Context: an optimization exercise on an open-source flow, tuned for small area and a short achievable clock period. The choices shown serve that exercise and are no tape-out recipe.
Where RTL was checked, it was by simulation tests only, not by an equivalence proof against the original.
Not every run is shown, and edits may drop behaviour that the tests do not exercise.
For run 2, only the layout was checked, not whether the RTL still works.

`design.v`:
```
module fixed(
input [15:0] data,
output [15:0] fixed
);
wire sign,expo_sign;
wire [3:0] expo_value;
wire [9:0] value;
reg [14:0] fixed_value,v_abs;
assign sign = data[15];
assign expo_sign = data[14];
assign expo_value =data[13:10];
assign value = data[9:0];
always @ (*) begin
  if(data==16'b0) fixed_value<=0;
  else begin
    if(expo_value==0) fixed_value<={4'b0001,value,1'b0};
    else if(expo_sign) 
            fixed_value<={1'b1,value}<<(expo_value-1);
        else 
            fixed_value<={1'b1,value}>>(expo_value-1);
end
end
always @(*)
begin
  if(sign)
  v_abs=(fixed_value^16'hFFFF)+1;
  else v_abs=fixed_value;
end
assign fixed={sign,v_abs};
endmodule
module fir (
input [15:0] signal,
input clk, 
output [15:0] out,
output [15:0] f1,
output [31:0] f2,f3,f4,
output [15:0] fo1
);
parameter signed[15:0] A0 = 16'b1_1111_11111110111; 
parameter signed[15:0] A1 = 16'b1_1111_11111110101; 
parameter signed[15:0] A2 = 16'b1_1111_11111110110; 
parameter signed[15:0] A3 = 16'b0_0000_00000010010;
parameter signed[15:0] A4 = 16'b0_0000_00001011010;
parameter signed[15:0] A5 = 16'b0_0000_00011001101;
parameter signed[15:0] A6 = 16'b0_0000_00101000111;
parameter signed[15:0] A7 = 16'b0_0000_00110010111;
parameter signed[15:0] A8 = 16'b0_0000_00110010111;
parameter signed[15:0] A9 = 16'b0_0000_00101000111;
parameter signed[15:0] A10 = 16'b0_0000_00011001101;
parameter signed[15:0] A11 = 16'b0_0000_00001011010;
parameter signed[15:0] A12 = 16'b0_0000_00000010010;
parameter signed[15:0] A13 = 16'b1_1111_11111110110;
parameter signed[15:0] A14 = 16'b1_1111_11111110101;
parameter signed[15:0] A15 = 16'b1_1111_11111110111;
wire [15:0] fix;
fixed f(.data(signal),.fixed(fix));
reg signed[15:0] d0,d1,d2,d3,d4,d5,d6,d7,d8,d9,d10,d11,d12,d13,d14,d15;
reg signed[31:0] p0,p1,p2,p3,p4,p5,p6,p7,p8,p9,p10,p11,p12,p13,p14,p15;
wire [15:0] o1,o2,o3,o4,o5,o6,o7;
always@(posedge clk)
begin
  d0<=fix;
  d1<=d0;
  d2<=d1;
  d3<=d2;
  d4<=d3;
  d5<=d4;
  d6<=d5;
  d7<=d6;
  d8<=d7;
  d9<=d8;
  d10<=d9;
  d11<=d10;
  d12<=d11;
  d13<=d12;
  d14<=d13;
  d15<=d14;
end
always@(negedge clk)
begin
  p0<=A0*d0;
  p1<=A1*d1;
  p2<=A2*d2;
  p3<=A3*d3;
  p4<=A4*d4;
  p5<=A5*d5;
  p6<=A6*d6;
  p7<=A7*d7;
  p8<=A8*d8;
  p9<=A9*d9;
  p10<=A10*d10;
  p11<=A11*d11;
  p12<=A12*d12;
  p13<=A13*d13;
  p14<=A14*d14;
  p15<=A15*d15;
end
assign o1=p0[26:11]+p1[26:11]+p2[26:11]; 
assign o2=p3[26:11]+p4[26:11]+p5[26:11];
assign o3=p6[26:11]+p7[26:11]+p8[26:11];
assign o4=p9[26:11]+p10[26:11]+p11[26:11];
assign o5=p12[26:11]+p13[26:11]+p14[26:11];
assign o6=o1+o2+o3;
assign o7=o4+o5+p15[26:11];
assign out=o6+o7;
assign f1=d0;
assign f2=p0;
assign f3=p1;
assign f4=p2;
assign fo1=o1;
endmodule
```
`run.sh`:
```
#!/bin/bash
# synth_recipe.tcl (not shown) runs the flow's synth.tcl, then flattens the netlist and writes it again
# the make line also repeats each setting of config.mk as NAME=value (left out here)
make -C /OpenROAD-flow-scripts/flow DESIGN_CONFIG=/design/flow/config.mk WORK_HOME=/design/flow/orfs CLKGATE_MAP_FILE= SYNTH_SCRIPT=/design/flow/synth_recipe.tcl finish
```
`config.mk`:
```
export PLATFORM = sky130hd
export DESIGN_NAME = fir
export DESIGN_NICKNAME = fir
export VERILOG_FILES = /design/flow/design.v
export SDC_FILE = /design/flow/constraint.sdc
export NUM_CORES = 4
export LEC_CHECK = 0
export CAP_MARGIN = 20
export CORE_MARGIN = 2
export CORE_UTILIZATION = 40
export SLEW_MARGIN = 20
```
`constraint.sdc`:
```
create_clock -name core_clock -period 30.0 [get_ports {clk}]
set_input_delay 6.0000 -clock core_clock [delete_from_list [all_inputs] [get_ports {clk}]]
set_output_delay 6.0000 -clock core_clock [all_outputs]
set_load 0.01 [all_outputs]
```
Figure 1. Metal 1 (run 1).
The bar under the picture is 100 microns long. Supply wires on this layer in gray.
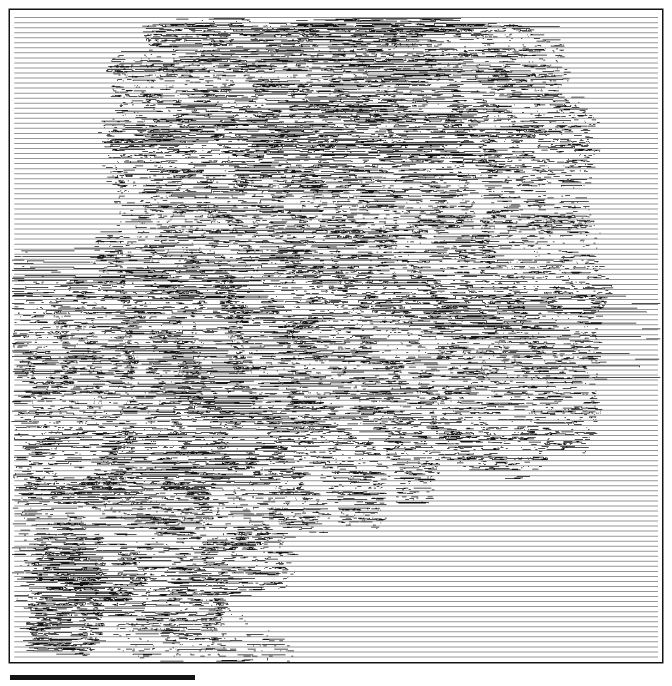
The layer holds 47% of the routed length. The layer carries 53.2 mm of wire. The wires run mostly horizontal. 6552 nets have wire on it.
Total Wirelength: 113000 microns
via count: 32763

Figure 2. The metal 2 layer (run 1).
The bar under the picture is 100 microns long.
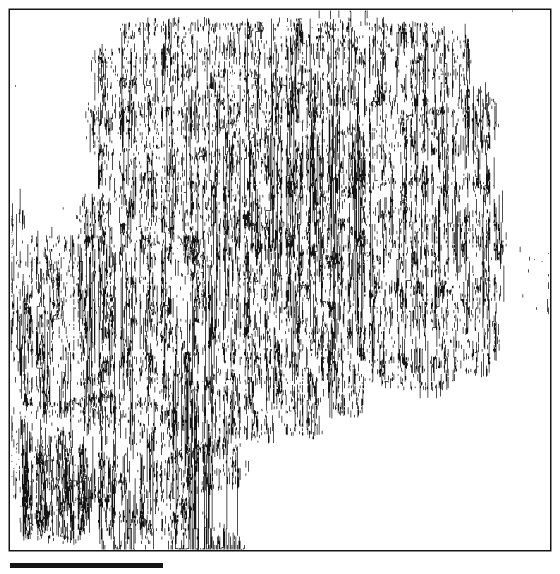
The wires run mostly vertical. The longest straight run is 124 microns. The layer holds 45% of the routed length. The layer carries 51.2 mm of wire. 5684 nets have wire on it.

Figure 3. Metal 3 (run 1).
The bar under the picture is 100 microns long. Cells faint in the background.
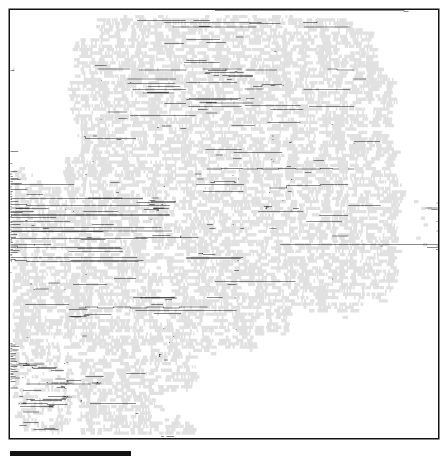
The layer carries 5730 microns of wire. The layer holds 5.1% of the routed length. The wires run mostly horizontal. The longest straight run is 156 microns.
met3 Track Usage GR: 0.0312

Figure 4. The metal 4 layer (run 1).
The bar under the picture is 100 microns long. Supply wires on this layer in gray.
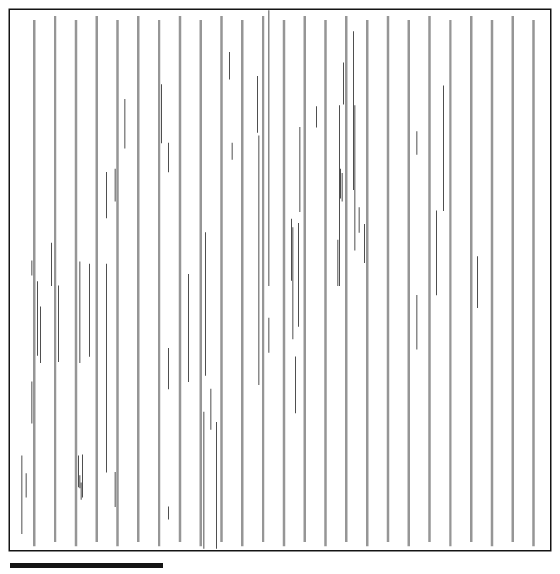
The longest straight run is 180 microns. The layer carries 2540 microns of wire. 30 nets have wire on it. The layer holds 2.3% of the routed length. The wires run mostly vertical.

==> results by group, run 1 <==
Worst setup path
  • CP max FO: 9
  • CP dominant cell by count: fa_1
  • Worst path max stage delay: around 0.56 ns
  • FF-to-FF Start: d8[2]
  • Arrival time at the worst endpoint: ~24 ns
  • R2r worst-path depth: 17
  • Req. time, crit path: 24.00 ns
  • Reg2Reg Capture Point: p8[25]
  • Minimum setup slack among reg-to-reg paths: 9.34 ns

Route
  • DRT Pass-1 Iters: 5
  • DRC errors left: 0
  • Initial drt markers: around 1400
  • Antenna-violating nets left: 0

Placed design
  • PortBufs: approximately 160
  • HPWL after DPL: 95500 microns
  • Final Wtd Congestion: about 0.9

Logic synthesis
  • Register area share after synthesis: 0.200
  • Synth warnings: 2
  • Mapped Area: 48500 sq um
  • Main area contributors after synthesis: ha_1 (25%), fa_1 (24%), dfxtp_1 (20%)
  • Yosys top cell area share: 0.250
  • Mapped Cells: about 5000
  • Flops & latches, synth: 484
  • EDFF count, synth: 0
  • Synth top cells by count: inv_1 (1232), ha_1 (968), fa_1 (584)
  • Dominant cell type by area after synthesis: ha_1

Die
  • Die Ht: 352 microns
  • Die X: roughly 350 microns
  • Die area: 124000 sq um
  • Core Region: 120000 sq um

Timing
  • Final Hold Violating Endpoints: 0
  • Slew Limit Fails: 0
  • Setup TNS: 0 ns
  • Clock Skew: around 0.052 ns
  • Worst slew pin tran: 1.02 ns

Global route
  • Number of global-route vias before repair: about 34000
  • Largest net degree at the start of global routing: 33
  • GRT Total Usage: 0.187

Worst hold path
  • HP Class: flop to flop
  • Hold EP: d13[1]
  • Hold depth: 0

CTS
  • H-tree depth: 2
  • CTS tree: yes
  • Post-CTS Setup Bufs: 0
  • Clock Latency Late Sink: 0.68 ns
  • CTS root buf: clkbuf_16

Finish
  • Final Core Density: 0.456
  • Filler Cells Inserted: approximately 12000
  • Ant diodes: 0
  • # nets final: between 6000 and 7000

Outcome
  • Status: finished clean

Flow run
  • Max-Cap Viols: 0
## run 1: layout make-up
type / count / area, sq um / share of cell area
inverter: 1233 / 4630 / 0.0846
timing repair buffer: 168 / 1660 / 0.0304
sequential: 484 / 9690 / 0.177
clock buffer: 66 / 1510 / 0.0276
clock inverter: 270 / 1340 / 0.0245
tap: 1612 / 2020 / 0.0368
multi-input combinational: 3082 / 33900 / 0.619
## run 1: cells in the final DEF (no fill, tap or decap), drive strengths merged, types with 80 or more instances in the layout
master | netlist | layout
xnor2 | 240 | 240
dfxtp | 484 | 484
nand2 | 109 | 109
ha | 968 | 968
nor2 | 192 | 192
clkdlybuf4s50 | 0 | 156
xor2 | 80 | 80
fa | 584 | 584
inv | 1233 | 1470
a21oi | 135 | 135
o21ai | 120 | 120
## run 1: cell families (layout without fill, tap and decap cells)
| logic type | after synthesis | count (layout) | share of synthesized area |
|---|---|---|---|
| adder cells (fa/ha/maj) | 1552 | 1552 | 0.491 |
| other | 1 | 1 | 0.0000773 |
| AO/OA/AOI/OAI | 550 | 550 | 0.0743 |
| buffers and inverters | 1297 | 1737 | 0.103 |
| XOR/XNOR | 320 | 320 | 0.0581 |
| flip-flops | 484 | 484 | 0.200 |
| multiplexers | 50 | 50 | 0.0125 |
| AND/OR/NAND/NOR | 609 | 609 | 0.0612 |
## run 1: per-stage QoR
stage	std cells	instance area [sq um]	worst slack, ns	hold slack [ns]
after floorplan	4863	48500	1.92	0.331
after global placement	6580	51800	0.594	0.365
after detailed placement	6580	51800	0.549	0.365
after CTS	6915	54700	0.00121	0.373
after global routing	6915	54700	-0.0137	0.377
final	6915	54700	0.359	0.364
## run 1: metal layers
| layer | vias up | track usage | wire length (microns) | part of all wire |
|---|---|---|---|---|
| li1 | 16305 | - | - | - |
| met1 | 15832 | 0.259 | 53200 | 0.47 |
| met2 | 500 | 0.306 | 51200 | 0.45 |
| met3 | 126 | 0.0312 | 5730 | 0.051 |
| met4 | 0 | 0.0421 | 2540 | 0.023 |
| met5 | - | 0 | 0 | 0 |
## run 1: how the worst max path moves through the flow
| stage | endpoint | slack [ns] | depth (start not counted) | startpoint |
|---|---|---|---|---|
| 2_1_floorplan | out[14] | 1.92 | 29 | p0[11] |
| 3_3_place_gp | out[14] | 0.59 | 31 | p0[11] |
| 3_5_place_dp | out[14] | 0.55 | 31 | p1[11] |
| 4_1_cts | out[15] | 0.001 | 32 | p0[11] |
| 5_1_grt | out[14] | -0.01 | 29 | p1[12] |
| 6_report | out[14] | 0.36 | 29 | p0[12] |
## run 1: what timing repair did
| item | in CTS | in global routing |
|---|---|---|
| endpoints found under the setup margin | 3 | 5 |
| gates resized for setup | 4 | 18 |
| pin swaps | 1 | 5 |
## Run 2: what changed since run 1
==> design.v (replaced) <==
module fixed(
input [15:0] data,
output [15:0] fixed
);
wire sign = data[15];
wire expo_sign = data[14];
wire [3:0] expo_value = data[13:10];
wire [9:0] value = data[9:0];
reg [14:0] fixed_value;
always @(*) begin
  if (data == 16'b0) fixed_value = 15'b0;
  else if (expo_value == 4'd0) fixed_value = {4'b0001, value, 1'b0};
  else if (expo_sign) fixed_value = {4'b0000, 1'b1, value} << (expo_value - 4'd1);
  else fixed_value = {4'b0000, 1'b1, value} >> (expo_value - 4'd1);
end
wire [14:0] mag = sign ? (~fixed_value + 15'd1) : fixed_value;
assign fixed = {sign, mag};
endmodule
module fir (
input [15:0] signal,
input clk,
output [15:0] out,
output [15:0] f1,
output [31:0] f2,f3,f4,
output [15:0] fo1
);
wire [15:0] fix;
fixed f(.data(signal),.fixed(fix));
reg signed [15:0] x;
always @(posedge clk) x <= fix;
wire signed [18:0] x19 = x;
wire signed [19:0] x20 = x;
wire signed [18:0] p5   = (x19 <<< 2) + x19;
wire signed [19:0] p9   = (x20 <<< 3) + x20;
wire signed [19:0] p11  = p9 + (x20 <<< 1);
wire signed [21:0] p45  = (p5 <<< 3) + p5;
wire signed [23:0] p205 = p45 + (p5 <<< 5);
wire signed [24:0] p407 = (p45 <<< 3) + p45 + (x20 <<< 1);
wire signed [24:0] p327 = p407 - (p5 <<< 4);
wire signed [19:0] n9   = -p9;
wire signed [19:0] n11  = -p11;
wire signed [18:0] n5   = -p5;
wire signed [8:0]  t9   = n9[19:11];      
wire signed [8:0]  t11  = n11[19:11];     
wire signed [8:0]  t10  = n5[18:10];      
wire signed [9:0]  t18  = p9[19:10];      
wire signed [11:0] t90  = p45[21:10];     
wire signed [12:0] t205 = p205[23:11];    
wire signed [13:0] t327 = p327[24:11];    
wire signed [13:0] t407 = p407[24:11];    
reg signed [8:0]  s15;
reg signed [9:0]  s14;
reg signed [9:0]  s13;
reg signed [10:0] s12;
reg signed [12:0] s11;
reg signed [13:0] s10;
reg signed [14:0] s9;
reg signed [15:0] s8, s7, s6, s5, s4, s3, s2, s1;
reg signed [9:0]  u;
reg signed [19:0] r3;
reg signed [19:0] d10, r4;
always @(posedge clk) begin
  s15 <= t9;
  s14 <= t11  + s15;
  s13 <= t10  + s14;
  s12 <= t18  + s13;
  s11 <= t90  + s12;
  s10 <= t205 + s11;
  s9  <= t327 + s10;
  s8  <= t407 + s9;
  s7  <= t407 + s8;
  s6  <= t327 + s7;
  s5  <= t205 + s6;
  s4  <= t90  + s5;
  s3  <= t18  + s4;
  s2  <= t10  + s3;
  s1  <= t11  + s2;
  u   <= t11 + $signed(d10[19:11]);
  r3  <= n11;
  d10 <= {n5, 1'b0};
  r4  <= d10;
end
wire signed [15:0] t0 = t9;
assign out = t0 + s1;
assign fo1 = t0 + u;
assign f1 = x;
assign f2 = {{12{n9[19]}}, n9};
assign f3 = {{12{r3[19]}}, r3};
assign f4 = {{12{r4[19]}}, r4};
endmodule
Figure 5. Metal 1 (run 2).
The bar under the picture is 50 microns long. Supply wires on this layer in gray.
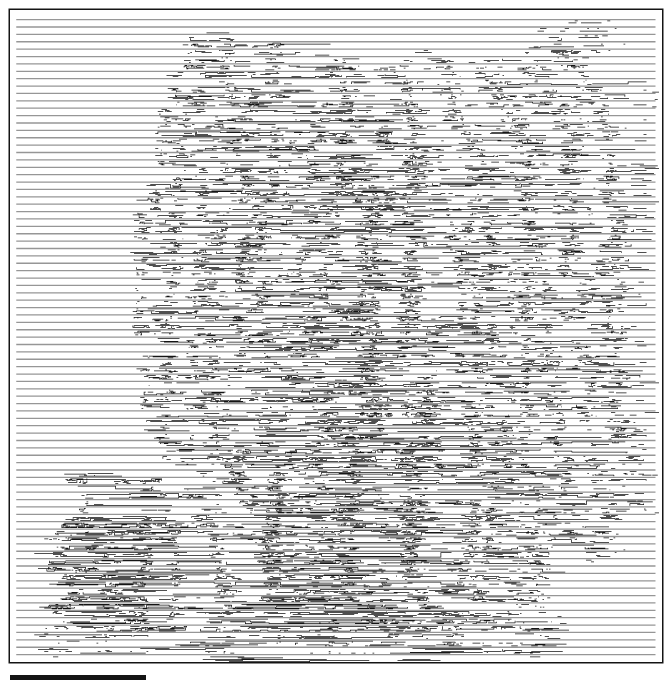
The wires run mostly horizontal. The layer holds 47% of the routed length. The longest straight run is 54.3 microns.
grt met1 use: 0.244
via count: 17058

Figure 6. Metal 3 (run 2).
The bar under the picture is 50 microns long. Cells faint in the background.
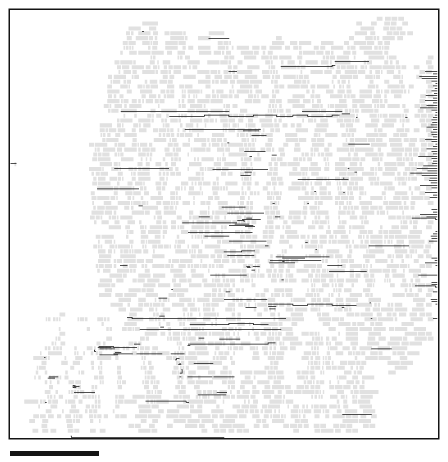
152 nets have wire on it. The wires run mostly horizontal. The longest straight run is 86.2 microns.
Total Wirelength: 53300 microns
met3 Track Usage GR: 0.0241

Figure 7. The metal 2 layer (run 2).
The bar under the picture is 50 microns long.
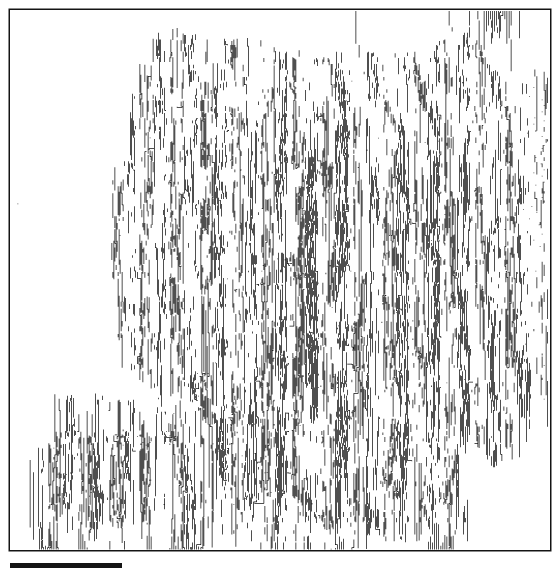
The layer holds 48% of the routed length. The longest straight run is 57.5 microns. The layer carries 25.5 mm of wire. The wires run mostly vertical. 2535 nets have wire on it.

==> results by group, run 2 <==
CTS
  • Post-CTS Setup Bufs: 0
  • Post-CTS sizing: 0
  • CTS root buf: clkbuf_16
  • H-tree depth: 2
  • CTS tree: yes
  • Clock tree buffer depth: 3
  • Clock Latency Late Sink: 0.56 ns

Timing
  • Clock Skew: a little over 0.03 ns
  • Worst slew pin tran: ~0.96 ns
  • Final Hold Violating Endpoints: 0
  • Setup violations, final: 0
  • Slew Limit Fails: 0
  • Setup TNS: 0 ns

Die
  • Die Ht: 240 microns
  • Die X: about 240 microns
  • Top Ports: about 160
  • Die area: roughly 58000 sq um
  • Core Region: approximately 55000 sq um

Worst setup path
  • Worst path max stage delay: ~0.58 ns
  • CP dominant cell by count: a21oi_1
  • Req. time, crit path: 24.00 ns
  • Arrival time at the worst endpoint: approximately 7.4 ns
  • CP max FO: 14

Logic synthesis
  • Dominant cell type by area after synthesis: dfxtp_1
  • Flops & latches, synth: 293
  • Mapped Cells: approximately 2500
  • Synth top cells by count: ha_1 (336), xnor2_1 (311), dfxtp_1 (293)
  • Yosys top cell area share: 0.263
  • Mapped Area: between 20000 and 25000 sq um
  • Synth warnings: 2
  • Main area contributors after synthesis: dfxtp_1 (26%), ha_1 (19%), xnor2_1 (12%)
  • EDFF count, synth: 0
  • Register area share after synthesis: 0.263

Route
  • Antenna-violating nets left: 0
  • DRC errors left: 0
  • DRT Pass-1 Iters: 5

Finish
  • Commonest non-fill, non-tap cell in the layout: ha_1
  • Post-route cell area: around 26000 sq um
  • # nets final: 2978
  • Ant diodes: 0

Flow run
  • Max-Cap Viols: 0

Global route
  • GR peak layer: met2
  • Met2 Usage GRT: 0.330
  • GRT Total Usage: 0.188
  • Number of global-route vias before repair: roughly 17000

Placed design
  • HPWL after DPL: between 40000 and 50000 microns
  • Final Wtd Congestion: 0.867
  • Dpl cell area: roughly 25000 sq um
  • PortBufs: 159

Outcome
  • Status: finished clean

Worst hold path
  • HP Class: flop to flop
run 2: cell types whose count changed after synthesis, sizes merged, moves of 33 or more:
cell    previous run  this run
inv             1233       230
ha               968       336
fa               584        39
dfxtp            484       293
o21bai            19       125
a21oi            135       237
xnor2            240       316
nor2             192       135
o21ai            120        79
nand3             59        26
run 2: path summary, 6_finish.rpt:
path                from       to  cells past startpoint  slack [ns]
setup / recovery    x[0]  out[15]                     29       16.60
hold / removal    d10[6]    r4[6]                      0        0.33
setup reg to reg    x[0]   s6[15]                     41       18.75
hold reg to reg   d10[6]    r4[6]                      0        0.33
run 2: critical path: cells and delay by family, from the launching register on:
kind                       cells  cell delay (ns)
AOI/OAI and AO/OA             19             3.39
xor gates and xnor gates       3             0.99
adders and majority gates      3             1.11
buffers and inverters          1             0.48
DFF                            1             0.50
and+or+nand+nor                3             0.38
run 2: area by class of cell:
cell class,count,area (sq um)
clock inverter,14,201
fill,5269,29500
tap,748,936
multi-input combinational,1849,15100
sequential,293,5870
timing repair buffer,178,1730
clock buffer,43,916
inverter,230,863
run 2: through the flow:
step                setup slack, ns  hold WS (ns)  utilization  instances
finish                        16.60         0.325        0.465       3355
global route                  15.91         0.333        0.465       3355
CTS                           16.55         0.327        0.465       3355
detailed placement            17.16         0.313        0.445       3298
global placement              17.28         0.311        0.445       3298
floorplan                     17.94         0.310            -       2454
run 2: per-layer routing:
layer  vias to the layer above  share of wire
met1                      7958           0.47
met5                         -              0
met4                         0          0.018
met2                       273           0.48
met3                        63          0.036
li1                       8764              -
run 2: logic make-up after synthesis:
family                     count (synthesis)  share of synthesized area
AOI/OAI and AO/OA                        637                      0.186
buffers and inverters                    312                     0.0605
other                                      1                   0.000168
DFF                                      293                      0.263
xor gates and xnor gates                 386                      0.155
adders and majority gates                399                      0.235
and+or+nand+nor                          400                     0.0864
muxes                                     26                     0.0144
## Run 3: files that changed since run 2, shown whole
==> design.v <==
module fixed(
input [15:0] data,
output [15:0] fixed
);
wire sign = data[15];
wire expo_sign = data[14];
wire [3:0] e = data[13:10];
wire [11:0] w = {1'b1, data[9:0], 1'b0};
wire [26:0] wl = {15'b0, w} << e;
wire [11:0] wr = w >> e;
wire left = expo_sign & (e != 4'd0);
wire zero = (data == 16'b0);
wire [14:0] fv = zero ? 15'b0 : (left ? wl[16:2] : {3'b0, wr});
wire [14:0] mag = sign ? (~fv + 15'd1) : fv;
assign fixed = {sign, mag};
endmodule
module fir (
input [15:0] signal,
input clk,
output [15:0] out,
output [15:0] f1,
output [31:0] f2,f3,f4,
output [15:0] fo1
);
wire sign = signal[15];
wire expo_sign = signal[14];
wire [3:0] e = signal[13:10];
wire [11:0] w = {1'b1, signal[9:0], 1'b0};
wire [26:0] wl = {15'b0, w} << e;
wire [11:0] wr = w >> e;
wire left = expo_sign & (e != 4'd0);
wire zero = (signal == 16'b0);
wire [14:0] fv = zero ? 15'b0 : (left ? wl[16:2] : {3'b0, wr});
wire fz = (fv == 15'b0);
wire [15:0] mg = {sign & fz, fv};
wire [19:0] sx = {20{~sign}};
wire signed [15:0] xq_a = {1'b0, fv ^ {15{sign}}};
wire signed [15:0] xq_b = 16'sd0;
wire signed [15:0] xq;
add_sk_16 i_xq (.a(xq_a), .b(xq_b), .ci(sign), .s(xq));
wire signed [15:0] xin = {sign, xq[14:0]};
wire signed [19:0] nc_x = {1'b0, mg, 3'b0} ^ sx;
wire signed [19:0] nc_y = {4'b0, mg} ^ sx;
wire signed [19:0] nc_z = {18'b0, ~sign, 1'b0};
wire signed [19:0] nc_s = nc_x ^ nc_y ^ nc_z;
wire [19:0] nc_m = (nc_x & nc_y) | (nc_x & nc_z) | (nc_y & nc_z);
wire signed [19:0] nin_a = nc_s;
wire signed [19:0] nin_b = {nc_m[18:0], 1'b0};
wire signed [19:0] nin;
add_sk_20 i_nin (.a(nin_a), .b(nin_b), .ci(1'b0), .s(nin));
reg signed [15:0] x;
reg signed [19:0] n;           
always @(posedge clk) begin
  x <= xin;
  n <= nin;
end
wire signed [18:0] m5_a = n;
wire signed [18:0] m5_b = x <<< 2;
wire signed [18:0] m5;
add_sk_19 i_m5 (.a(m5_a), .b(m5_b), .ci(1'b0), .s(m5));
wire signed [19:0] m11_a = n;
wire signed [19:0] m11_b = ~(x <<< 1);
wire signed [19:0] m11;
add_sk_20 i_m11 (.a(m11_a), .b(m11_b), .ci(1'b1), .s(m11));
wire signed [21:0] m45_a = n <<< 2;
wire signed [21:0] m45_b = n;
wire signed [21:0] m45;
add_sk_22 i_m45 (.a(m45_a), .b(m45_b), .ci(1'b0), .s(m45));
reg signed [19:0] nd;          
reg signed [18:0] m5d;         
reg signed [21:0] m45d;        
reg signed [19:0] m11d;        
reg signed [19:0] r4;          
always @(posedge clk) begin
  nd <= n;
  m5d <= m5;
  m45d <= m45;
  m11d <= m11;
  r4 <= {m5d, 1'b0};
end
wire signed [23:0] p205_a = m45d;
wire signed [23:0] p205_b = m5d <<< 5;
wire signed [23:0] p205;
add_bk_24 i_p205 (.a(p205_a), .b(p205_b), .ci(1'b0), .s(p205));
wire signed [24:0] c407_x = m11d <<< 5;
wire signed [24:0] c407_y = m45d;
wire signed [24:0] c407_z = m5d <<< 1;
wire signed [24:0] c407_s = c407_x ^ c407_y ^ c407_z;
wire [24:0] c407_m = (c407_x & c407_y) | (c407_x & c407_z) | (c407_y & c407_z);
wire signed [24:0] p407_a = c407_s;
wire signed [24:0] p407_b = {c407_m[23:0], 1'b0};
wire signed [24:0] p407;
add_bk_25 i_p407 (.a(p407_a), .b(p407_b), .ci(1'b0), .s(p407));
wire signed [24:0] c327_x = m11d <<< 5;
wire signed [24:0] c327_y = ~(m5d <<< 2);
wire signed [24:0] c327_z = ~m5d;
wire signed [24:0] c327_s = c327_x ^ c327_y ^ c327_z;
wire [24:0] c327_m = (c327_x & c327_y) | (c327_x & c327_z) | (c327_y & c327_z);
wire signed [24:0] p327_a = c327_s;
wire signed [24:0] p327_b = {c327_m[23:0], 1'b1};
wire signed [24:0] p327;
add_bk_25 i_p327 (.a(p327_a), .b(p327_b), .ci(1'b1), .s(p327));
wire signed [8:0]  t9   = nd[19:11];
wire signed [8:0]  t11  = m11d[19:11];
wire signed [8:0]  t10  = m5d[18:10];
wire signed [9:0]  c18  = ~nd[19:10];     wire z18  = ~|nd[9:0];
wire signed [11:0] c90  = ~m45d[21:10];   wire z90  = ~|m45d[9:0];
wire signed [12:0] c205 = ~p205[23:11];   wire z205 = ~|p205[10:0];
wire signed [13:0] c327 = ~p327[24:11];   wire z327 = ~|p327[10:0];
wire signed [13:0] c407 = ~p407[24:11];   wire z407 = ~|p407[10:0];
reg signed [8:0] v15;
reg signed [9:0] v14;
reg signed [9:0] v13;
reg signed [10:0] v12;
reg signed [12:0] v11;
reg signed [13:0] v10;
reg signed [14:0] v9;
reg signed [15:0] v8;
reg signed [15:0] v7;
reg signed [15:0] v6;
reg signed [15:0] v5;
reg signed [15:0] v4;
reg signed [15:0] v3;
wire signed [9:0] v14_n_a = t11;
wire signed [9:0] v14_n_b = v15;
wire signed [9:0] v14_n;
add_rip_10 i_v14_n (.a(v14_n_a), .b(v14_n_b), .ci(1'b0), .s(v14_n));
wire signed [9:0] v13_n_a = t10;
wire signed [9:0] v13_n_b = v14;
wire signed [9:0] v13_n;
add_rip_10 i_v13_n (.a(v13_n_a), .b(v13_n_b), .ci(1'b0), .s(v13_n));
wire signed [10:0] v12_n_a = c18;
wire signed [10:0] v12_n_b = v13;
wire signed [10:0] v12_n;
add_rip_11 i_v12_n (.a(v12_n_a), .b(v12_n_b), .ci(z18), .s(v12_n));
wire signed [12:0] v11_n_a = c90;
wire signed [12:0] v11_n_b = v12;
wire signed [12:0] v11_n;
add_rip_13 i_v11_n (.a(v11_n_a), .b(v11_n_b), .ci(z90), .s(v11_n));
wire signed [13:0] v10_n_a = c205;
wire signed [13:0] v10_n_b = v11;
wire signed [13:0] v10_n;
add_rip_14 i_v10_n (.a(v10_n_a), .b(v10_n_b), .ci(z205), .s(v10_n));
wire signed [14:0] v9_n_a = c327;
wire signed [14:0] v9_n_b = v10;
wire signed [14:0] v9_n;
add_rip_15 i_v9_n (.a(v9_n_a), .b(v9_n_b), .ci(z327), .s(v9_n));
wire signed [15:0] v8_n_a = c407;
wire signed [15:0] v8_n_b = v9;
wire signed [15:0] v8_n;
add_rip_16 i_v8_n (.a(v8_n_a), .b(v8_n_b), .ci(z407), .s(v8_n));
wire signed [15:0] v7_n_a = c407;
wire signed [15:0] v7_n_b = v8;
wire signed [15:0] v7_n;
add_rip_16 i_v7_n (.a(v7_n_a), .b(v7_n_b), .ci(z407), .s(v7_n));
wire signed [15:0] v6_n_a = c327;
wire signed [15:0] v6_n_b = v7;
wire signed [15:0] v6_n;
add_rip_16 i_v6_n (.a(v6_n_a), .b(v6_n_b), .ci(z327), .s(v6_n));
wire signed [15:0] v5_n_a = c205;
wire signed [15:0] v5_n_b = v6;
wire signed [15:0] v5_n;
add_rip_16 i_v5_n (.a(v5_n_a), .b(v5_n_b), .ci(z205), .s(v5_n));
wire signed [15:0] v4_n_a = c90;
wire signed [15:0] v4_n_b = v5;
wire signed [15:0] v4_n;
add_rip_16 i_v4_n (.a(v4_n_a), .b(v4_n_b), .ci(z90), .s(v4_n));
wire signed [15:0] v3_n_a = c18;
wire signed [15:0] v3_n_b = v4;
wire signed [15:0] v3_n;
add_rip_16 i_v3_n (.a(v3_n_a), .b(v3_n_b), .ci(z18), .s(v3_n));
wire signed [8:0] t11x = m11[19:11];
wire signed [9:0] u_n_a = t11x;
wire signed [9:0] u_n_b = t10;
wire signed [9:0] u_n;
add_rip_10 i_u_n (.a(u_n_a), .b(u_n_b), .ci(1'b0), .s(u_n));
wire signed [15:0] cs1_x = t11x;
wire signed [15:0] cs1_y = t10;
wire signed [15:0] cs1_z = v3;
wire signed [15:0] cs1_s = cs1_x ^ cs1_y ^ cs1_z;
wire [15:0] cs1_m = (cs1_x & cs1_y) | (cs1_x & cs1_z) | (cs1_y & cs1_z);
wire signed [15:0] s1_n_a = cs1_s;
wire signed [15:0] s1_n_b = {cs1_m[14:0], 1'b0};
wire signed [15:0] s1_n;
add_rip_16 i_s1_n (.a(s1_n_a), .b(s1_n_b), .ci(1'b0), .s(s1_n));
reg signed [15:0] s1;
reg signed [9:0] u;
always @(posedge clk) begin
  v15 <= t9;
  v14 <= v14_n;
  v13 <= v13_n;
  v12 <= v12_n;
  v11 <= v11_n;
  v10 <= v10_n;
  v9 <= v9_n;
  v8 <= v8_n;
  v7 <= v7_n;
  v6 <= v6_n;
  v5 <= v5_n;
  v4 <= v4_n;
  v3 <= v3_n;
  u <= u_n;
  s1 <= s1_n;
end
wire signed [8:0] t0 = n[19:11];
wire signed [15:0] out_n_a = s1;
wire signed [15:0] out_n_b = t0;
wire signed [15:0] out_n;
add_sk_16 i_out_n (.a(out_n_a), .b(out_n_b), .ci(1'b0), .s(out_n));
wire signed [15:0] fo1_n_a = u;
wire signed [15:0] fo1_n_b = t0;
wire signed [15:0] fo1_n;
add_sk_16 i_fo1_n (.a(fo1_n_a), .b(fo1_n_b), .ci(1'b0), .s(fo1_n));
assign out = out_n;
assign fo1 = fo1_n;
assign f1 = x;
assign f2 = {{12{n[19]}}, n};
assign f3 = {{12{m11d[19]}}, m11d};
assign f4 = {{12{r4[19]}}, r4};
endmodule
module add_sk_16(input [15:0] a, input [15:0] b, input ci, output [15:0] s);
wire [15:0] p = a ^ b;
wire [15:0] g0 = a & b;
wire [15:0] g = {g0[15:1], g0[0] | (p[0] & ci)};
wire G1 = g[1] | (p[1] & g[0]);
wire P1 = p[1] & p[0];
wire G2 = g[3] | (p[3] & g[2]);
wire P2 = p[3] & p[2];
wire G3 = g[5] | (p[5] & g[4]);
wire P3 = p[5] & p[4];
wire G4 = g[7] | (p[7] & g[6]);
wire P4 = p[7] & p[6];
wire G5 = g[9] | (p[9] & g[8]);
wire P5 = p[9] & p[8];
wire G6 = g[11] | (p[11] & g[10]);
wire P6 = p[11] & p[10];
wire G7 = g[13] | (p[13] & g[12]);
wire P7 = p[13] & p[12];
wire G8 = g[15] | (p[15] & g[14]);
wire P8 = p[15] & p[14];
wire G9 = g[2] | (p[2] & G1);
wire P9 = p[2] & P1;
wire G10 = G2 | (P2 & G1);
wire P10 = P2 & P1;
wire G11 = g[6] | (p[6] & G3);
wire P11 = p[6] & P3;
wire G12 = G4 | (P4 & G3);
wire P12 = P4 & P3;
wire G13 = g[10] | (p[10] & G5);
wire P13 = p[10] & P5;
wire G14 = G6 | (P6 & G5);
wire P14 = P6 & P5;
wire G15 = g[14] | (p[14] & G7);
wire P15 = p[14] & P7;
wire G16 = G8 | (P8 & G7);
wire P16 = P8 & P7;
wire G17 = g[4] | (p[4] & G10);
wire P17 = p[4] & P10;
wire G18 = G3 | (P3 & G10);
wire P18 = P3 & P10;
wire G19 = G11 | (P11 & G10);
wire P19 = P11 & P10;
wire G20 = G12 | (P12 & G10);
wire P20 = P12 & P10;
wire G21 = g[12] | (p[12] & G14);
wire P21 = p[12] & P14;
wire G22 = G7 | (P7 & G14);
wire P22 = P7 & P14;
wire G23 = G15 | (P15 & G14);
wire P23 = P15 & P14;
wire G24 = G16 | (P16 & G14);
wire P24 = P16 & P14;
wire G25 = g[8] | (p[8] & G20);
wire P25 = p[8] & P20;
wire G26 = G5 | (P5 & G20);
wire P26 = P5 & P20;
wire G27 = G13 | (P13 & G20);
wire P27 = P13 & P20;
wire G28 = G14 | (P14 & G20);
wire P28 = P14 & P20;
wire G29 = G21 | (P21 & G20);
wire P29 = P21 & P20;
wire G30 = G22 | (P22 & G20);
wire P30 = P22 & P20;
wire G31 = G23 | (P23 & G20);
wire P31 = P23 & P20;
wire G32 = G24 | (P24 & G20);
wire P32 = P24 & P20;
wire [16:0] c = {G32, G31, G30, G29, G28, G27, G26, G25, G20, G19, G18, G17, G10, G9, G1, g[0], ci};
assign s = p ^ c[15:0];
endmodule
module add_sk_20(input [19:0] a, input [19:0] b, input ci, output [19:0] s);
wire [19:0] p = a ^ b;
wire [19:0] g0 = a & b;
wire [19:0] g = {g0[19:1], g0[0] | (p[0] & ci)};
wire G1 = g[1] | (p[1] & g[0]);
wire P1 = p[1] & p[0];
wire G2 = g[3] | (p[3] & g[2]);
wire P2 = p[3] & p[2];
wire G3 = g[5] | (p[5] & g[4]);
wire P3 = p[5] & p[4];
wire G4 = g[7] | (p[7] & g[6]);
wire P4 = p[7] & p[6];
wire G5 = g[9] | (p[9] & g[8]);
wire P5 = p[9] & p[8];
wire G6 = g[11] | (p[11] & g[10]);
wire P6 = p[11] & p[10];
wire G7 = g[13] | (p[13] & g[12]);
wire P7 = p[13] & p[12];
wire G8 = g[15] | (p[15] & g[14]);
wire P8 = p[15] & p[14];
wire G9 = g[17] | (p[17] & g[16]);
wire P9 = p[17] & p[16];
wire G10 = g[19] | (p[19] & g[18]);
wire P10 = p[19] & p[18];
wire G11 = g[2] | (p[2] & G1);
wire P11 = p[2] & P1;
wire G12 = G2 | (P2 & G1);
wire P12 = P2 & P1;
wire G13 = g[6] | (p[6] & G3);
wire P13 = p[6] & P3;
wire G14 = G4 | (P4 & G3);
wire P14 = P4 & P3;
wire G15 = g[10] | (p[10] & G5);
wire P15 = p[10] & P5;
wire G16 = G6 | (P6 & G5);
wire P16 = P6 & P5;
wire G17 = g[14] | (p[14] & G7);
wire P17 = p[14] & P7;
wire G18 = G8 | (P8 & G7);
wire P18 = P8 & P7;
wire G19 = g[18] | (p[18] & G9);
wire P19 = p[18] & P9;
wire G20 = G10 | (P10 & G9);
wire P20 = P10 & P9;
wire G21 = g[4] | (p[4] & G12);
wire P21 = p[4] & P12;
wire G22 = G3 | (P3 & G12);
wire P22 = P3 & P12;
wire G23 = G13 | (P13 & G12);
wire P23 = P13 & P12;
wire G24 = G14 | (P14 & G12);
wire P24 = P14 & P12;
wire G25 = g[12] | (p[12] & G16);
wire P25 = p[12] & P16;
wire G26 = G7 | (P7 & G16);
wire P26 = P7 & P16;
wire G27 = G17 | (P17 & G16);
wire P27 = P17 & P16;
wire G28 = G18 | (P18 & G16);
wire P28 = P18 & P16;
wire G29 = g[8] | (p[8] & G24);
wire P29 = p[8] & P24;
wire G30 = G5 | (P5 & G24);
wire P30 = P5 & P24;
wire G31 = G15 | (P15 & G24);
wire P31 = P15 & P24;
wire G32 = G16 | (P16 & G24);
wire P32 = P16 & P24;
wire G33 = G25 | (P25 & G24);
wire P33 = P25 & P24;
wire G34 = G26 | (P26 & G24);
wire P34 = P26 & P24;
wire G35 = G27 | (P27 & G24);
wire P35 = P27 & P24;
wire G36 = G28 | (P28 & G24);
wire P36 = P28 & P24;
wire G37 = g[16] | (p[16] & G36);
wire P37 = p[16] & P36;
wire G38 = G9 | (P9 & G36);
wire P38 = P9 & P36;
wire G39 = G19 | (P19 & G36);
wire P39 = P19 & P36;
wire G40 = G20 | (P20 & G36);
wire P40 = P20 & P36;
wire [20:0] c = {G40, G39, G38, G37, G36, G35, G34, G33, G32, G31, G30, G29, G24, G23, G22, G21, G12, G11, G1, g[0], ci};
assign s = p ^ c[19:0];
endmodule
module add_sk_19(input [18:0] a, input [18:0] b, input ci, output [18:0] s);
wire [18:0] p = a ^ b;
wire [18:0] g0 = a & b;
wire [18:0] g = {g0[18:1], g0[0] | (p[0] & ci)};
wire G1 = g[1] | (p[1] & g[0]);
wire P1 = p[1] & p[0];
wire G2 = g[3] | (p[3] & g[2]);
wire P2 = p[3] & p[2];
wire G3 = g[5] | (p[5] & g[4]);
wire P3 = p[5] & p[4];
wire G4 = g[7] | (p[7] & g[6]);
wire P4 = p[7] & p[6];
wire G5 = g[9] | (p[9] & g[8]);
wire P5 = p[9] & p[8];
wire G6 = g[11] | (p[11] & g[10]);
wire P6 = p[11] & p[10];
wire G7 = g[13] | (p[13] & g[12]);
wire P7 = p[13] & p[12];
wire G8 = g[15] | (p[15] & g[14]);
wire P8 = p[15] & p[14];
wire G9 = g[17] | (p[17] & g[16]);
wire P9 = p[17] & p[16];
wire G10 = g[2] | (p[2] & G1);
wire P10 = p[2] & P1;
wire G11 = G2 | (P2 & G1);
wire P11 = P2 & P1;
wire G12 = g[6] | (p[6] & G3);
wire P12 = p[6] & P3;
wire G13 = G4 | (P4 & G3);
wire P13 = P4 & P3;
wire G14 = g[10] | (p[10] & G5);
wire P14 = p[10] & P5;
wire G15 = G6 | (P6 & G5);
wire P15 = P6 & P5;
wire G16 = g[14] | (p[14] & G7);
wire P16 = p[14] & P7;
wire G17 = G8 | (P8 & G7);
wire P17 = P8 & P7;
wire G18 = g[18] | (p[18] & G9);
wire P18 = p[18] & P9;
wire G19 = g[4] | (p[4] & G11);
wire P19 = p[4] & P11;
wire G20 = G3 | (P3 & G11);
wire P20 = P3 & P11;
wire G21 = G12 | (P12 & G11);
wire P21 = P12 & P11;
wire G22 = G13 | (P13 & G11);
wire P22 = P13 & P11;
wire G23 = g[12] | (p[12] & G15);
wire P23 = p[12] & P15;
wire G24 = G7 | (P7 & G15);
wire P24 = P7 & P15;
wire G25 = G16 | (P16 & G15);
wire P25 = P16 & P15;
wire G26 = G17 | (P17 & G15);
wire P26 = P17 & P15;
wire G27 = g[8] | (p[8] & G22);
wire P27 = p[8] & P22;
wire G28 = G5 | (P5 & G22);
wire P28 = P5 & P22;
wire G29 = G14 | (P14 & G22);
wire P29 = P14 & P22;
wire G30 = G15 | (P15 & G22);
wire P30 = P15 & P22;
wire G31 = G23 | (P23 & G22);
wire P31 = P23 & P22;
wire G32 = G24 | (P24 & G22);
wire P32 = P24 & P22;
wire G33 = G25 | (P25 & G22);
wire P33 = P25 & P22;
wire G34 = G26 | (P26 & G22);
wire P34 = P26 & P22;
wire G35 = g[16] | (p[16] & G34);
wire P35 = p[16] & P34;
wire G36 = G9 | (P9 & G34);
wire P36 = P9 & P34;
wire G37 = G18 | (P18 & G34);
wire P37 = P18 & P34;
wire [19:0] c = {G37, G36, G35, G34, G33, G32, G31, G30, G29, G28, G27, G22, G21, G20, G19, G11, G10, G1, g[0], ci};
assign s = p ^ c[18:0];
endmodule
module add_sk_22(input [21:0] a, input [21:0] b, input ci, output [21:0] s);
wire [21:0] p = a ^ b;
wire [21:0] g0 = a & b;
wire [21:0] g = {g0[21:1], g0[0] | (p[0] & ci)};
wire G1 = g[1] | (p[1] & g[0]);
wire P1 = p[1] & p[0];
wire G2 = g[3] | (p[3] & g[2]);
wire P2 = p[3] & p[2];
wire G3 = g[5] | (p[5] & g[4]);
wire P3 = p[5] & p[4];
wire G4 = g[7] | (p[7] & g[6]);
wire P4 = p[7] & p[6];
wire G5 = g[9] | (p[9] & g[8]);
wire P5 = p[9] & p[8];
wire G6 = g[11] | (p[11] & g[10]);
wire P6 = p[11] & p[10];
wire G7 = g[13] | (p[13] & g[12]);
wire P7 = p[13] & p[12];
wire G8 = g[15] | (p[15] & g[14]);
wire P8 = p[15] & p[14];
wire G9 = g[17] | (p[17] & g[16]);
wire P9 = p[17] & p[16];
wire G10 = g[19] | (p[19] & g[18]);
wire P10 = p[19] & p[18];
wire G11 = g[21] | (p[21] & g[20]);
wire P11 = p[21] & p[20];
wire G12 = g[2] | (p[2] & G1);
wire P12 = p[2] & P1;
wire G13 = G2 | (P2 & G1);
wire P13 = P2 & P1;
wire G14 = g[6] | (p[6] & G3);
wire P14 = p[6] & P3;
wire G15 = G4 | (P4 & G3);
wire P15 = P4 & P3;
wire G16 = g[10] | (p[10] & G5);
wire P16 = p[10] & P5;
wire G17 = G6 | (P6 & G5);
wire P17 = P6 & P5;
wire G18 = g[14] | (p[14] & G7);
wire P18 = p[14] & P7;
wire G19 = G8 | (P8 & G7);
wire P19 = P8 & P7;
wire G20 = g[18] | (p[18] & G9);
wire P20 = p[18] & P9;
wire G21 = G10 | (P10 & G9);
wire P21 = P10 & P9;
wire G22 = g[4] | (p[4] & G13);
wire P22 = p[4] & P13;
wire G23 = G3 | (P3 & G13);
wire P23 = P3 & P13;
wire G24 = G14 | (P14 & G13);
wire P24 = P14 & P13;
wire G25 = G15 | (P15 & G13);
wire P25 = P15 & P13;
wire G26 = g[12] | (p[12] & G17);
wire P26 = p[12] & P17;
wire G27 = G7 | (P7 & G17);
wire P27 = P7 & P17;
wire G28 = G18 | (P18 & G17);
wire P28 = P18 & P17;
wire G29 = G19 | (P19 & G17);
wire P29 = P19 & P17;
wire G30 = g[20] | (p[20] & G21);
wire P30 = p[20] & P21;
wire G31 = G11 | (P11 & G21);
wire P31 = P11 & P21;
wire G32 = g[8] | (p[8] & G25);
wire P32 = p[8] & P25;
wire G33 = G5 | (P5 & G25);
wire P33 = P5 & P25;
wire G34 = G16 | (P16 & G25);
wire P34 = P16 & P25;
wire G35 = G17 | (P17 & G25);
wire P35 = P17 & P25;
wire G36 = G26 | (P26 & G25);
wire P36 = P26 & P25;
wire G37 = G27 | (P27 & G25);
wire P37 = P27 & P25;
wire G38 = G28 | (P28 & G25);
wire P38 = P28 & P25;
wire G39 = G29 | (P29 & G25);
wire P39 = P29 & P25;
wire G40 = g[16] | (p[16] & G39);
wire P40 = p[16] & P39;
wire G41 = G9 | (P9 & G39);
wire P41 = P9 & P39;
wire G42 = G20 | (P20 & G39);
wire P42 = P20 & P39;
wire G43 = G21 | (P21 & G39);
wire P43 = P21 & P39;
wire G44 = G30 | (P30 & G39);
wire P44 = P30 & P39;
wire G45 = G31 | (P31 & G39);
wire P45 = P31 & P39;
wire [22:0] c = {G45, G44, G43, G42, G41, G40, G39, G38, G37, G36, G35, G34, G33, G32, G25, G24, G23, G22, G13, G12, G1, g[0], ci};
assign s = p ^ c[21:0];
endmodule
module add_bk_24(input [23:0] a, input [23:0] b, input ci, output [23:0] s);
wire [23:0] p = a ^ b;
wire [23:0] g0 = a & b;
wire [23:0] g = {g0[23:1], g0[0] | (p[0] & ci)};
wire G1 = g[1] | (p[1] & g[0]);
wire P1 = p[1] & p[0];
wire G2 = g[3] | (p[3] & g[2]);
wire P2 = p[3] & p[2];
wire G3 = g[5] | (p[5] & g[4]);
wire P3 = p[5] & p[4];
wire G4 = g[7] | (p[7] & g[6]);
wire P4 = p[7] & p[6];
wire G5 = g[9] | (p[9] & g[8]);
wire P5 = p[9] & p[8];
wire G6 = g[11] | (p[11] & g[10]);
wire P6 = p[11] & p[10];
wire G7 = g[13] | (p[13] & g[12]);
wire P7 = p[13] & p[12];
wire G8 = g[15] | (p[15] & g[14]);
wire P8 = p[15] & p[14];
wire G9 = g[17] | (p[17] & g[16]);
wire P9 = p[17] & p[16];
wire G10 = g[19] | (p[19] & g[18]);
wire P10 = p[19] & p[18];
wire G11 = g[21] | (p[21] & g[20]);
wire P11 = p[21] & p[20];
wire G12 = g[23] | (p[23] & g[22]);
wire P12 = p[23] & p[22];
wire G13 = G2 | (P2 & G1);
wire P13 = P2 & P1;
wire G14 = G4 | (P4 & G3);
wire P14 = P4 & P3;
wire G15 = G6 | (P6 & G5);
wire P15 = P6 & P5;
wire G16 = G8 | (P8 & G7);
wire P16 = P8 & P7;
wire G17 = G10 | (P10 & G9);
wire P17 = P10 & P9;
wire G18 = G12 | (P12 & G11);
wire P18 = P12 & P11;
wire G19 = G14 | (P14 & G13);
wire P19 = P14 & P13;
wire G20 = G16 | (P16 & G15);
wire P20 = P16 & P15;
wire G21 = G18 | (P18 & G17);
wire P21 = P18 & P17;
wire G22 = G20 | (P20 & G19);
wire P22 = P20 & P19;
wire G23 = G21 | (P21 & G22);
wire P23 = P21 & P22;
wire G24 = G15 | (P15 & G19);
wire P24 = P15 & P19;
wire G25 = G17 | (P17 & G22);
wire P25 = P17 & P22;
wire G26 = G3 | (P3 & G13);
wire P26 = P3 & P13;
wire G27 = G5 | (P5 & G19);
wire P27 = P5 & P19;
wire G28 = G7 | (P7 & G24);
wire P28 = P7 & P24;
wire G29 = G9 | (P9 & G22);
wire P29 = P9 & P22;
wire G30 = G11 | (P11 & G25);
wire P30 = P11 & P25;
wire G31 = g[2] | (p[2] & G1);
wire P31 = p[2] & P1;
wire G32 = g[4] | (p[4] & G13);
wire P32 = p[4] & P13;
wire G33 = g[6] | (p[6] & G26);
wire P33 = p[6] & P26;
wire G34 = g[8] | (p[8] & G19);
wire P34 = p[8] & P19;
wire G35 = g[10] | (p[10] & G27);
wire P35 = p[10] & P27;
wire G36 = g[12] | (p[12] & G24);
wire P36 = p[12] & P24;
wire G37 = g[14] | (p[14] & G28);
wire P37 = p[14] & P28;
wire G38 = g[16] | (p[16] & G22);
wire P38 = p[16] & P22;
wire G39 = g[18] | (p[18] & G29);
wire P39 = p[18] & P29;
wire G40 = g[20] | (p[20] & G25);
wire P40 = p[20] & P25;
wire G41 = g[22] | (p[22] & G30);
wire P41 = p[22] & P30;
wire [24:0] c = {G23, G41, G30, G40, G25, G39, G29, G38, G22, G37, G28, G36, G24, G35, G27, G34, G19, G33, G26, G32, G13, G31, G1, g[0], ci};
assign s = p ^ c[23:0];
endmodule
module add_bk_25(input [24:0] a, input [24:0] b, input ci, output [24:0] s);
wire [24:0] p = a ^ b;
wire [24:0] g0 = a & b;
wire [24:0] g = {g0[24:1], g0[0] | (p[0] & ci)};
wire G1 = g[1] | (p[1] & g[0]);
wire P1 = p[1] & p[0];
wire G2 = g[3] | (p[3] & g[2]);
wire P2 = p[3] & p[2];
wire G3 = g[5] | (p[5] & g[4]);
wire P3 = p[5] & p[4];
wire G4 = g[7] | (p[7] & g[6]);
wire P4 = p[7] & p[6];
wire G5 = g[9] | (p[9] & g[8]);
wire P5 = p[9] & p[8];
wire G6 = g[11] | (p[11] & g[10]);
wire P6 = p[11] & p[10];
wire G7 = g[13] | (p[13] & g[12]);
wire P7 = p[13] & p[12];
wire G8 = g[15] | (p[15] & g[14]);
wire P8 = p[15] & p[14];
wire G9 = g[17] | (p[17] & g[16]);
wire P9 = p[17] & p[16];
wire G10 = g[19] | (p[19] & g[18]);
wire P10 = p[19] & p[18];
wire G11 = g[21] | (p[21] & g[20]);
wire P11 = p[21] & p[20];
wire G12 = g[23] | (p[23] & g[22]);
wire P12 = p[23] & p[22];
wire G13 = G2 | (P2 & G1);
wire P13 = P2 & P1;
wire G14 = G4 | (P4 & G3);
wire P14 = P4 & P3;
wire G15 = G6 | (P6 & G5);
wire P15 = P6 & P5;
wire G16 = G8 | (P8 & G7);
wire P16 = P8 & P7;
wire G17 = G10 | (P10 & G9);
wire P17 = P10 & P9;
wire G18 = G12 | (P12 & G11);
wire P18 = P12 & P11;
wire G19 = G14 | (P14 & G13);
wire P19 = P14 & P13;
wire G20 = G16 | (P16 & G15);
wire P20 = P16 & P15;
wire G21 = G18 | (P18 & G17);
wire P21 = P18 & P17;
wire G22 = G20 | (P20 & G19);
wire P22 = P20 & P19;
wire G23 = G21 | (P21 & G22);
wire P23 = P21 & P22;
wire G24 = G15 | (P15 & G19);
wire P24 = P15 & P19;
wire G25 = G17 | (P17 & G22);
wire P25 = P17 & P22;
wire G26 = G3 | (P3 & G13);
wire P26 = P3 & P13;
wire G27 = G5 | (P5 & G19);
wire P27 = P5 & P19;
wire G28 = G7 | (P7 & G24);
wire P28 = P7 & P24;
wire G29 = G9 | (P9 & G22);
wire P29 = P9 & P22;
wire G30 = G11 | (P11 & G25);
wire P30 = P11 & P25;
wire G31 = g[2] | (p[2] & G1);
wire P31 = p[2] & P1;
wire G32 = g[4] | (p[4] & G13);
wire P32 = p[4] & P13;
wire G33 = g[6] | (p[6] & G26);
wire P33 = p[6] & P26;
wire G34 = g[8] | (p[8] & G19);
wire P34 = p[8] & P19;
wire G35 = g[10] | (p[10] & G27);
wire P35 = p[10] & P27;
wire G36 = g[12] | (p[12] & G24);
wire P36 = p[12] & P24;
wire G37 = g[14] | (p[14] & G28);
wire P37 = p[14] & P28;
wire G38 = g[16] | (p[16] & G22);
wire P38 = p[16] & P22;
wire G39 = g[18] | (p[18] & G29);
wire P39 = p[18] & P29;
wire G40 = g[20] | (p[20] & G25);
wire P40 = p[20] & P25;
wire G41 = g[22] | (p[22] & G30);
wire P41 = p[22] & P30;
wire G42 = g[24] | (p[24] & G23);
wire P42 = p[24] & P23;
wire [25:0] c = {G42, G23, G41, G30, G40, G25, G39, G29, G38, G22, G37, G28, G36, G24, G35, G27, G34, G19, G33, G26, G32, G13, G31, G1, g[0], ci};
assign s = p ^ c[24:0];
endmodule
module add_rip_10(input [9:0] a, input [9:0] b, input ci, output [9:0] s);
wire [10:0] c;
assign c[0] = ci;
genvar i;
generate for (i = 0; i < 10; i = i + 1) begin : r
  assign s[i] = a[i] ^ b[i] ^ c[i];
  assign c[i+1] = (a[i] & b[i]) | (a[i] & c[i]) | (b[i] & c[i]);
end endgenerate
endmodule
module add_rip_11(input [10:0] a, input [10:0] b, input ci, output [10:0] s);
wire [11:0] c;
assign c[0] = ci;
genvar i;
generate for (i = 0; i < 11; i = i + 1) begin : r
  assign s[i] = a[i] ^ b[i] ^ c[i];
  assign c[i+1] = (a[i] & b[i]) | (a[i] & c[i]) | (b[i] & c[i]);
end endgenerate
endmodule
module add_rip_13(input [12:0] a, input [12:0] b, input ci, output [12:0] s);
wire [13:0] c;
assign c[0] = ci;
genvar i;
generate for (i = 0; i < 13; i = i + 1) begin : r
  assign s[i] = a[i] ^ b[i] ^ c[i];
  assign c[i+1] = (a[i] & b[i]) | (a[i] & c[i]) | (b[i] & c[i]);
end endgenerate
endmodule
module add_rip_14(input [13:0] a, input [13:0] b, input ci, output [13:0] s);
wire [14:0] c;
assign c[0] = ci;
genvar i;
generate for (i = 0; i < 14; i = i + 1) begin : r
  assign s[i] = a[i] ^ b[i] ^ c[i];
  assign c[i+1] = (a[i] & b[i]) | (a[i] & c[i]) | (b[i] & c[i]);
end endgenerate
endmodule
module add_rip_15(input [14:0] a, input [14:0] b, input ci, output [14:0] s);
wire [15:0] c;
assign c[0] = ci;
genvar i;
generate for (i = 0; i < 15; i = i + 1) begin : r
  assign s[i] = a[i] ^ b[i] ^ c[i];
  assign c[i+1] = (a[i] & b[i]) | (a[i] & c[i]) | (b[i] & c[i]);
end endgenerate
endmodule
module add_rip_16(input [15:0] a, input [15:0] b, input ci, output [15:0] s);
wire [16:0] c;
assign c[0] = ci;
genvar i;
generate for (i = 0; i < 16; i = i + 1) begin : r
  assign s[i] = a[i] ^ b[i] ^ c[i];
  assign c[i+1] = (a[i] & b[i]) | (a[i] & c[i]) | (b[i] & c[i]);
end endgenerate
endmodule
Figure 8. The metal 4 layer (run 3).
The bar under the picture is 50 microns long. Supply wires on this layer in gray.
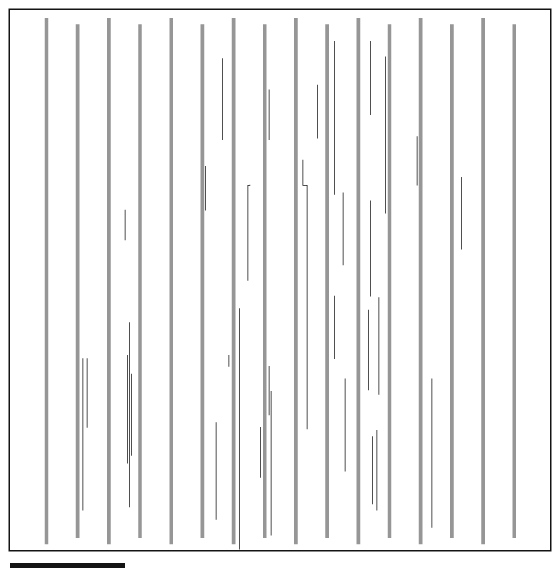
20 nets have wire on it. The layer holds 2.7% of the routed length. The wires run mostly vertical.

Figure 9. Finished layout with every layer on (run 3).
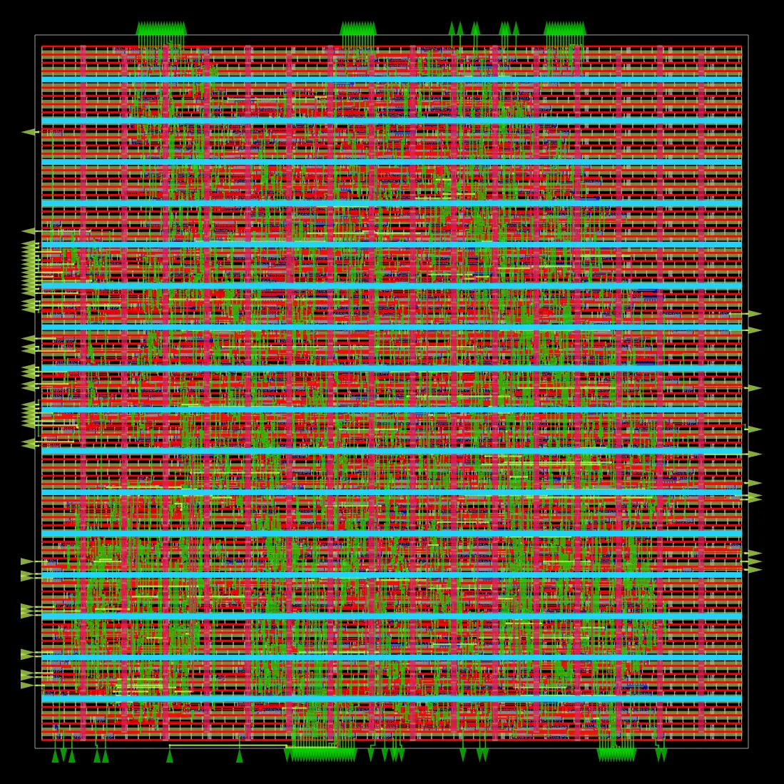
Site Rows: 84
Final Core Density: 0.469

Figure 10. Metal 3 (run 3).
The bar under the picture is 50 microns long. Cells faint in the background.
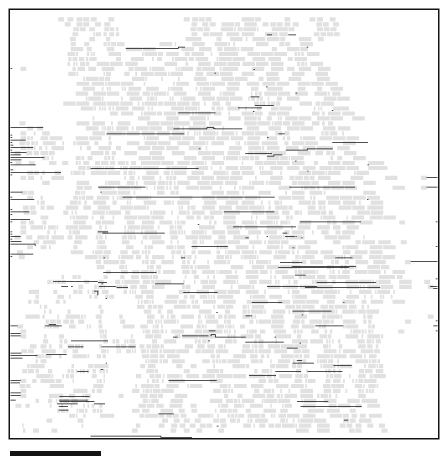
The longest straight run is 83.3 microns. 113 nets have wire on it. The layer carries 1730 microns of wire. The layer holds 3.5% of the routed length. The wires run mostly horizontal.

==> results by group, run 3 <==
CTS
  • CTS root buf: clkbuf_16
  • Clock tree buffer depth: 3
  • Post-CTS sizing: 0
  • Post-CTS Setup Bufs: 0
  • H-tree depth: 2
  • CTS tree: yes
  • Clock Latency Late Sink: ~0.56 ns

Global route
  • Number of global-route vias before repair: between 10000 and 15000

Finish
  • # nets final: 2547
  • Most frequent cells in the layout: dfxtp_1 (335), inv_1 (326), fa_1 (285), ha_1 (190), clkdlybuf4s50_1 (158)
  • Commonest non-fill, non-tap cell in the layout: dfxtp_1
  • Ant diodes: 0

Placed design
  • Final Wtd Congestion: 0.824
  • HPWL after DPL: about 40000 microns
  • PortBufs: 159

Die
  • Core Region: ~53000 sq um
  • Top Ports: 161
  • Die Ht: roughly 230 microns

Worst setup path
  • Req. time, crit path: approximately 30 ns
  • CP max FO: 35
  • Arrival time at the worst endpoint: 11.38 ns

Logic synthesis
  • Post-synthesis simple-gate area fraction: 0.0737
  • Mapped Cells: 1914
  • Mapped Area: 21300 sq um
  • EDFF count, synth: 0
  • Main area contributors after synthesis: dfxtp_1 (31%), fa_1 (27%), ha_1 (11%)
  • Synth Area in Adders: 0.379
  • Register area share after synthesis: 0.314
  • Flops & latches, synth: 335
  • Synth warnings: 1
  • Post-synthesis compound-gate area fraction: 0.0798
  • Post-Synth XOR/XNOR Area: 0.0542

Timing
  • Setup TNS: 0 ns
  • Setup violations, final: 0
  • Final Hold Violating Endpoints: 0
  • Worst slew pin tran: between 0.8 and 0.9 ns
  • Slew Limit Fails: 0
  • Clock Skew: 0.0339 ns
  • Final setup margin: 19.07 ns

Route
  • Antenna-violating nets left: 0
  • Total Wirelength: between 40000 and 50000 microns
  • Via count: around 14000
  • Initial drt markers: approximately 700

Outcome
  • Status: finished clean

Flow run
  • Max-Cap Viols: 0
## run 3: changes by cell type after synthesis, moves of 26 or more
cell / change
o21bai_1: -115
nor2_1: -67
inv_1: +104
xnor2_1: -220
ha_1: -146
o21ai_0: -29
a21oi_1: -173
fa_1: +246
nand2_1: -27
dfxtp_1: +42
xor2_1: -26
## run 3: stage by stage
step / std cells / utilization / area (sq um) / hold slack [ns]
floorplan: 1914 / - / 21300 / 0.351
global placement: 2703 / 0.444 / 23400 / 0.409
detailed placement: 2703 / 0.444 / 23400 / 0.411
CTS: 2770 / 0.469 / 24700 / 0.390
global route: 2770 / 0.469 / 24700 / 0.403
finish: 2770 / 0.469 / 24700 / 0.389
## run 3: final timing paths
kind	slack, ns	to	cells past startpoint	start
max	19.07	n[17]	16	signal[11]
min	0.39	v15[1]	0	nd[12]
max reg2reg	20.10	v6[15]	30	m11d[0]
min reg2reg	0.39	v15[1]	0	nd[12]
## run 3: layer usage
metal | share of wire | vias up | GRT usage
met5 | 0 | - | 0
met4 | 0.027 | 0 | 0.0589
met3 | 0.035 | 76 | 0.0237
met2 | 0.48 | 231 | 0.308
met1 | 0.46 | 6766 | 0.252
li1 | - | 6453 | -
## run 3: cells by family after synthesis
group	Yosys count
AOI/OAI and AO/OA	250
adders and majority gates	475
DFF	335
muxes	28
buffers and inverters	394
and+or+nand+nor	299
xor gates and xnor gates	132
other	1
## run 3: final cells by class
| cell class | instances | area, sq um |
|---|---|---|
| inverter | 328 | 1230 |
| multi-input combinational | 1185 | 13000 |
| sequential | 335 | 6710 |
| tap | 688 | 861 |
| fill | 4803 | 28000 |
| clock inverter | 17 | 223 |
| clock buffer | 50 | 1070 |
| timing repair buffer | 167 | 1650 |
## run 3: worst max-delay path: stages
cell and delay, ns:
clkdlybuf4s50_1 0.45, buf_4 0.35, clkinv_1 0.37, a21oi_1 0.55, a2bb2oi_1 0.22, o32ai_1 0.10
o21ai_0 0.58, ha_1 0.36, ha_1 0.36, nand2_1 0.09, or4b_2 0.67, and2_1 0.21
o21ai_0 0.31, a21oi_1 0.15, fa_1 0.45, xnor2_1 0.13
## Run 4: what changed since run 3
--- a/config.mk
+++ b/config.mk
@@ -5,6 +5,7 @@
 export SDC_FILE = /design/flow/constraint.sdc
 export NUM_CORES = 4
 export LEC_CHECK = 0
+export ABC_AREA = 1
 export CAP_MARGIN = 20
 export CORE_MARGIN = 2
 export CORE_UTILIZATION = 40
Figure 11. Finished layout with every layer on (run 4).
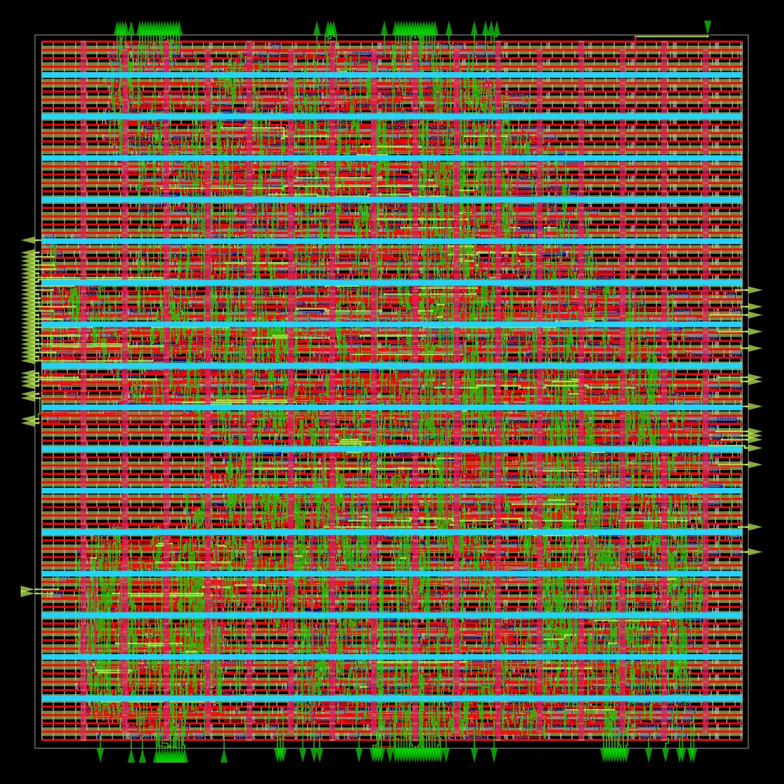
post-route cell area: 24400 sq um
Die Ht: 233 microns
Top Ports: 161
die area: 54500 sq um

Figure 12. The metal 2 layer (run 4).
The bar under the picture is 50 microns long.
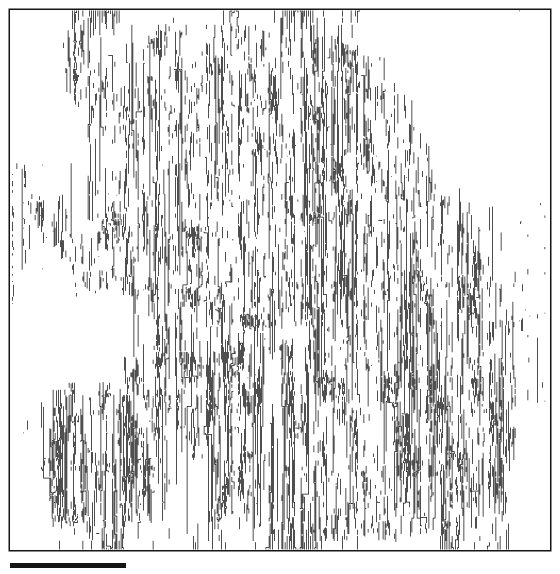
The layer holds 48% of the routed length. The wires run mostly vertical. The layer carries 23.6 mm of wire.
via count: 13475
met2 Usage GRT: 0.324
Total Wirelength: 49500 microns

Figure 13. Metal 1 (run 4).
The bar under the picture is 50 microns long. Supply wires on this layer in gray.
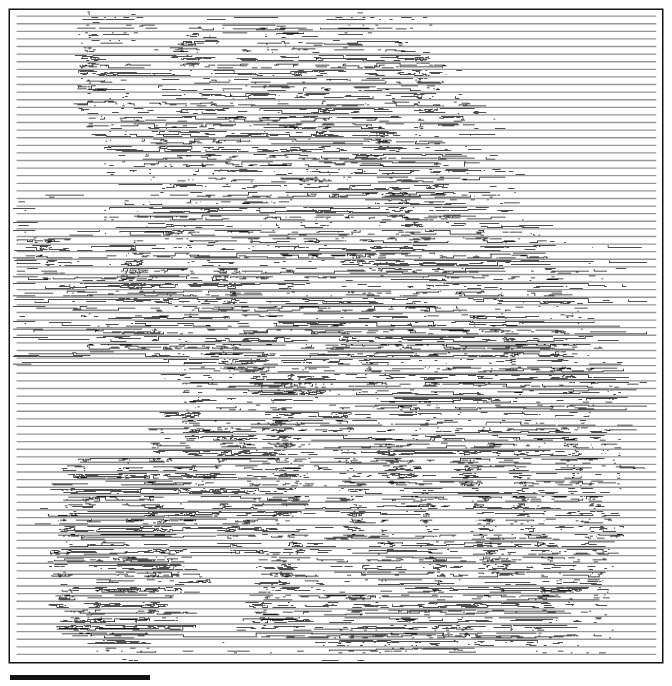
The wires run mostly horizontal. The layer carries 22.5 mm of wire. The layer holds 45% of the routed length. 2509 nets have wire on it.

==> results by group, run 4 <==
Placed design
  • HPWL after DPL: 39900 microns
  • Dpl cell area: 23100 sq um
  • Setup WS pre-CTS: approximately 19 ns
  • PortBufs: ~160

Route
  • DRT Pass-1 Iters: 5
  • DRC errors left: 0
  • Antenna-violating nets left: 0

Finish
  • Most frequent cells in the layout: inv_1 (385), dfxtp_1 (335), fa_1 (285), nand2_1 (233), ha_1 (190)
  • # nets final: 2675
  • Commonest non-fill, non-tap cell in the layout: inv_1
  • Final Core Density: 0.467

Global route
  • GRT Total Usage: 0.194
  • Largest net degree at the start of global routing: 31

Outcome
  • Status: finished clean

Timing
  • Setup TNS: 0 ns
  • Hold Slack: 0.397 ns
  • Final setup margin: approximately 20 ns
  • Worst slew pin tran: ~1.0 ns

Logic synthesis
  • Synth top cells by count: inv_1 (385), dfxtp_1 (335), fa_1 (285)
  • Dominant cell type by area after synthesis: dfxtp_1
  • EDFF count, synth: 0
  • Flops & latches, synth: around 340
  • Yosys top cell area share: 0.319
  • Mapped Cells: about 2000

Worst hold path
  • Hold depth: 0

Worst setup path
  • Arrival time at the worst endpoint: roughly 11 ns
  • Minimum setup slack among reg-to-reg paths: just under 20 ns
  • Req. time, crit path: a little over 30 ns

Die
  • Die X: approximately 230 microns
  • Site Rows: 84
  • Core Region: 52300 sq um

CTS
  • H-tree depth: 2
  • CTS tree: yes
  • Clock Latency Late Sink: approximately 0.58 ns

Flow run
  • Max-Cap Viols: 0
## run 4: routing by layer
metal / track usage / up-vias / part of all wire
met4: 0.0570 / 0 / 0.027
li1: - / 6575 / -
met1: 0.257 / 6574 / 0.45
met3: 0.0325 / 76 / 0.041
met2: 0.324 / 250 / 0.48
met5: 0 / - / 0
## run 4: cells by family after synthesis
family,count (synthesis),share of synthesized area
simple gates,488,0.108
mux,2,0.00107
other cells,1,0.000178
compound gates,168,0.0477
buf+inv,443,0.0897
xor+xnor,121,0.0511
fa+ha+maj,475,0.384
flops,335,0.319
## run 4: final timing paths
kind              start  endpoint
max          signal[12]     n[17]
min              nd[15]    v15[4]
max reg2reg     m45d[1]    v6[15]
min reg2reg      nd[15]    v15[4]
## run 4: worst max-delay path, cell delays in order
cell             delay (ns)
clkdlybuf4s50_1        1.08
inv_1                  0.48
nor2_2                 0.36
inv_1                  0.10
nor2_1                 0.10
o21ai_0                0.14
ha_1                   0.35
inv_1                  0.09
ha_1                   0.28
ha_1                   0.35
inv_1                  0.08
o21bai_1               0.19
inv_1                  0.08
o21a_1                 0.18
o21ai_0                0.10
a21o_1                 0.17
inv_1                  0.08
fa_1                   0.43
xnor2_1                0.13
## run 4: stage by stage
step                instances
floorplan                2033
global placement         2831
detailed placement       2831
CTS                      2899
global route             2899
finish                   2899
## run 4: final cells by class
cell class              count  area, sq um
fillers                  4867        27900
multi-input cells        1255        12500
flip-flops and latches    335         6710
repair buffers            164         1630
inverters                 389         1460
clock buffers              52         1070
well taps                 688          861
clock inverters            16          245
## Run 5: what changed since run 4
--- a/config.mk
+++ b/config.mk
@@ -8,5 +8,6 @@
 export ABC_AREA = 1
 export CAP_MARGIN = 20
 export CORE_MARGIN = 2
-export CORE_UTILIZATION = 40
+export CORE_UTILIZATION = 60
+export CTS_BUF_LIST = sky130_fd_sc_hd__clkbuf_4 sky130_fd_sc_hd__clkbuf_8
 export SLEW_MARGIN = 20
Figure 14. Finished layout with every layer on (run 5).
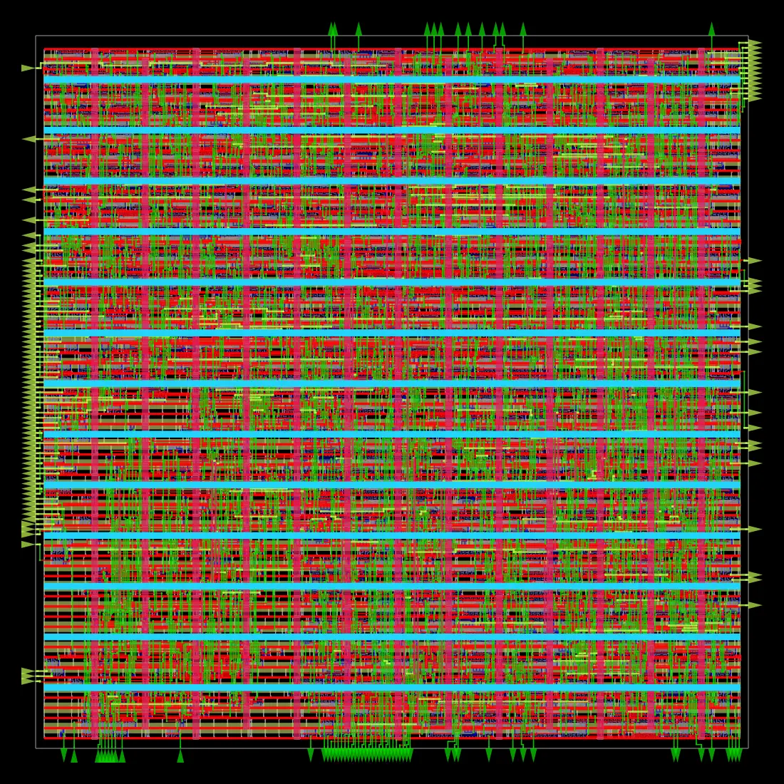
Site Rows: 68
Die Ht: 191 microns
post-route cell area: 24100 sq um
non-filler cells, final: 2699

Figure 15. The metal 2 layer (run 5).
The bar under the picture is 50 microns long.
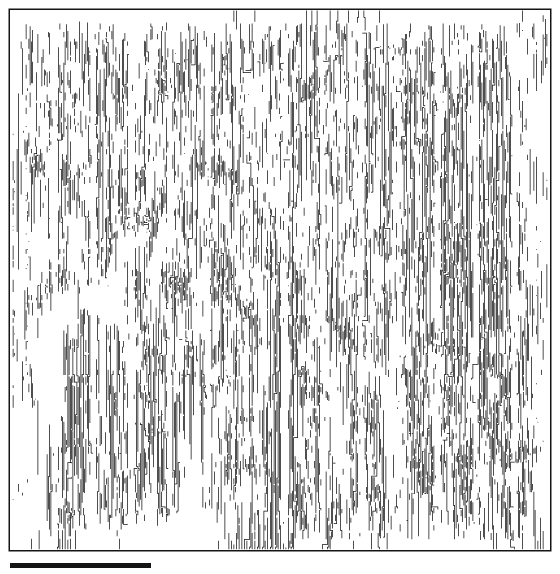
The wires run mostly vertical. The longest straight run is 73.1 microns.

Figure 16. Metal 1 (run 5).
The bar under the picture is 50 microns long. Supply wires on this layer in gray.
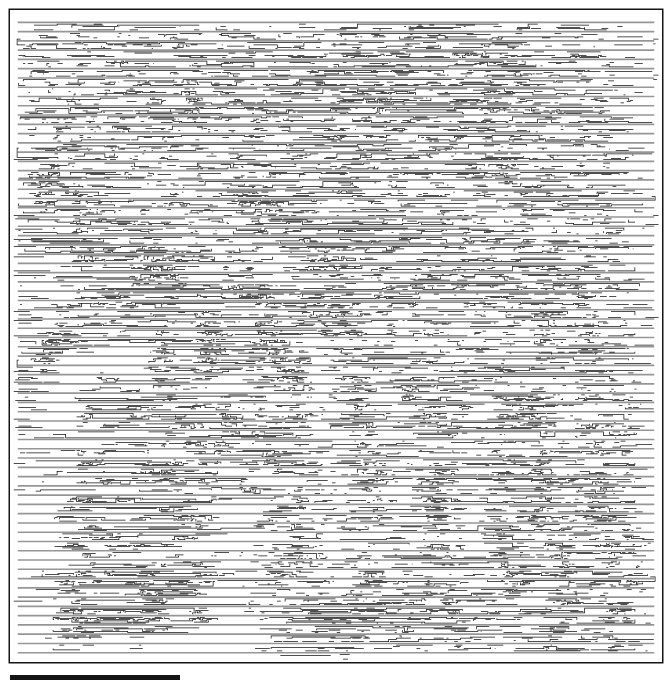
The longest straight run is 72.2 microns. The layer holds 45% of the routed length. The layer carries 21.9 mm of wire. 2532 nets have wire on it. The wires run mostly horizontal.
Total Wirelength: 48700 microns
via count: 13739
grt met1 use: 0.383

==> results by group, run 5 <==
Logic synthesis
  • Dominant cell type by area after synthesis: dfxtp_1
  • Mapped Area: between 20000 and 25000 sq um
  • Flops & latches, synth: 335
  • Synth top cells by count: inv_1 (385), dfxtp_1 (335), fa_1 (285)
  • Register area share after synthesis: 0.319
  • Synth warnings: 1
  • Mapped Cells: a little over 2000

CTS
  • Post-CTS Setup Bufs: 0
  • Clock Latency Late Sink: 0.65 ns
  • Post-CTS sizing: 0
  • CTS tree: yes
  • CTS root buf: clkbuf_8
  • Clock tree buffer depth: 3

Placed design
  • Final Wtd Congestion: ~0.86

Timing
  • Setup TNS: 0 ns
  • Clock Skew: between 0.02 and 0.025 ns

Worst setup path
  • Reg2Reg Capture Point: v6[15]
  • FF-to-FF Start: m45d[1]
  • Minimum setup slack among reg-to-reg paths: between 15 and 20 ns
  • CP dominant cell by count: fa_1
  • CP max stage cell: dfxtp_1
  • Arrival time at the worst endpoint: between 10 and 15 ns
  • CP max FO: 8

Global route
  • GRT Total Usage: 0.284
  • Number of global-route vias before repair: approximately 15000
  • Largest net degree at the start of global routing: 31

Die
  • Die X: roughly 190 microns
  • Core Region: approximately 35000 sq um
  • Top Ports: approximately 160

Worst hold path
  • Hold EP: v15[1]
  • HP Class: flop to flop

Finish
  • Ant diodes: 0
  • Most frequent cells in the layout: inv_1 (385), dfxtp_1 (335), fa_1 (285), nand2_1 (233), ha_1 (190)

Route
  • DRC errors left: 0

Outcome
  • Status: finished clean
[run 5: cells by family after synthesis]
logic type	Yosys count	synth area share
muxes	2	0.00107
DFF	335	0.319
and+or+nand+nor	488	0.108
xor gates and xnor gates	121	0.0511
buffers and inverters	443	0.0897
AOI/OAI and AO/OA	168	0.0477
adders and majority gates	475	0.384
other	1	0.000178
[run 5: how the worst max path moves through the flow]
stage / start / to / cells past startpoint
3_3_place_gp: signal[11] / n[16] / 22
5_1_grt: m45d[1] / v6[15] / 32
2_1_floorplan: m11d[0] / v6[15] / 32
4_1_cts: m45d[1] / v6[15] / 32
3_5_place_dp: signal[11] / n[17] / 22
6_report: m45d[1] / v6[15] / 32
[run 5: routing by layer]
layer | wire length (microns) | global-route usage
met2 | 23000 | 0.467
met1 | 21900 | 0.383
met4 | 1310 | 0.0852
met5 | 0 | 0
met3 | 2500 | 0.0556
[run 5: stage by stage]
stage	hold slack, ns	util	area, sq um
after global routing	0.420	0.697	24100
after floorplan	0.351	-	21000
after CTS	0.411	0.697	24100
after detailed placement	0.409	0.661	22800
after global placement	0.406	0.661	22800
final	0.411	0.697	24100
[run 5: final cells by class]
| cell class | instances | area (sq um) |
|---|---|---|
| Clock buffer | 83 | 1050 |
| Clock inverter | 18 | 210 |
| Fill cell | 2612 | 10500 |
| Inverter | 389 | 1460 |
| Multi-Input combinational cell | 1255 | 12500 |
| Sequential cell | 335 | 6710 |
| Tap cell | 455 | 569 |
| Timing Repair Buffer | 164 | 1630 |
[run 5: critical path, delay by kind of cell (launching register included)]
kind            cells  cell delay [ns]
fa+ha+maj          18             7.57
xor+xnor            1             0.19
buf+inv             4             0.48
compound gates      5             1.09
simple gates        4             0.41
flops               1             0.54
## Run 6: what changed since run 5
==> flow/run.sh (new file) <==
#!/bin/bash
# The standard layout, with the ports buffered by sky130_fd_sc_hd__buf_1 cells.
bash standard.sh BUFFER_PORTS_ARGS="-buffer_cell sky130_fd_sc_hd__buf_1" finish > standard.log 2>&1
==> standard.sh (new file) <==
#!/bin/bash
# synth_recipe.tcl (not shown) runs the flow's synth.tcl, then flattens the netlist and writes it again
# the make line also repeats each setting of config.mk as NAME=value (left out here)
make -C /OpenROAD-flow-scripts/flow DESIGN_CONFIG=/design/flow/config.mk WORK_HOME=/design/flow/orfs CLKGATE_MAP_FILE= SYNTH_SCRIPT=/design/flow/synth_recipe.tcl "${@:-finish}"
--- a/config.mk
+++ b/config.mk
@@ -8,6 +8,5 @@
 export ABC_AREA = 1
 export CAP_MARGIN = 20
 export CORE_MARGIN = 2
-export CORE_UTILIZATION = 60
-export CTS_BUF_LIST = sky130_fd_sc_hd__clkbuf_4 sky130_fd_sc_hd__clkbuf_8
+export CORE_UTILIZATION = 40
 export SLEW_MARGIN = 20
removed: run.sh
Figure 17. Finished layout with every layer on (run 6).
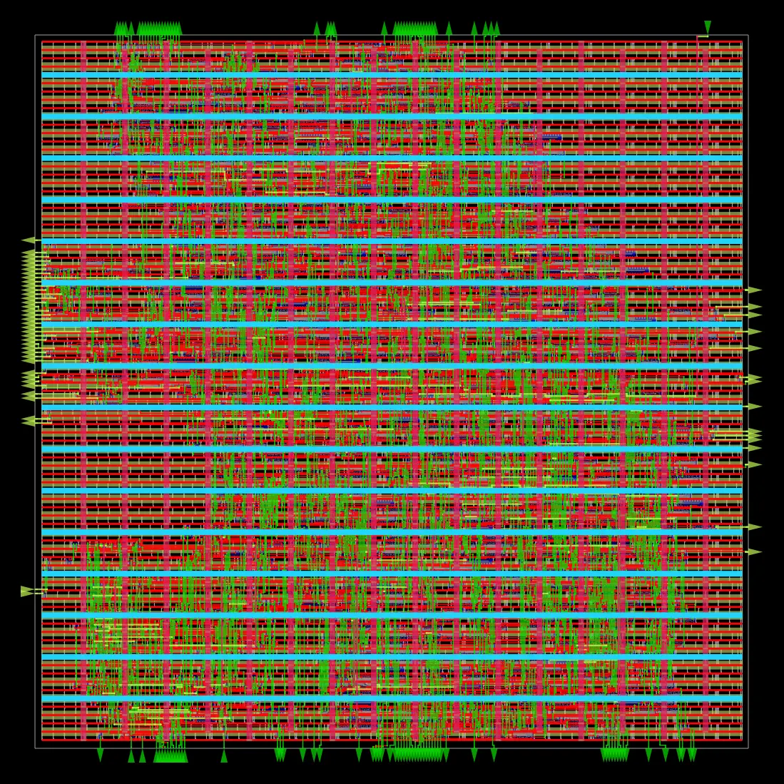
Final Core Density: 0.447
Site Rows: 84
Die Ht: 233 microns
non-filler cells, final: 2898
Total Wirelength: 48600 microns

Figure 18. The metal 4 layer (run 6).
The bar under the picture is 50 microns long. Supply wires on this layer in gray.
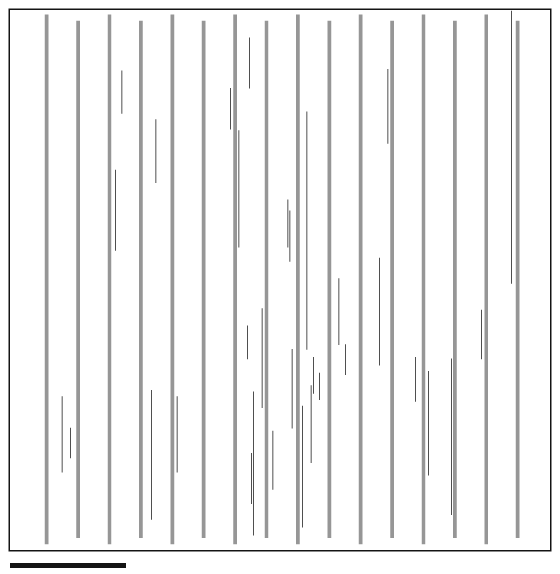
The longest straight run is 118 microns. The layer holds 2.4% of the routed length.

Figure 19. Metal 1 (run 6).
The bar under the picture is 50 microns long. Supply wires on this layer in gray.
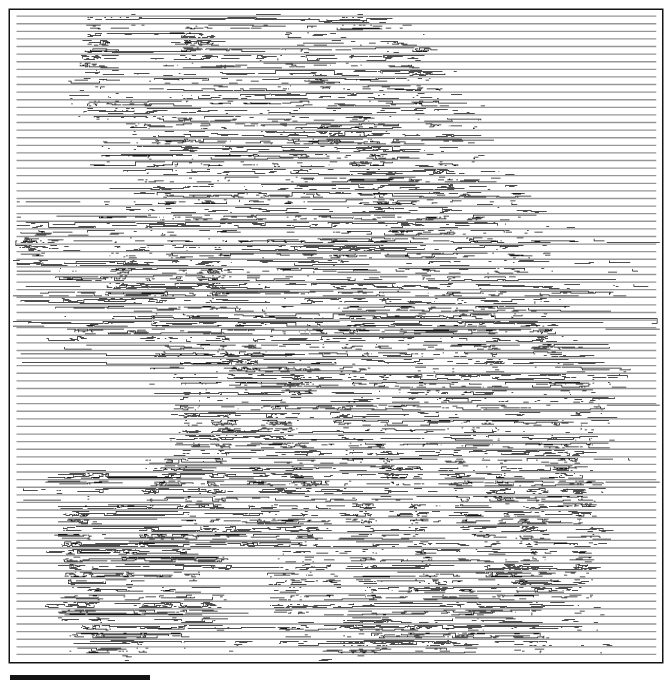
The layer holds 46% of the routed length. The wires run mostly horizontal. The longest straight run is 79.6 microns. The layer carries 22.5 mm of wire.

==> results by group, run 6 <==
Outcome
  • Status: finished clean

Finish
  • Most frequent cells in the layout: inv_1 (385), dfxtp_1 (335), fa_1 (285), nand2_1 (233), ha_1 (190)
  • Ant diodes: 0
  • Area of the multi-input gates: around 12000 sq um
  • Filler Cells Inserted: around 5000
  • # nets final: between 2000 and 3000

Worst setup path
  • Arrival time at the worst endpoint: about 11 ns
  • FF-to-FF Start: m45d[1]
  • Critical Path Start: m45d[1]
  • Worst path max stage delay: 0.49 ns
  • R2r worst-path depth: 32
  • Minimum setup slack among reg-to-reg paths: ~20 ns
  • CP Capture Point: v6[15]
  • Req. time, crit path: 30.48 ns
  • CP max stage cell: dfxtp_1
  • CP dominant cell by count: fa_1
  • Reg2Reg Capture Point: v6[15]

Timing
  • Final Hold Violating Endpoints: 0
  • Worst slew pin tran: just over 1 ns
  • Hold Slack: between 0.4 and 0.5 ns
  • Slew Limit Fails: 0

Logic synthesis
  • Yosys top cell area share: 0.319
  • Mapped Area: 21000 sq um
  • Dominant cell type by area after synthesis: dfxtp_1
  • Register area share after synthesis: 0.319
  • Synth warnings: 1
  • Mapped Cells: between 2000 and 2500
  • EDFF count, synth: 0

CTS
  • H-tree depth: 2
  • CTS root buf: clkbuf_16
  • Clock Latency Late Sink: a little under 0.6 ns
  • CTS tree: yes
  • Post-CTS sizing: 0

Placed design
  • HPWL after DPL: approximately 40000 microns
  • PortBufs: ~160
  • Final Wtd Congestion: about 0.9
  • Placed insts: approximately 2800

Global route
  • Met2 Usage GRT: 0.318
  • GRT Total Usage: 0.191
  • Number of global-route vias before repair: between 10000 and 15000
  • Largest net degree at the start of global routing: 31
  • Grt met1 use: 0.257

Flow run
  • Max-Cap Viols: 0

Die
  • Top Ports: 161
  • Die area: around 54000 sq um
  • Die X: around 230 microns
  • Core Region: ~52000 sq um

Route
  • DRC errors left: 0
  • Antenna-violating nets left: 0
  • DRT Pass-1 Iters: 4
  • Initial drt markers: between 600 and 700
  • Via count: 13509
==> run 6: cell counts after synthesis <==
No cell type changed its count.
==> run 6: area by class of cell <==
type / instances / share of cell area
clock inverters: 16 / 0.0100
inverters: 389 / 0.0625
repair buffers: 168 / 0.0284
multi-input cells: 1255 / 0.532
flip-flops and latches: 335 / 0.287
clock buffers: 47 / 0.0434
well taps: 688 / 0.0368
==> run 6: routing by layer <==
layer  routed length [microns]  up-vias
met5                         0        -
met4                      1150        0
met3                      1930       72
met2                     23000      242
met1                     22500     6610
li1                          -     6585
==> run 6: cells by family (layout without fill, tap and decap cells) <==
family | count (synthesis) | count (layout) | share of synthesized area
and+or+nand+nor | 488 | 488 | 0.108
adders and majority gates | 475 | 475 | 0.384
buffers and inverters | 443 | 620 | 0.0897
DFF | 335 | 335 | 0.319
AOI/OAI and AO/OA | 168 | 168 | 0.0477
xor gates and xnor gates | 121 | 121 | 0.0511
muxes | 2 | 2 | 0.00107
other | 1 | 1 | 0.000178
==> run 6: worst min-delay path by stage <==
stage          endpoint  startpoint  slack [ns]  depth (start not counted)
6_report         v15[2]      nd[13]        0.41                          0
5_1_grt          v15[5]      nd[16]        0.43                          0
4_1_cts          v15[5]      nd[16]        0.42                          0
3_5_place_dp     v15[5]      nd[16]        0.41                          0
3_3_place_gp     v15[3]      nd[14]        0.41                          0
2_1_floorplan   m45d[1]        n[1]        0.35                          0
==> run 6: critical path, delay by kind of cell, from the launching register on <==
family	cells	cell delay (ns)
adders and majority gates	18	7.39
AOI/OAI and AO/OA	5	1.13
xor gates and xnor gates	1	0.23
buffers and inverters	4	0.39
and+or+nand+nor	4	0.34
DFF	1	0.49
==> run 6: metrics by stage <==
stage                     area (sq um)  setup slack [ns]
after floorplan                  21000             20.71
after global placement           22100             19.84
after detailed placement         22100             19.75
after CTS                        23400             19.82
after global routing             23400             19.22
final                            23400             19.93
## Run 7: what changed since run 6
==> flow/run.sh (replaced) <==
#!/bin/bash
# The standard layout, with the ports buffered by sky130_fd_sc_hd__buf_2 cells.
bash standard.sh BUFFER_PORTS_ARGS="-buffer_cell sky130_fd_sc_hd__buf_2" finish > standard.log 2>&1
Figure 20. The metal 2 layer (run 7).
The bar under the picture is 50 microns long.
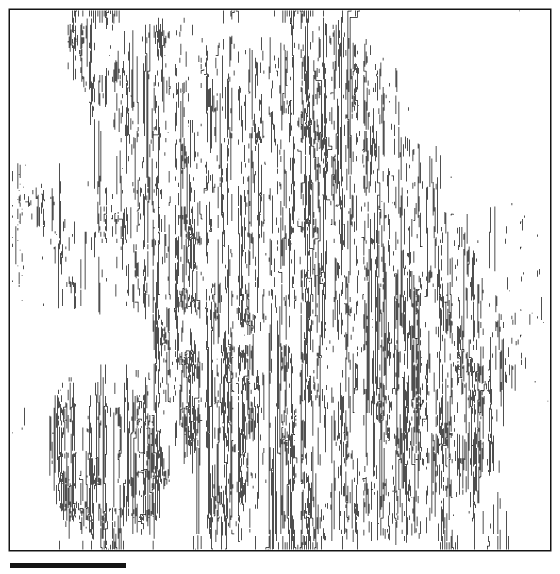
2207 nets have wire on it. The longest straight run is 86.7 microns. The wires run mostly vertical.
met2 Usage GRT: 0.318
via count: 13413
Total Wirelength: 48700 microns

Figure 21. Metal 3 (run 7).
The bar under the picture is 50 microns long. Cells faint in the background.
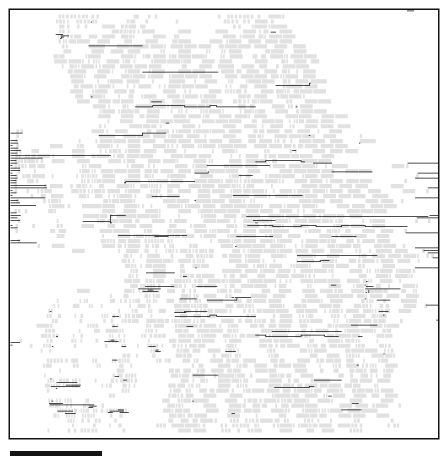
113 nets have wire on it. The wires run mostly horizontal. The layer carries 1710 microns of wire. The layer holds 3.5% of the routed length. The longest straight run is 98.9 microns.
met3 Track Usage GR: 0.0288

Figure 22. Metal 1 (run 7).
The bar under the picture is 50 microns long. Supply wires on this layer in gray.
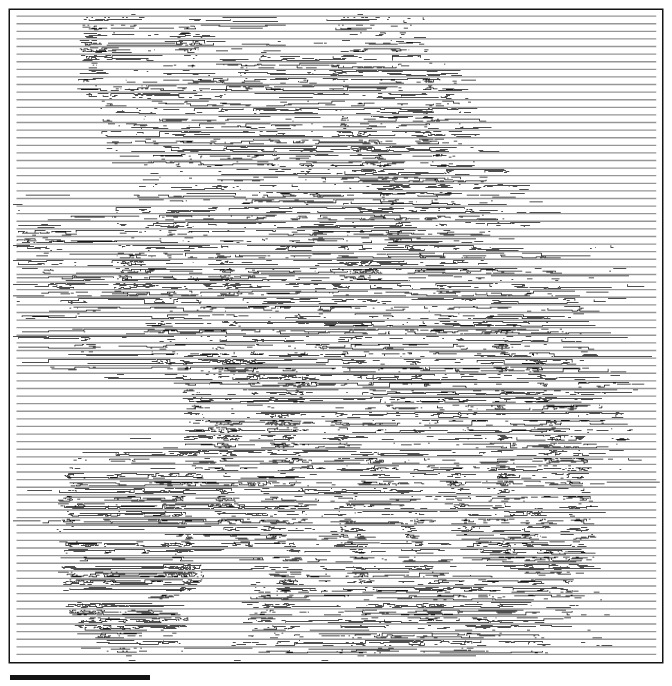
The longest straight run is 81.0 microns. The layer holds 47% of the routed length.

==> results by group, run 7 <==
Logic synthesis
  • Yosys top cell area share: 0.319
  • Mapped Area: approximately 21000 sq um
  • Flops & latches, synth: 335
  • Synth warnings: 1
  • Post-Synth XOR/XNOR Area: 0.0511
  • Post-synthesis simple-gate area fraction: 0.108
  • Post-synthesis mux area share: 0.00107
  • Post-synthesis compound-gate area fraction: 0.0477
  • EDFF count, synth: 0
  • Synth top cells by count: inv_1 (385), dfxtp_1 (335), fa_1 (285)
  • Largest family of logic cells by synthesized area: adder cells

Worst setup path
  • Arrival time at the worst endpoint: about 10 ns
  • R2r worst-path depth: 31
  • Minimum setup slack among reg-to-reg paths: roughly 20 ns
  • FF-to-FF Start: m45d[1]
  • Req. time, crit path: about 30 ns

Flow run
  • Max-Cap Viols: 0

Placed design
  • PortBufs: ~160
  • HPWL after DPL: 39700 microns
  • Final Wtd Congestion: 0.886

Timing
  • Hold Slack: 0.412 ns
  • Final Hold Violating Endpoints: 0
  • Worst slew pin tran: just under 1 ns
  • Slew Limit Fails: 0
  • Clock Skew: about 0.026 ns

Outcome
  • Status: finished clean

Worst hold path
  • HP Class: flop to flop
  • Worst hold start: nd[12]

Die
  • Top Ports: ~160
  • Core Region: about 52000 sq um
  • Die X: roughly 230 microns
  • Die Ht: 233 microns

CTS
  • CTS root buf: clkbuf_16
  • Post-CTS Setup Bufs: 0
  • Clock Latency Late Sink: roughly 0.58 ns
  • Clock tree buffer depth: 3
  • Post-CTS sizing: 0
  • H-tree depth: 2

Route
  • Initial drt markers: around 520
  • DRT Pass-1 Iters: 5
  • Wire length on met3: roughly 1700 microns

Finish
  • Area of the multi-input gates: 12500 sq um
  • Most frequent cells in the layout: inv_1 (385), dfxtp_1 (335), fa_1 (285), nand2_1 (233), ha_1 (190)
  • # nets final: approximately 2700
  • Ant diodes: 0

Global route
  • Number of global-route vias before repair: between 10000 and 15000
  • Largest net degree at the start of global routing: 31
==> run 7: worst max path at each step <==
stage / startpoint / end / slack, ns
global route: m11d[0] / v7[15] / 19.50
global placement: signal[12] / n[16] / 20.06
floorplan: m11d[0] / v6[15] / 20.71
detailed placement: m45d[1] / v6[15] / 19.99
finish: m45d[1] / v7[15] / 20.02
CTS: m45d[1] / v7[15] / 19.95
==> run 7: through the flow <==
stage          setup WS [ns]  std cells
5_1_grt                19.50       2899
4_1_cts                19.95       2899
3_3_place_gp           20.06       2830
3_5_place_dp           19.99       2830
6_report               20.02       2899
2_1_floorplan          20.71       2033
==> run 7: metal layers <==
| metal | GRT usage | vias up |
|---|---|---|
| li1 | - | 6570 |
| met1 | 0.255 | 6551 |
| met2 | 0.318 | 226 |
| met3 | 0.0288 | 66 |
| met4 | 0.0483 | 0 |
| met5 | 0 | - |
==> run 7: cell type report <==
class	instances	share of cell area
multi-input combinational	1255	0.527
sequential	335	0.284
inverter	389	0.0618
clock buffer	53	0.0469
tap	688	0.0364
timing repair buffer	163	0.0349
clock inverter	16	0.00989
==> run 7: logic make-up after synthesis <==
kind of cell / count (synthesis)
adders and majority gates: 475
other: 1
xor gates and xnor gates: 121
AOI/OAI and AO/OA: 168
and+or+nand+nor: 488
DFF: 335
buffers and inverters: 443
muxes: 2
==> run 7: critical path: cells and delay by family, from the launching register on <==
family | cells | cell delay (ns)
fa+ha+maj | 19 | 7.68
compound gates | 3 | 0.66
simple gates | 6 | 0.59
flops | 1 | 0.50
xor+xnor | 2 | 0.34
buf+inv | 1 | 0.06
## Run 8: what changed since run 7
--- a/design.v
+++ b/design.v
@@ -66,13 +66,15 @@
 wire signed [21:0] m45_b = n;
 wire signed [21:0] m45;
 add_sk_22 i_m45 (.a(m45_a), .b(m45_b), .ci(1'b0), .s(m45));
-reg signed [19:0] nd;          
+reg signed [9:0] ndh;          
+reg nz;                        
 reg signed [18:0] m5d;         
 reg signed [21:0] m45d;        
 reg signed [19:0] m11d;        
 reg signed [19:0] r4;          
 always @(posedge clk) begin
-  nd <= n;
+  ndh <= n[19:10];
+  nz <= ~|n[9:0];
   m5d <= m5;
   m45d <= m45;
   m11d <= m11;
@@ -100,10 +102,10 @@
 wire signed [24:0] p327_b = {c327_m[23:0], 1'b1};
 wire signed [24:0] p327;
 add_bk_25 i_p327 (.a(p327_a), .b(p327_b), .ci(1'b1), .s(p327));
-wire signed [8:0]  t9   = nd[19:11];
+wire signed [8:0]  t9   = ndh[9:1];
 wire signed [8:0]  t11  = m11d[19:11];
 wire signed [8:0]  t10  = m5d[18:10];
-wire signed [9:0]  c18  = ~nd[19:10];     wire z18  = ~|nd[9:0];
+wire signed [9:0]  c18  = ~ndh;           wire z18  = nz;
 wire signed [11:0] c90  = ~m45d[21:10];   wire z90  = ~|m45d[9:0];
 wire signed [12:0] c205 = ~p205[23:11];   wire z205 = ~|p205[10:0];
 wire signed [13:0] c327 = ~p327[24:11];   wire z327 = ~|p327[10:0];
==> flow/run.sh (replaced) <==
#!/bin/bash
# The standard layout (standard.sh), with the ports buffered by buf_1 cells.
bash standard.sh BUFFER_PORTS_ARGS="-buffer_cell sky130_fd_sc_hd__buf_1" finish > standard.log 2>&1
Figure 23. The metal 2 layer (run 8).
The bar under the picture is 50 microns long.
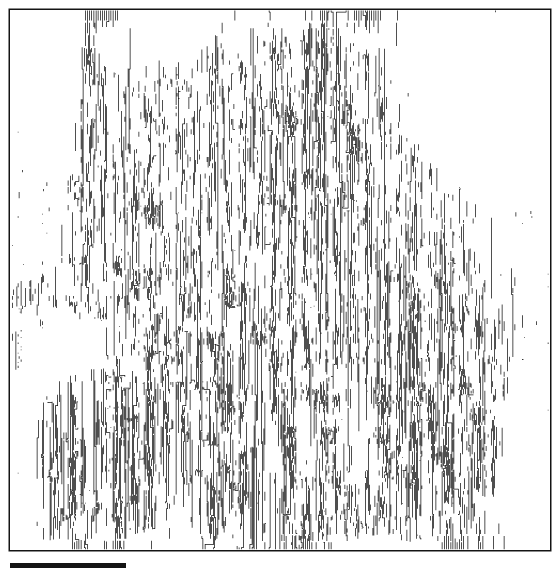
The wires run mostly vertical. 2236 nets have wire on it. The layer carries 23.1 mm of wire. The layer holds 48% of the routed length.
Total Wirelength: 48700 microns
via count: 13636
met2 Usage GRT: 0.314

Figure 24. Metal 3 (run 8).
The bar under the picture is 50 microns long. Cells faint in the background.
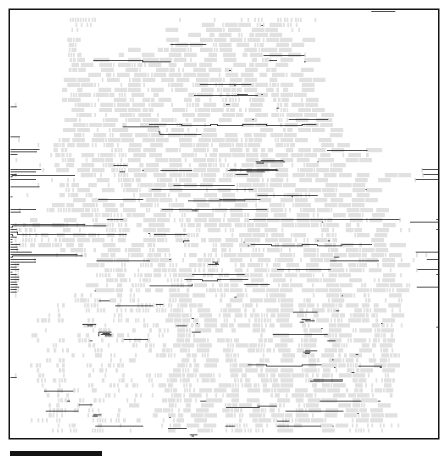
The layer carries 2160 microns of wire. The longest straight run is 81.4 microns. The layer holds 4.4% of the routed length. The wires run mostly horizontal.

Figure 25. The metal 4 layer (run 8).
The bar under the picture is 50 microns long. Supply wires on this layer in gray.
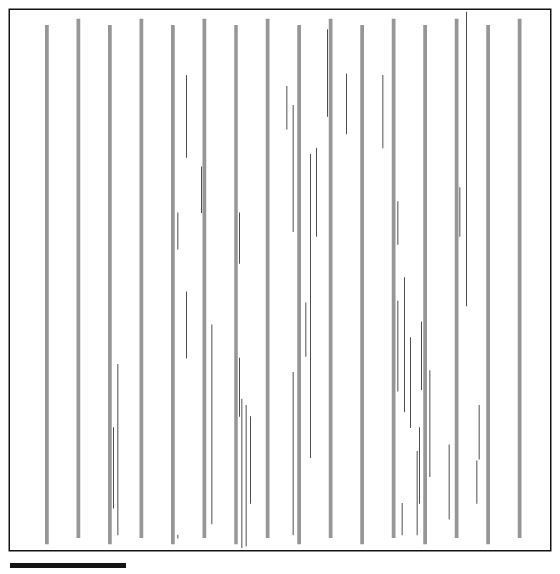
The layer carries 1460 microns of wire. The wires run mostly vertical. The longest straight run is 131 microns. The layer holds 3.0% of the routed length.

==> results by group, run 8 <==
Die
  • Core Region: between 50000 and 60000 sq um
  • Die area: 54000 sq um
  • Die Ht: 232 microns

Finish
  • Ant diodes: 0
  • Filler Cells Inserted: between 4000 and 5000
  • Commonest non-fill, non-tap cell in the layout: inv_1

Worst hold path
  • Hold depth: 0
  • HP Class: flop to flop
  • Worst hold start: ndh[4]
  • Hold EP: v15[3]

Global route
  • Number of global-route vias before repair: approximately 15000
  • GRT Total Usage: 0.191

Route
  • Initial drt markers: 642
  • DRC errors left: 0

CTS
  • CTS tree: yes

Logic synthesis
  • Yosys top cell area share: 0.314
  • Dominant cell type by area after synthesis: dfxtp_1
  • Mapped Cells: 2057
  • Synth warnings: 1

Worst setup path
  • Arrival time at the worst endpoint: 10.52 ns
  • CP max FO: 17
  • FF-to-FF Start: m45d[1]

Outcome
  • Status: finished clean

Placed design
  • Dpl cell area: about 22000 sq um

Timing
  • Slew Limit Fails: 0
  • Setup violations, final: 0
==> run 8: final cells by class <==
class,instances,area (sq um),share of cell area
inverter,400,1510,0.0650
sequential,328,6570,0.283
clock buffer,55,1060,0.0459
tap,680,851,0.0367
timing repair buffer,167,657,0.0284
clock inverter,10,135,0.00583
multi-input combinational,1275,12400,0.535
==> run 8: cells by family after synthesis <==
| kind of cell | count (synthesis) | synth area share |
|---|---|---|
| AND/OR/NAND/NOR | 515 | 0.110 |
| other | 1 | 0.000180 |
| AO/OA/AOI/OAI | 168 | 0.0472 |
| adder cells (fa/ha/maj) | 475 | 0.387 |
| XOR/XNOR | 116 | 0.0487 |
| buffers and inverters | 454 | 0.0921 |
| flip-flops | 328 | 0.314 |
==> run 8: critical path, stage by stage <==
cell and delay (ns):
buf_1 0.73, nand2_1 0.20, and2_1 0.24, o21ai_0 0.20
nand2_1 0.08, o211ai_1 0.08, nand2_1 0.08, o21ai_0 0.18
inv_1 0.16, ha_1 0.31, inv_1 0.04, ha_1 0.30
ha_1 0.35, nand2_1 0.07, inv_1 0.05, nand2_1 0.07
a21oi_1 0.14, nor2_1 0.12, o21ai_0 0.42, inv_1 0.13
fa_1 0.55, inv_1 0.03
==> run 8: worst max-delay path by stage <==
stage | startpoint | end | slack [ns] | depth (start not counted)
2_1_floorplan | m11d[0] | v6[15] | 20.66 | 32
3_3_place_gp | signal[10] | n[16] | 19.47 | 22
3_5_place_dp | signal[10] | n[17] | 19.42 | 22
4_1_cts | m45d[1] | v6[15] | 19.83 | 32
5_1_grt | m45d[1] | v6[15] | 19.25 | 32
6_report | signal[10] | n[16] | 19.94 | 22
==> run 8: through the flow <==
step / hold WS [ns] / instances
after floorplan: 0.355 / 2057
after global placement: 0.403 / 2850
after detailed placement: 0.411 / 2850
after CTS: 0.419 / 2915
after global routing: 0.433 / 2915
final: 0.416 / 2915
==> run 8: per-layer routing <==
layer / global-route usage / wire length (microns) / vias to the layer above
met5: 0 / 13 / -
met1: 0.252 / 21900 / 6640
met2: 0.314 / 23100 / 252
li1: - / - / 6664
met3: 0.0382 / 2160 / 78
met4: 0.0619 / 1460 / 2
## Run 9: what changed since run 8
--- a/config.mk
+++ b/config.mk
@@ -8,5 +8,8 @@
 export ABC_AREA = 1
 export CAP_MARGIN = 20
 export CORE_MARGIN = 2
-export CORE_UTILIZATION = 40
+export CORE_UTILIZATION = 55
+export CTS_CLUSTER_DIAMETER = 60
+export CTS_CLUSTER_SIZE = 40
+export PLACE_DENSITY = 0.7
 export SLEW_MARGIN = 20
Figure 26. Metal 3 (run 9).
The bar under the picture is 50 microns long. Cells faint in the background.
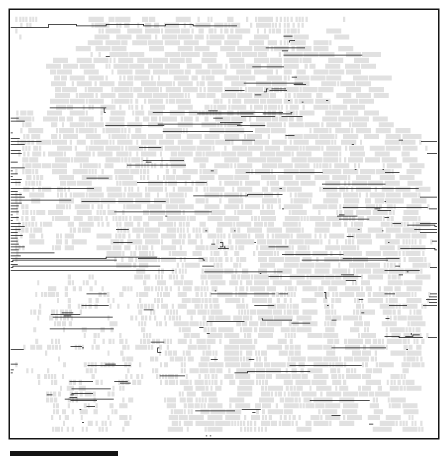
The wires run mostly horizontal. The layer carries 2440 microns of wire. The longest straight run is 75.7 microns.
Total Wirelength: 46300 microns
met3 Track Usage GR: 0.0397

Figure 27. Finished layout with every layer on (run 9).
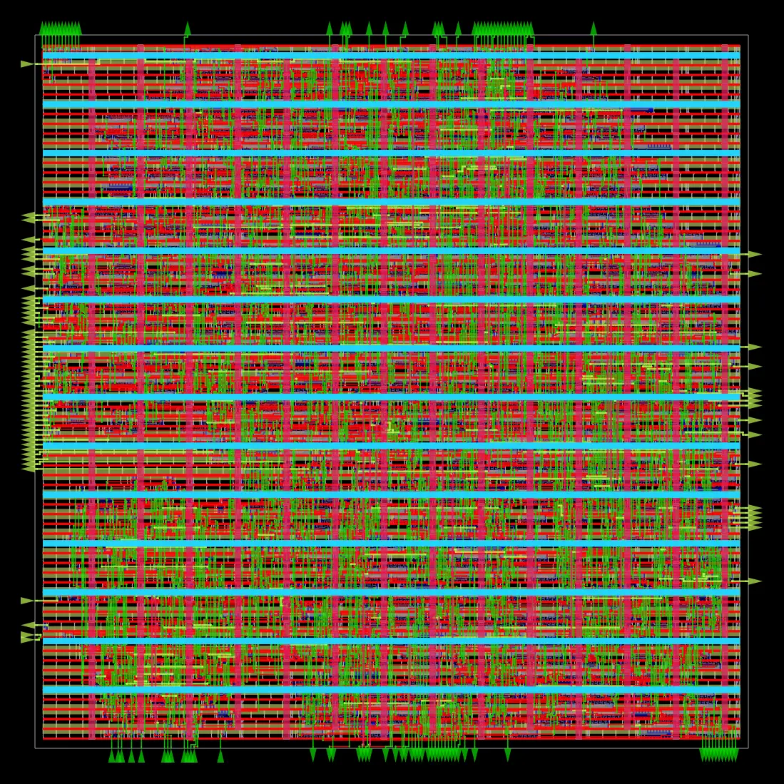
Die Ht: 199 microns
die area: 39500 sq um
non-filler cells, final: 2730

Figure 28. Metal 1 (run 9).
The bar under the picture is 50 microns long. Supply wires on this layer in gray.
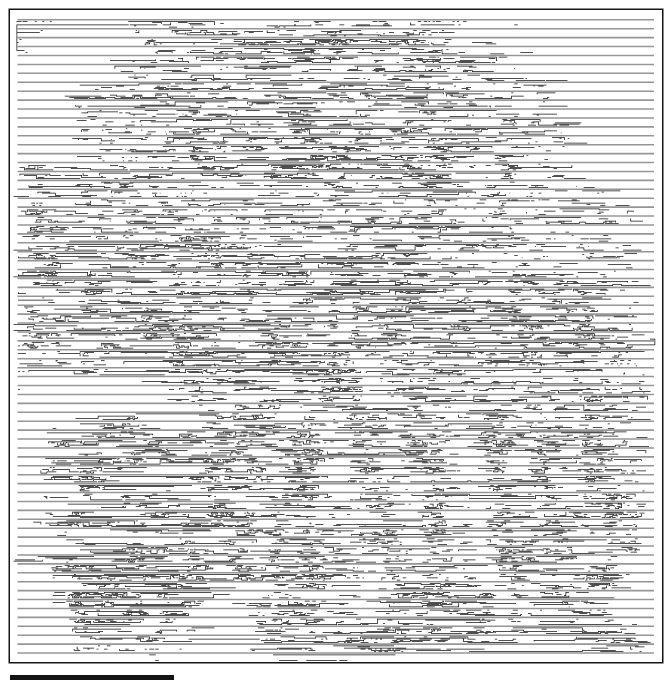
The wires run mostly horizontal. The layer carries 20.5 mm of wire. The longest straight run is 53.6 microns.
via count: 13702
grt met1 use: 0.341

==> results by group, run 9 <==
Outcome
  • Status: finished clean

Logic synthesis
  • Largest family of logic cells by synthesized area: adder cells
  • Synth Area in Adders: 0.387
  • Synth top cells by count: inv_1 (394), dfxtp_1 (328), fa_1 (285)
  • Mapped Cells: about 2000
  • Post-synthesis compound-gate area fraction: 0.0472
  • Post-synthesis mux area share: 0
  • Main area contributors after synthesis: dfxtp_1 (31%), fa_1 (27%), ha_1 (11%)
  • Synth warnings: 1
  • Yosys top cell area share: 0.314
  • Mapped Area: between 20000 and 25000 sq um
  • Flops & latches, synth: around 330
  • Post-Synth XOR/XNOR Area: 0.0487
  • EDFF count, synth: 0

CTS
  • Clock tree buffer depth: 3
  • Post-CTS sizing: 0
  • Clock Latency Late Sink: approximately 0.6 ns
  • CTS tree: yes

Finish
  • Area of the multi-input gates: roughly 12000 sq um
  • # nets final: ~2700
  • Filler Cells Inserted: about 3100
  • Reg area: between 6000 and 7000 sq um

Die
  • Core Region: roughly 37000 sq um
  • Site Rows: slightly above 70

Worst setup path
  • Arrival time at the worst endpoint: ~11 ns
  • Worst path max stage delay: approximately 0.77 ns
  • CP max FO: 21
  • Req. time, crit path: about 30 ns
  • CP max stage cell: buf_1
  • WP buf/inv: 6
  • Cell Chain, Critical Path: buf_1 > inv_2 > nor2_1 > nand2_1 > o21ai_0 > nand2_1 > o211ai_1 > nand2_1 > o21ai_0 > inv_1 > ha_1 > inv_1 > ha_1 > ha_1 > nand2_1 > inv_1 > nand2_1 > a21oi_1 > nor2_1 > o21ai_0 > inv_1 > fa_1 > xnor2_1
  • Crit path max-delay family: buffers and inverters

Placed design
  • HPWL after DPL: 37700 microns
  • PortBufs: between 150 and 200

Flow run
  • Max-Cap Viols: 0

Global route
  • Largest net degree at the start of global routing: 31
  • GRT Total Usage: 0.252
  • Number of global-route vias before repair: 14484
  • GR peak layer: met2

Timing
  • Slew Limit Fails: 0
  • Final Hold Violating Endpoints: 0
  • Setup TNS: 0 ns

Worst hold path
  • HP Class: flop to flop
## run 9: logic make-up (layout without fill, tap and decap cells)
| group | count (synthesis) | in the layout |
|---|---|---|
| flops | 328 | 328 |
| buf+inv | 454 | 616 |
| simple gates | 515 | 515 |
| other cells | 1 | 1 |
| xor+xnor | 116 | 116 |
| fa+ha+maj | 475 | 475 |
| compound gates | 168 | 168 |
## run 9: routing by layer
| metal | wire (microns) | vias to the layer above | share of wire |
|---|---|---|---|
| met4 | 1450 | 0 | 0.031 |
| li1 | - | 6640 | - |
| met5 | 0 | - | 0 |
| met3 | 2440 | 81 | 0.053 |
| met1 | 20500 | 6667 | 0.44 |
| met2 | 21900 | 314 | 0.47 |
## run 9: final timing paths
| kind | end | start | cells after the start | slack, ns |
|---|---|---|---|---|
| setup / recovery | n[17] | signal[11] | 23 | 19.60 |
| hold / removal | v15[5] | ndh[6] | 0 | 0.41 |
| setup reg to reg | v6[15] | m11d[0] | 32 | 19.80 |
| hold reg to reg | v15[5] | ndh[6] | 0 | 0.41 |
## run 9: stage by stage
stage | area, sq um | utilization | hold slack, ns | setup slack (ns) | instances
final | 22800 | 0.608 | 0.415 | 19.60 | 2730
after global routing | 22800 | 0.608 | 0.437 | 19.05 | 2730
after CTS | 22800 | 0.608 | 0.423 | 19.61 | 2730
after detailed placement | 21800 | 0.580 | 0.415 | 19.03 | 2680
after global placement | 21800 | 0.580 | 0.411 | 19.07 | 2680
after floorplan | 20900 | - | 0.355 | 20.66 | 2057
## run 9: cell type report
cell class	instances	area share
Multi-Input combinational cell	1275	0.544
Clock inverter	21	0.0147
Inverter	400	0.0661
Clock buffer	29	0.0309
Tap cell	511	0.0281
Sequential cell	328	0.288
Timing Repair Buffer	166	0.0285
## run 9: worst register-to-register path, delay by kind of cell (launching register included)
kind	cells	cell delay, ns
buffers and inverters	4	0.34
AO/OA/AOI/OAI	3	0.71
XOR/XNOR	1	0.22
AND/OR/NAND/NOR	6	0.61
flip-flops	1	0.47
adder cells (fa/ha/maj)	18	7.74
## Run 10: what changed since run 9
--- a/config.mk
+++ b/config.mk
@@ -8,8 +8,8 @@
 export ABC_AREA = 1
 export CAP_MARGIN = 20
 export CORE_MARGIN = 2
-export CORE_UTILIZATION = 55
+export CORE_UTILIZATION = 40
+export CTS_BUF_LIST = sky130_fd_sc_hd__clkbuf_8
 export CTS_CLUSTER_DIAMETER = 60
 export CTS_CLUSTER_SIZE = 40
-export PLACE_DENSITY = 0.7
 export SLEW_MARGIN = 20
Figure 29. The metal 2 layer (run 10).
The bar under the picture is 50 microns long.
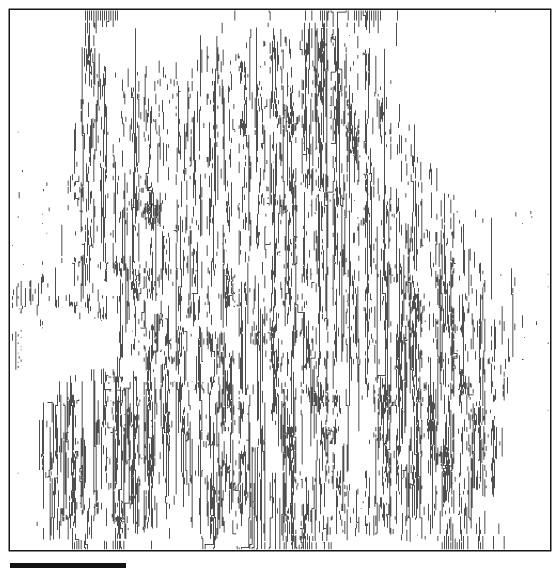
2213 nets have wire on it. The layer holds 48% of the routed length.
Total Wirelength: 47800 microns
via count: 13445
met2 Usage GRT: 0.309

Figure 30. Finished layout with every layer on (run 10).
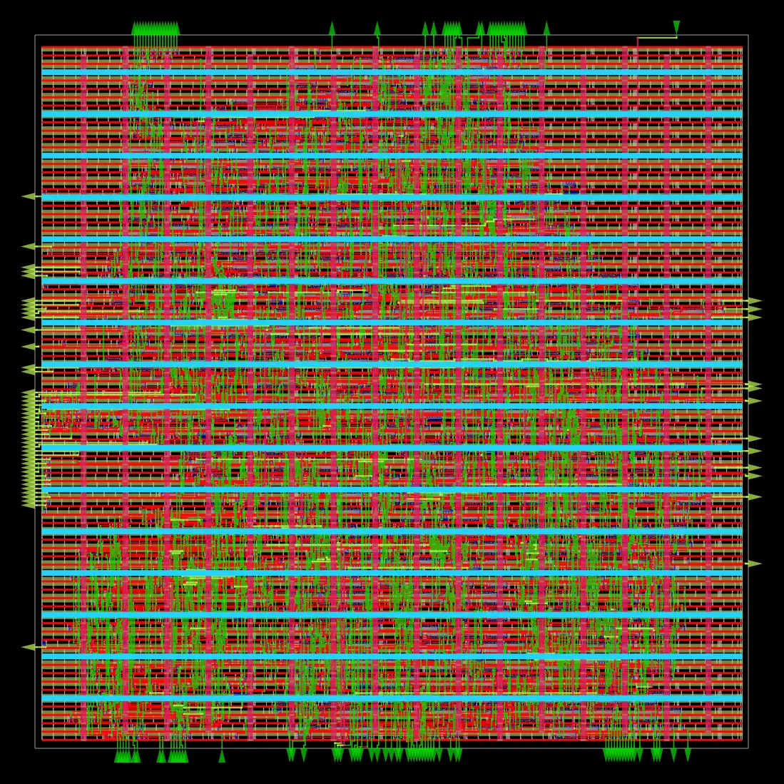
Die X: 232 microns
die area: 54000 sq um
non-filler cells, final: 2898
post-route cell area: 22600 sq um

Figure 31. The metal 4 layer (run 10).
The bar under the picture is 50 microns long. Supply wires on this layer in gray.
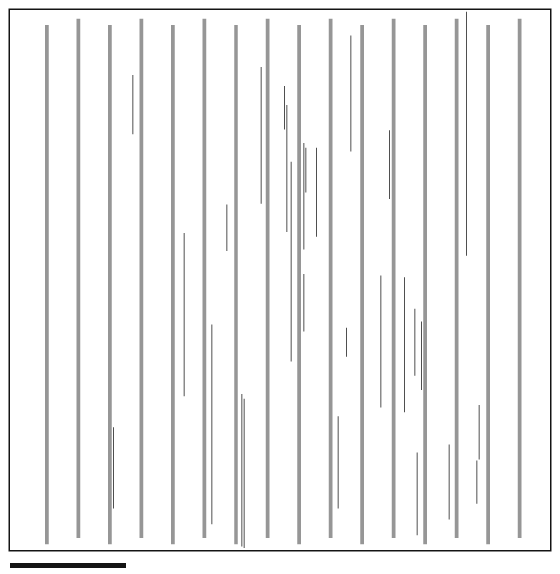
The layer holds 2.6% of the routed length. The layer carries 1220 microns of wire. 22 nets have wire on it. The wires run mostly vertical.

==> results by group, run 10 <==
Placed design
  • Placed insts: around 2900
  • HPWL after DPL: roughly 40000 microns
  • PortBufs: 159
  • Dpl cell area: about 22000 sq um

CTS
  • Clock Latency Late Sink: about 0.63 ns
  • CTS tree: yes
  • Post-CTS sizing: 0
  • CTS root buf: clkbuf_8
  • Clock tree buffer depth: 3
  • Post-CTS Setup Bufs: 0

Worst setup path
  • FF-to-FF Start: m45d[1]
  • Arrival time at the worst endpoint: 10.59 ns
  • Reg2Reg Capture Point: v6[15]
  • Minimum setup slack among reg-to-reg paths: roughly 20 ns
  • Req. time, crit path: ~31 ns
  • CP max stage cell: dfxtp_1
  • R2r worst-path depth: 32
  • Worst path max stage delay: 0.55 ns

Timing
  • Worst slew pin tran: 1.00 ns
  • Setup TNS: 0 ns
  • Final setup margin: around 20 ns
  • Clock Skew: between 0.02 and 0.03 ns
  • Setup violations, final: 0
  • Slew Limit Fails: 0
  • Hold Slack: 0.423 ns

Finish
  • Reg area: 6570 sq um
  • Final Core Density: 0.438
  • Filler Cells Inserted: 5007
  • # nets final: ~2700
  • Ant diodes: 0
  • Area of the multi-input gates: 12400 sq um

Route
  • Initial drt markers: approximately 730
  • Antenna-violating nets left: 0
  • DRC errors left: 0
  • DRT Pass-1 Iters: 5

Die
  • Core Region: just over 50000 sq um
  • Top Ports: 161
  • Site Rows: between 80 and 90

Logic synthesis
  • Yosys top cell area share: 0.314
  • Register area share after synthesis: 0.314
  • Mapped Cells: between 2000 and 2500
  • Flops & latches, synth: roughly 330

Global route
  • Largest net degree at the start of global routing: 31

Outcome
  • Status: finished clean

Worst hold path
  • Hold depth: 0
  • Hold EP: v15[3]
  • HP Class: flop to flop

Flow run
  • Max-Cap Viols: 0
[run 10: cell counts after synthesis]
No cell type changed its count.
[run 10: worst max-delay path, delay by kind of cell (launching register included)]
family | cells | cell delay (ns)
adder cells (fa/ha/maj) | 18 | 7.31
buffers and inverters | 4 | 0.42
XOR/XNOR | 1 | 0.19
flip-flops | 1 | 0.55
AO/OA/AOI/OAI | 5 | 1.12
AND/OR/NAND/NOR | 4 | 0.35
[run 10: worst max-delay path by stage]
stage / start / end / slack [ns] / depth (start not counted)
2_1_floorplan: m11d[0] / v6[15] / 20.66 / 32
3_3_place_gp: signal[10] / n[16] / 19.47 / 22
3_5_place_dp: signal[10] / n[17] / 19.42 / 22
4_1_cts: m45d[1] / v6[15] / 19.81 / 32
5_1_grt: m45d[1] / v6[15] / 19.23 / 32
6_report: m45d[1] / v6[15] / 19.93 / 32
[run 10: cell families after synthesis]
| kind of cell | count (synthesis) | share of synthesized area |
|---|---|---|
| xor gates and xnor gates | 116 | 0.0487 |
| DFF | 328 | 0.314 |
| and+or+nand+nor | 515 | 0.110 |
| adders and majority gates | 475 | 0.387 |
| buffers and inverters | 454 | 0.0921 |
| AOI/OAI and AO/OA | 168 | 0.0472 |
| other | 1 | 0.000180 |
[run 10: area by class of cell]
cell class              count  share of cell area
multi-input cells        1275               0.549
flip-flops and latches    328               0.291
inverters                 400              0.0668
well taps                 680              0.0377
repair buffers            167              0.0291
clock buffers              27              0.0165
clock inverters            21             0.00954
[run 10: routing by layer]
| metal | up-vias | share of wire | global-route usage |
|---|---|---|---|
| met5 | - | 0 | 0 |
| met4 | 0 | 0.026 | 0.0504 |
| met3 | 61 | 0.041 | 0.0300 |
| met2 | 226 | 0.48 | 0.309 |
| met1 | 6517 | 0.46 | 0.252 |
| li1 | 6641 | - | - |
## Run 11: what changed since run 10
--- a/config.mk
+++ b/config.mk
@@ -9,7 +9,6 @@
 export CAP_MARGIN = 20
 export CORE_MARGIN = 2
 export CORE_UTILIZATION = 40
-export CTS_BUF_LIST = sky130_fd_sc_hd__clkbuf_8
 export CTS_CLUSTER_DIAMETER = 60
 export CTS_CLUSTER_SIZE = 40
 export SLEW_MARGIN = 20
Figure 32. Finished layout with every layer on (run 11).
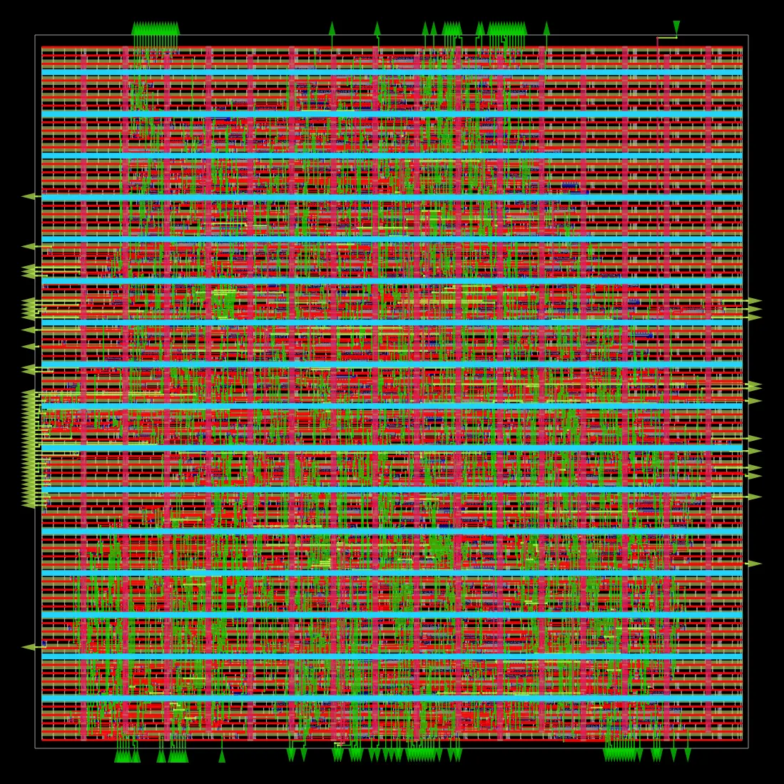
Total Wirelength: 47900 microns
post-route cell area: 22900 sq um
Die Ht: 232 microns
Site Rows: 83
Final Core Density: 0.444

Figure 33. Metal 3 (run 11).
The bar under the picture is 50 microns long. Cells faint in the background.
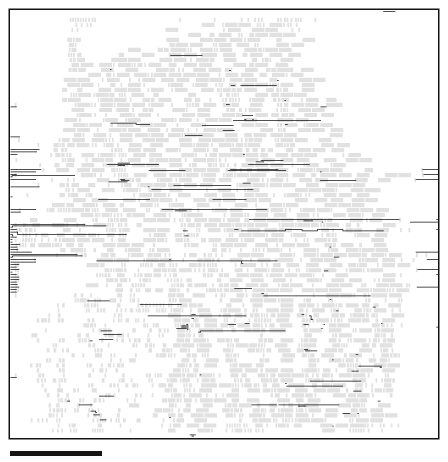
The layer holds 3.9% of the routed length. The layer carries 1860 microns of wire. 120 nets have wire on it. The longest straight run is 98.0 microns. The wires run mostly horizontal.
met3 Track Usage GR: 0.0289
via count: 13483

Figure 34. Metal 1 (run 11).
The bar under the picture is 50 microns long. Supply wires on this layer in gray.
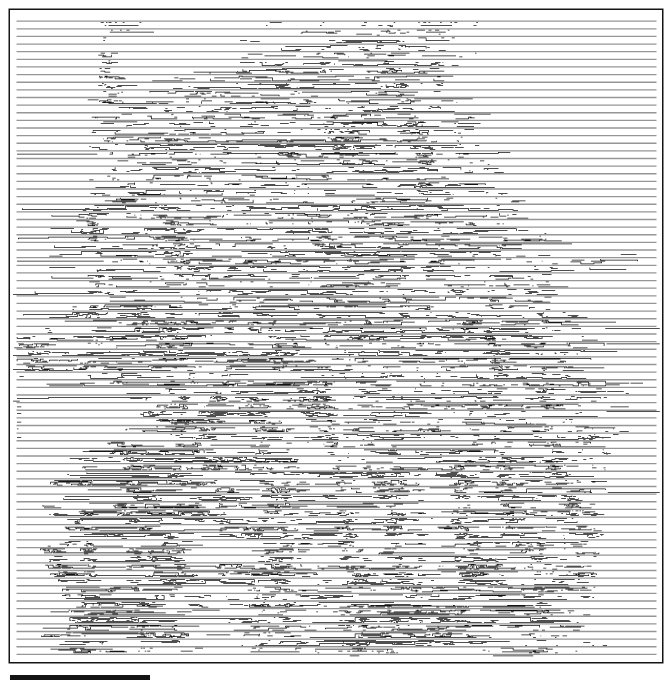
The wires run mostly horizontal. The layer carries 22.0 mm of wire. 2513 nets have wire on it. The layer holds 46% of the routed length.

==> results by group, run 11 <==
Finish
  • Commonest non-fill, non-tap cell in the layout: inv_1
  • Most frequent cells in the layout: inv_1 (394), dfxtp_1 (328), fa_1 (285), nand2_1 (253), ha_1 (190)
  • # nets final: ~2700
  • Ant diodes: 0
  • Filler Cells Inserted: approximately 5000
  • Non-filler cells, final: 2898

Flow run
  • Max-Cap Viols: 0

Worst setup path
  • Arrival time at the worst endpoint: between 10 and 15 ns
  • Req. time, crit path: about 30 ns

Worst hold path
  • HP Class: flop to flop

Die
  • Die X: ~230 microns
  • Top Ports: 161
  • Core Region: slightly above 50000 sq um
  • Die area: 54000 sq um

CTS
  • Post-CTS sizing: 0
  • CTS tree: yes
  • Clock tree buffer depth: 3
  • CTS root buf: clkbuf_16
  • Clock Latency Late Sink: about 0.57 ns
  • H-tree depth: 1

Logic synthesis
  • EDFF count, synth: 0
  • Count leader, synth: inv_1
  • Dominant cell type by area after synthesis: dfxtp_1
  • Flops & latches, synth: 328
  • Synth top cells by count: inv_1 (394), dfxtp_1 (328), fa_1 (285)
  • Mapped Cells: 2057
  • Register area share after synthesis: 0.314
  • Synth warnings: 1
  • Main area contributors after synthesis: dfxtp_1 (31%), fa_1 (27%), ha_1 (11%)
  • Mapped Area: 20900 sq um
  • Yosys top cell area share: 0.314

Timing
  • Worst slew pin tran: between 1 and 1.5 ns
  • Clock Skew: 0.0171 ns
  • RSZ-0062 raised after global routing: false
  • Setup violations, final: 0
  • Final Hold Violating Endpoints: 0
  • Peak Freq: 99.1 MHz
  • Final period util: 0.336
  • Setup TNS: 0 ns
  • Slew Limit Fails: 0
  • Final setup margin: 19.91 ns

Placed design
  • HPWL after DPL: around 40000 microns
  • Final Wtd Congestion: around 0.89
  • Placed insts: 2850
  • PortBufs: 159

Global route
  • Initial antenna violation count: 0
  • Largest net degree at the start of global routing: 31
  • Number of global-route vias before repair: between 10000 and 15000
  • GRT Total Usage: 0.186
  • Grt total ovfl: 0

Outcome
  • Status: finished clean

Route
  • Antenna-violating nets left: 0
  • DRT Pass-1 Iters: 7
run 11: cell types whose count changed in the layout (fill, tap and decap cells not counted), sizes merged:
cell | before | now
clkinv | 10 | 11
inv | 410 | 409
run 11: metal layers:
layer  share of wire  global-route usage  up-vias
li1                -                   -     6648
met1            0.46               0.251     6539
met2            0.47               0.309      222
met3           0.039              0.0289       74
met4           0.029              0.0549        0
met5               0                   0        -
run 11: logic make-up after synthesis:
logic type | synth area share
buffers and inverters | 0.0921
AO/OA/AOI/OAI | 0.0472
XOR/XNOR | 0.0487
AND/OR/NAND/NOR | 0.110
flip-flops | 0.314
other | 0.000180
adder cells (fa/ha/maj) | 0.387
run 11: worst paths after layout:
kind,slack [ns],to,start,cells after the start
worst max register to register,19.94,v6[15],m45d[1],32
worst max-delay path,19.91,n[17],signal[10],22
worst min-delay path,0.42,v15[3],ndh[4],0
worst min register to register,0.42,v15[3],ndh[4],0
run 11: cell type report:
cell class,count,area (sq um),share of cell area
Tap cell,680,851,0.0372
Clock inverter,21,223,0.00974
Clock buffer,27,664,0.0291
Sequential cell,328,6570,0.287
Multi-Input combinational cell,1275,12400,0.542
Timing Repair Buffer,167,657,0.0287
Inverter,400,1510,0.0659
run 11: per-stage QoR:
step	hold slack (ns)	utilization	area [sq um]
floorplan	0.355	-	20900
global placement	0.403	0.427	22000
detailed placement	0.411	0.427	22000
CTS	0.425	0.444	22900
global route	0.439	0.444	22900
finish	0.420	0.444	22900
run 11: critical path: stages:
cell and delay (ns):
buf_1 0.74, nand2_1 0.21, and2_1 0.24, o21ai_0 0.20, nand2_1 0.08, o211ai_1 0.08
nand2_1 0.08, o21ai_0 0.18, inv_1 0.16, ha_1 0.31, inv_1 0.04, ha_1 0.30
ha_1 0.35, nand2_1 0.07, inv_1 0.05, nand2_1 0.07, a21oi_1 0.14, nor2_1 0.12
o21ai_0 0.42, inv_1 0.13, fa_1 0.45, xnor2_1 0.14

## static timing again, ports no longer ideal
The results above use ideal ports. As a check the final layouts listed here were re-extracted and re-timed, cells and wires unchanged. Step 1 assumes that a clkbuf_16 drives the clock port and a buf_2 every other input. Step 2 also shifts input and output timing later by t, the mid clock arrival at the registers, as if the neighbouring blocks saw the same clock. Slacks: no drivers / after step 1 / after step 2; pairs: no drivers / after step 1.
| run | t, ns | setup slack, ns | worst setup path after step 2 | slew at the worst register clock pin (ns) |
|---|---|---|---|---|
| run 2 | 0.595 | 16.599 / 16.542 / 17.136 | register to output | 0.06 / 0.06 |
| run 3 | 0.597 | 19.074 / 19.105 / 18.508 | input to register | 0.07 / 0.07 |
| run 4 | 0.623 | 19.683 / 19.715 / 19.092 | input to register | 0.06 / 0.06 |
| run 5 | 0.682 | 19.596 / 19.596 / 19.262 | input to register | 0.07 / 0.07 |
| run 6 | 0.619 | 19.930 / 19.930 / 19.730 | input to register | 0.06 / 0.06 |
| run 7 | 0.625 | 20.024 / 20.024 / 19.923 | input to register | 0.06 / 0.06 |
| run 8 | 0.615 | 19.939 / 19.951 / 19.346 | input to register | 0.08 / 0.08 |
| run 9 | 0.637 | 19.599 / 19.629 / 18.992 | input to register | 0.09 / 0.09 |
| run 10 | 0.663 | 19.929 / 19.929 / 19.348 | input to register | 0.13 / 0.13 |
| run 11 | 0.616 | 19.907 / 19.929 / 19.313 | input to register | 0.09 / 0.09 |
After both steps every run listed still meets setup and hold. For run 9, which loses most, drivers alone change the setup slack by +0.030 ns; drivers and shift together by -0.607 ns.
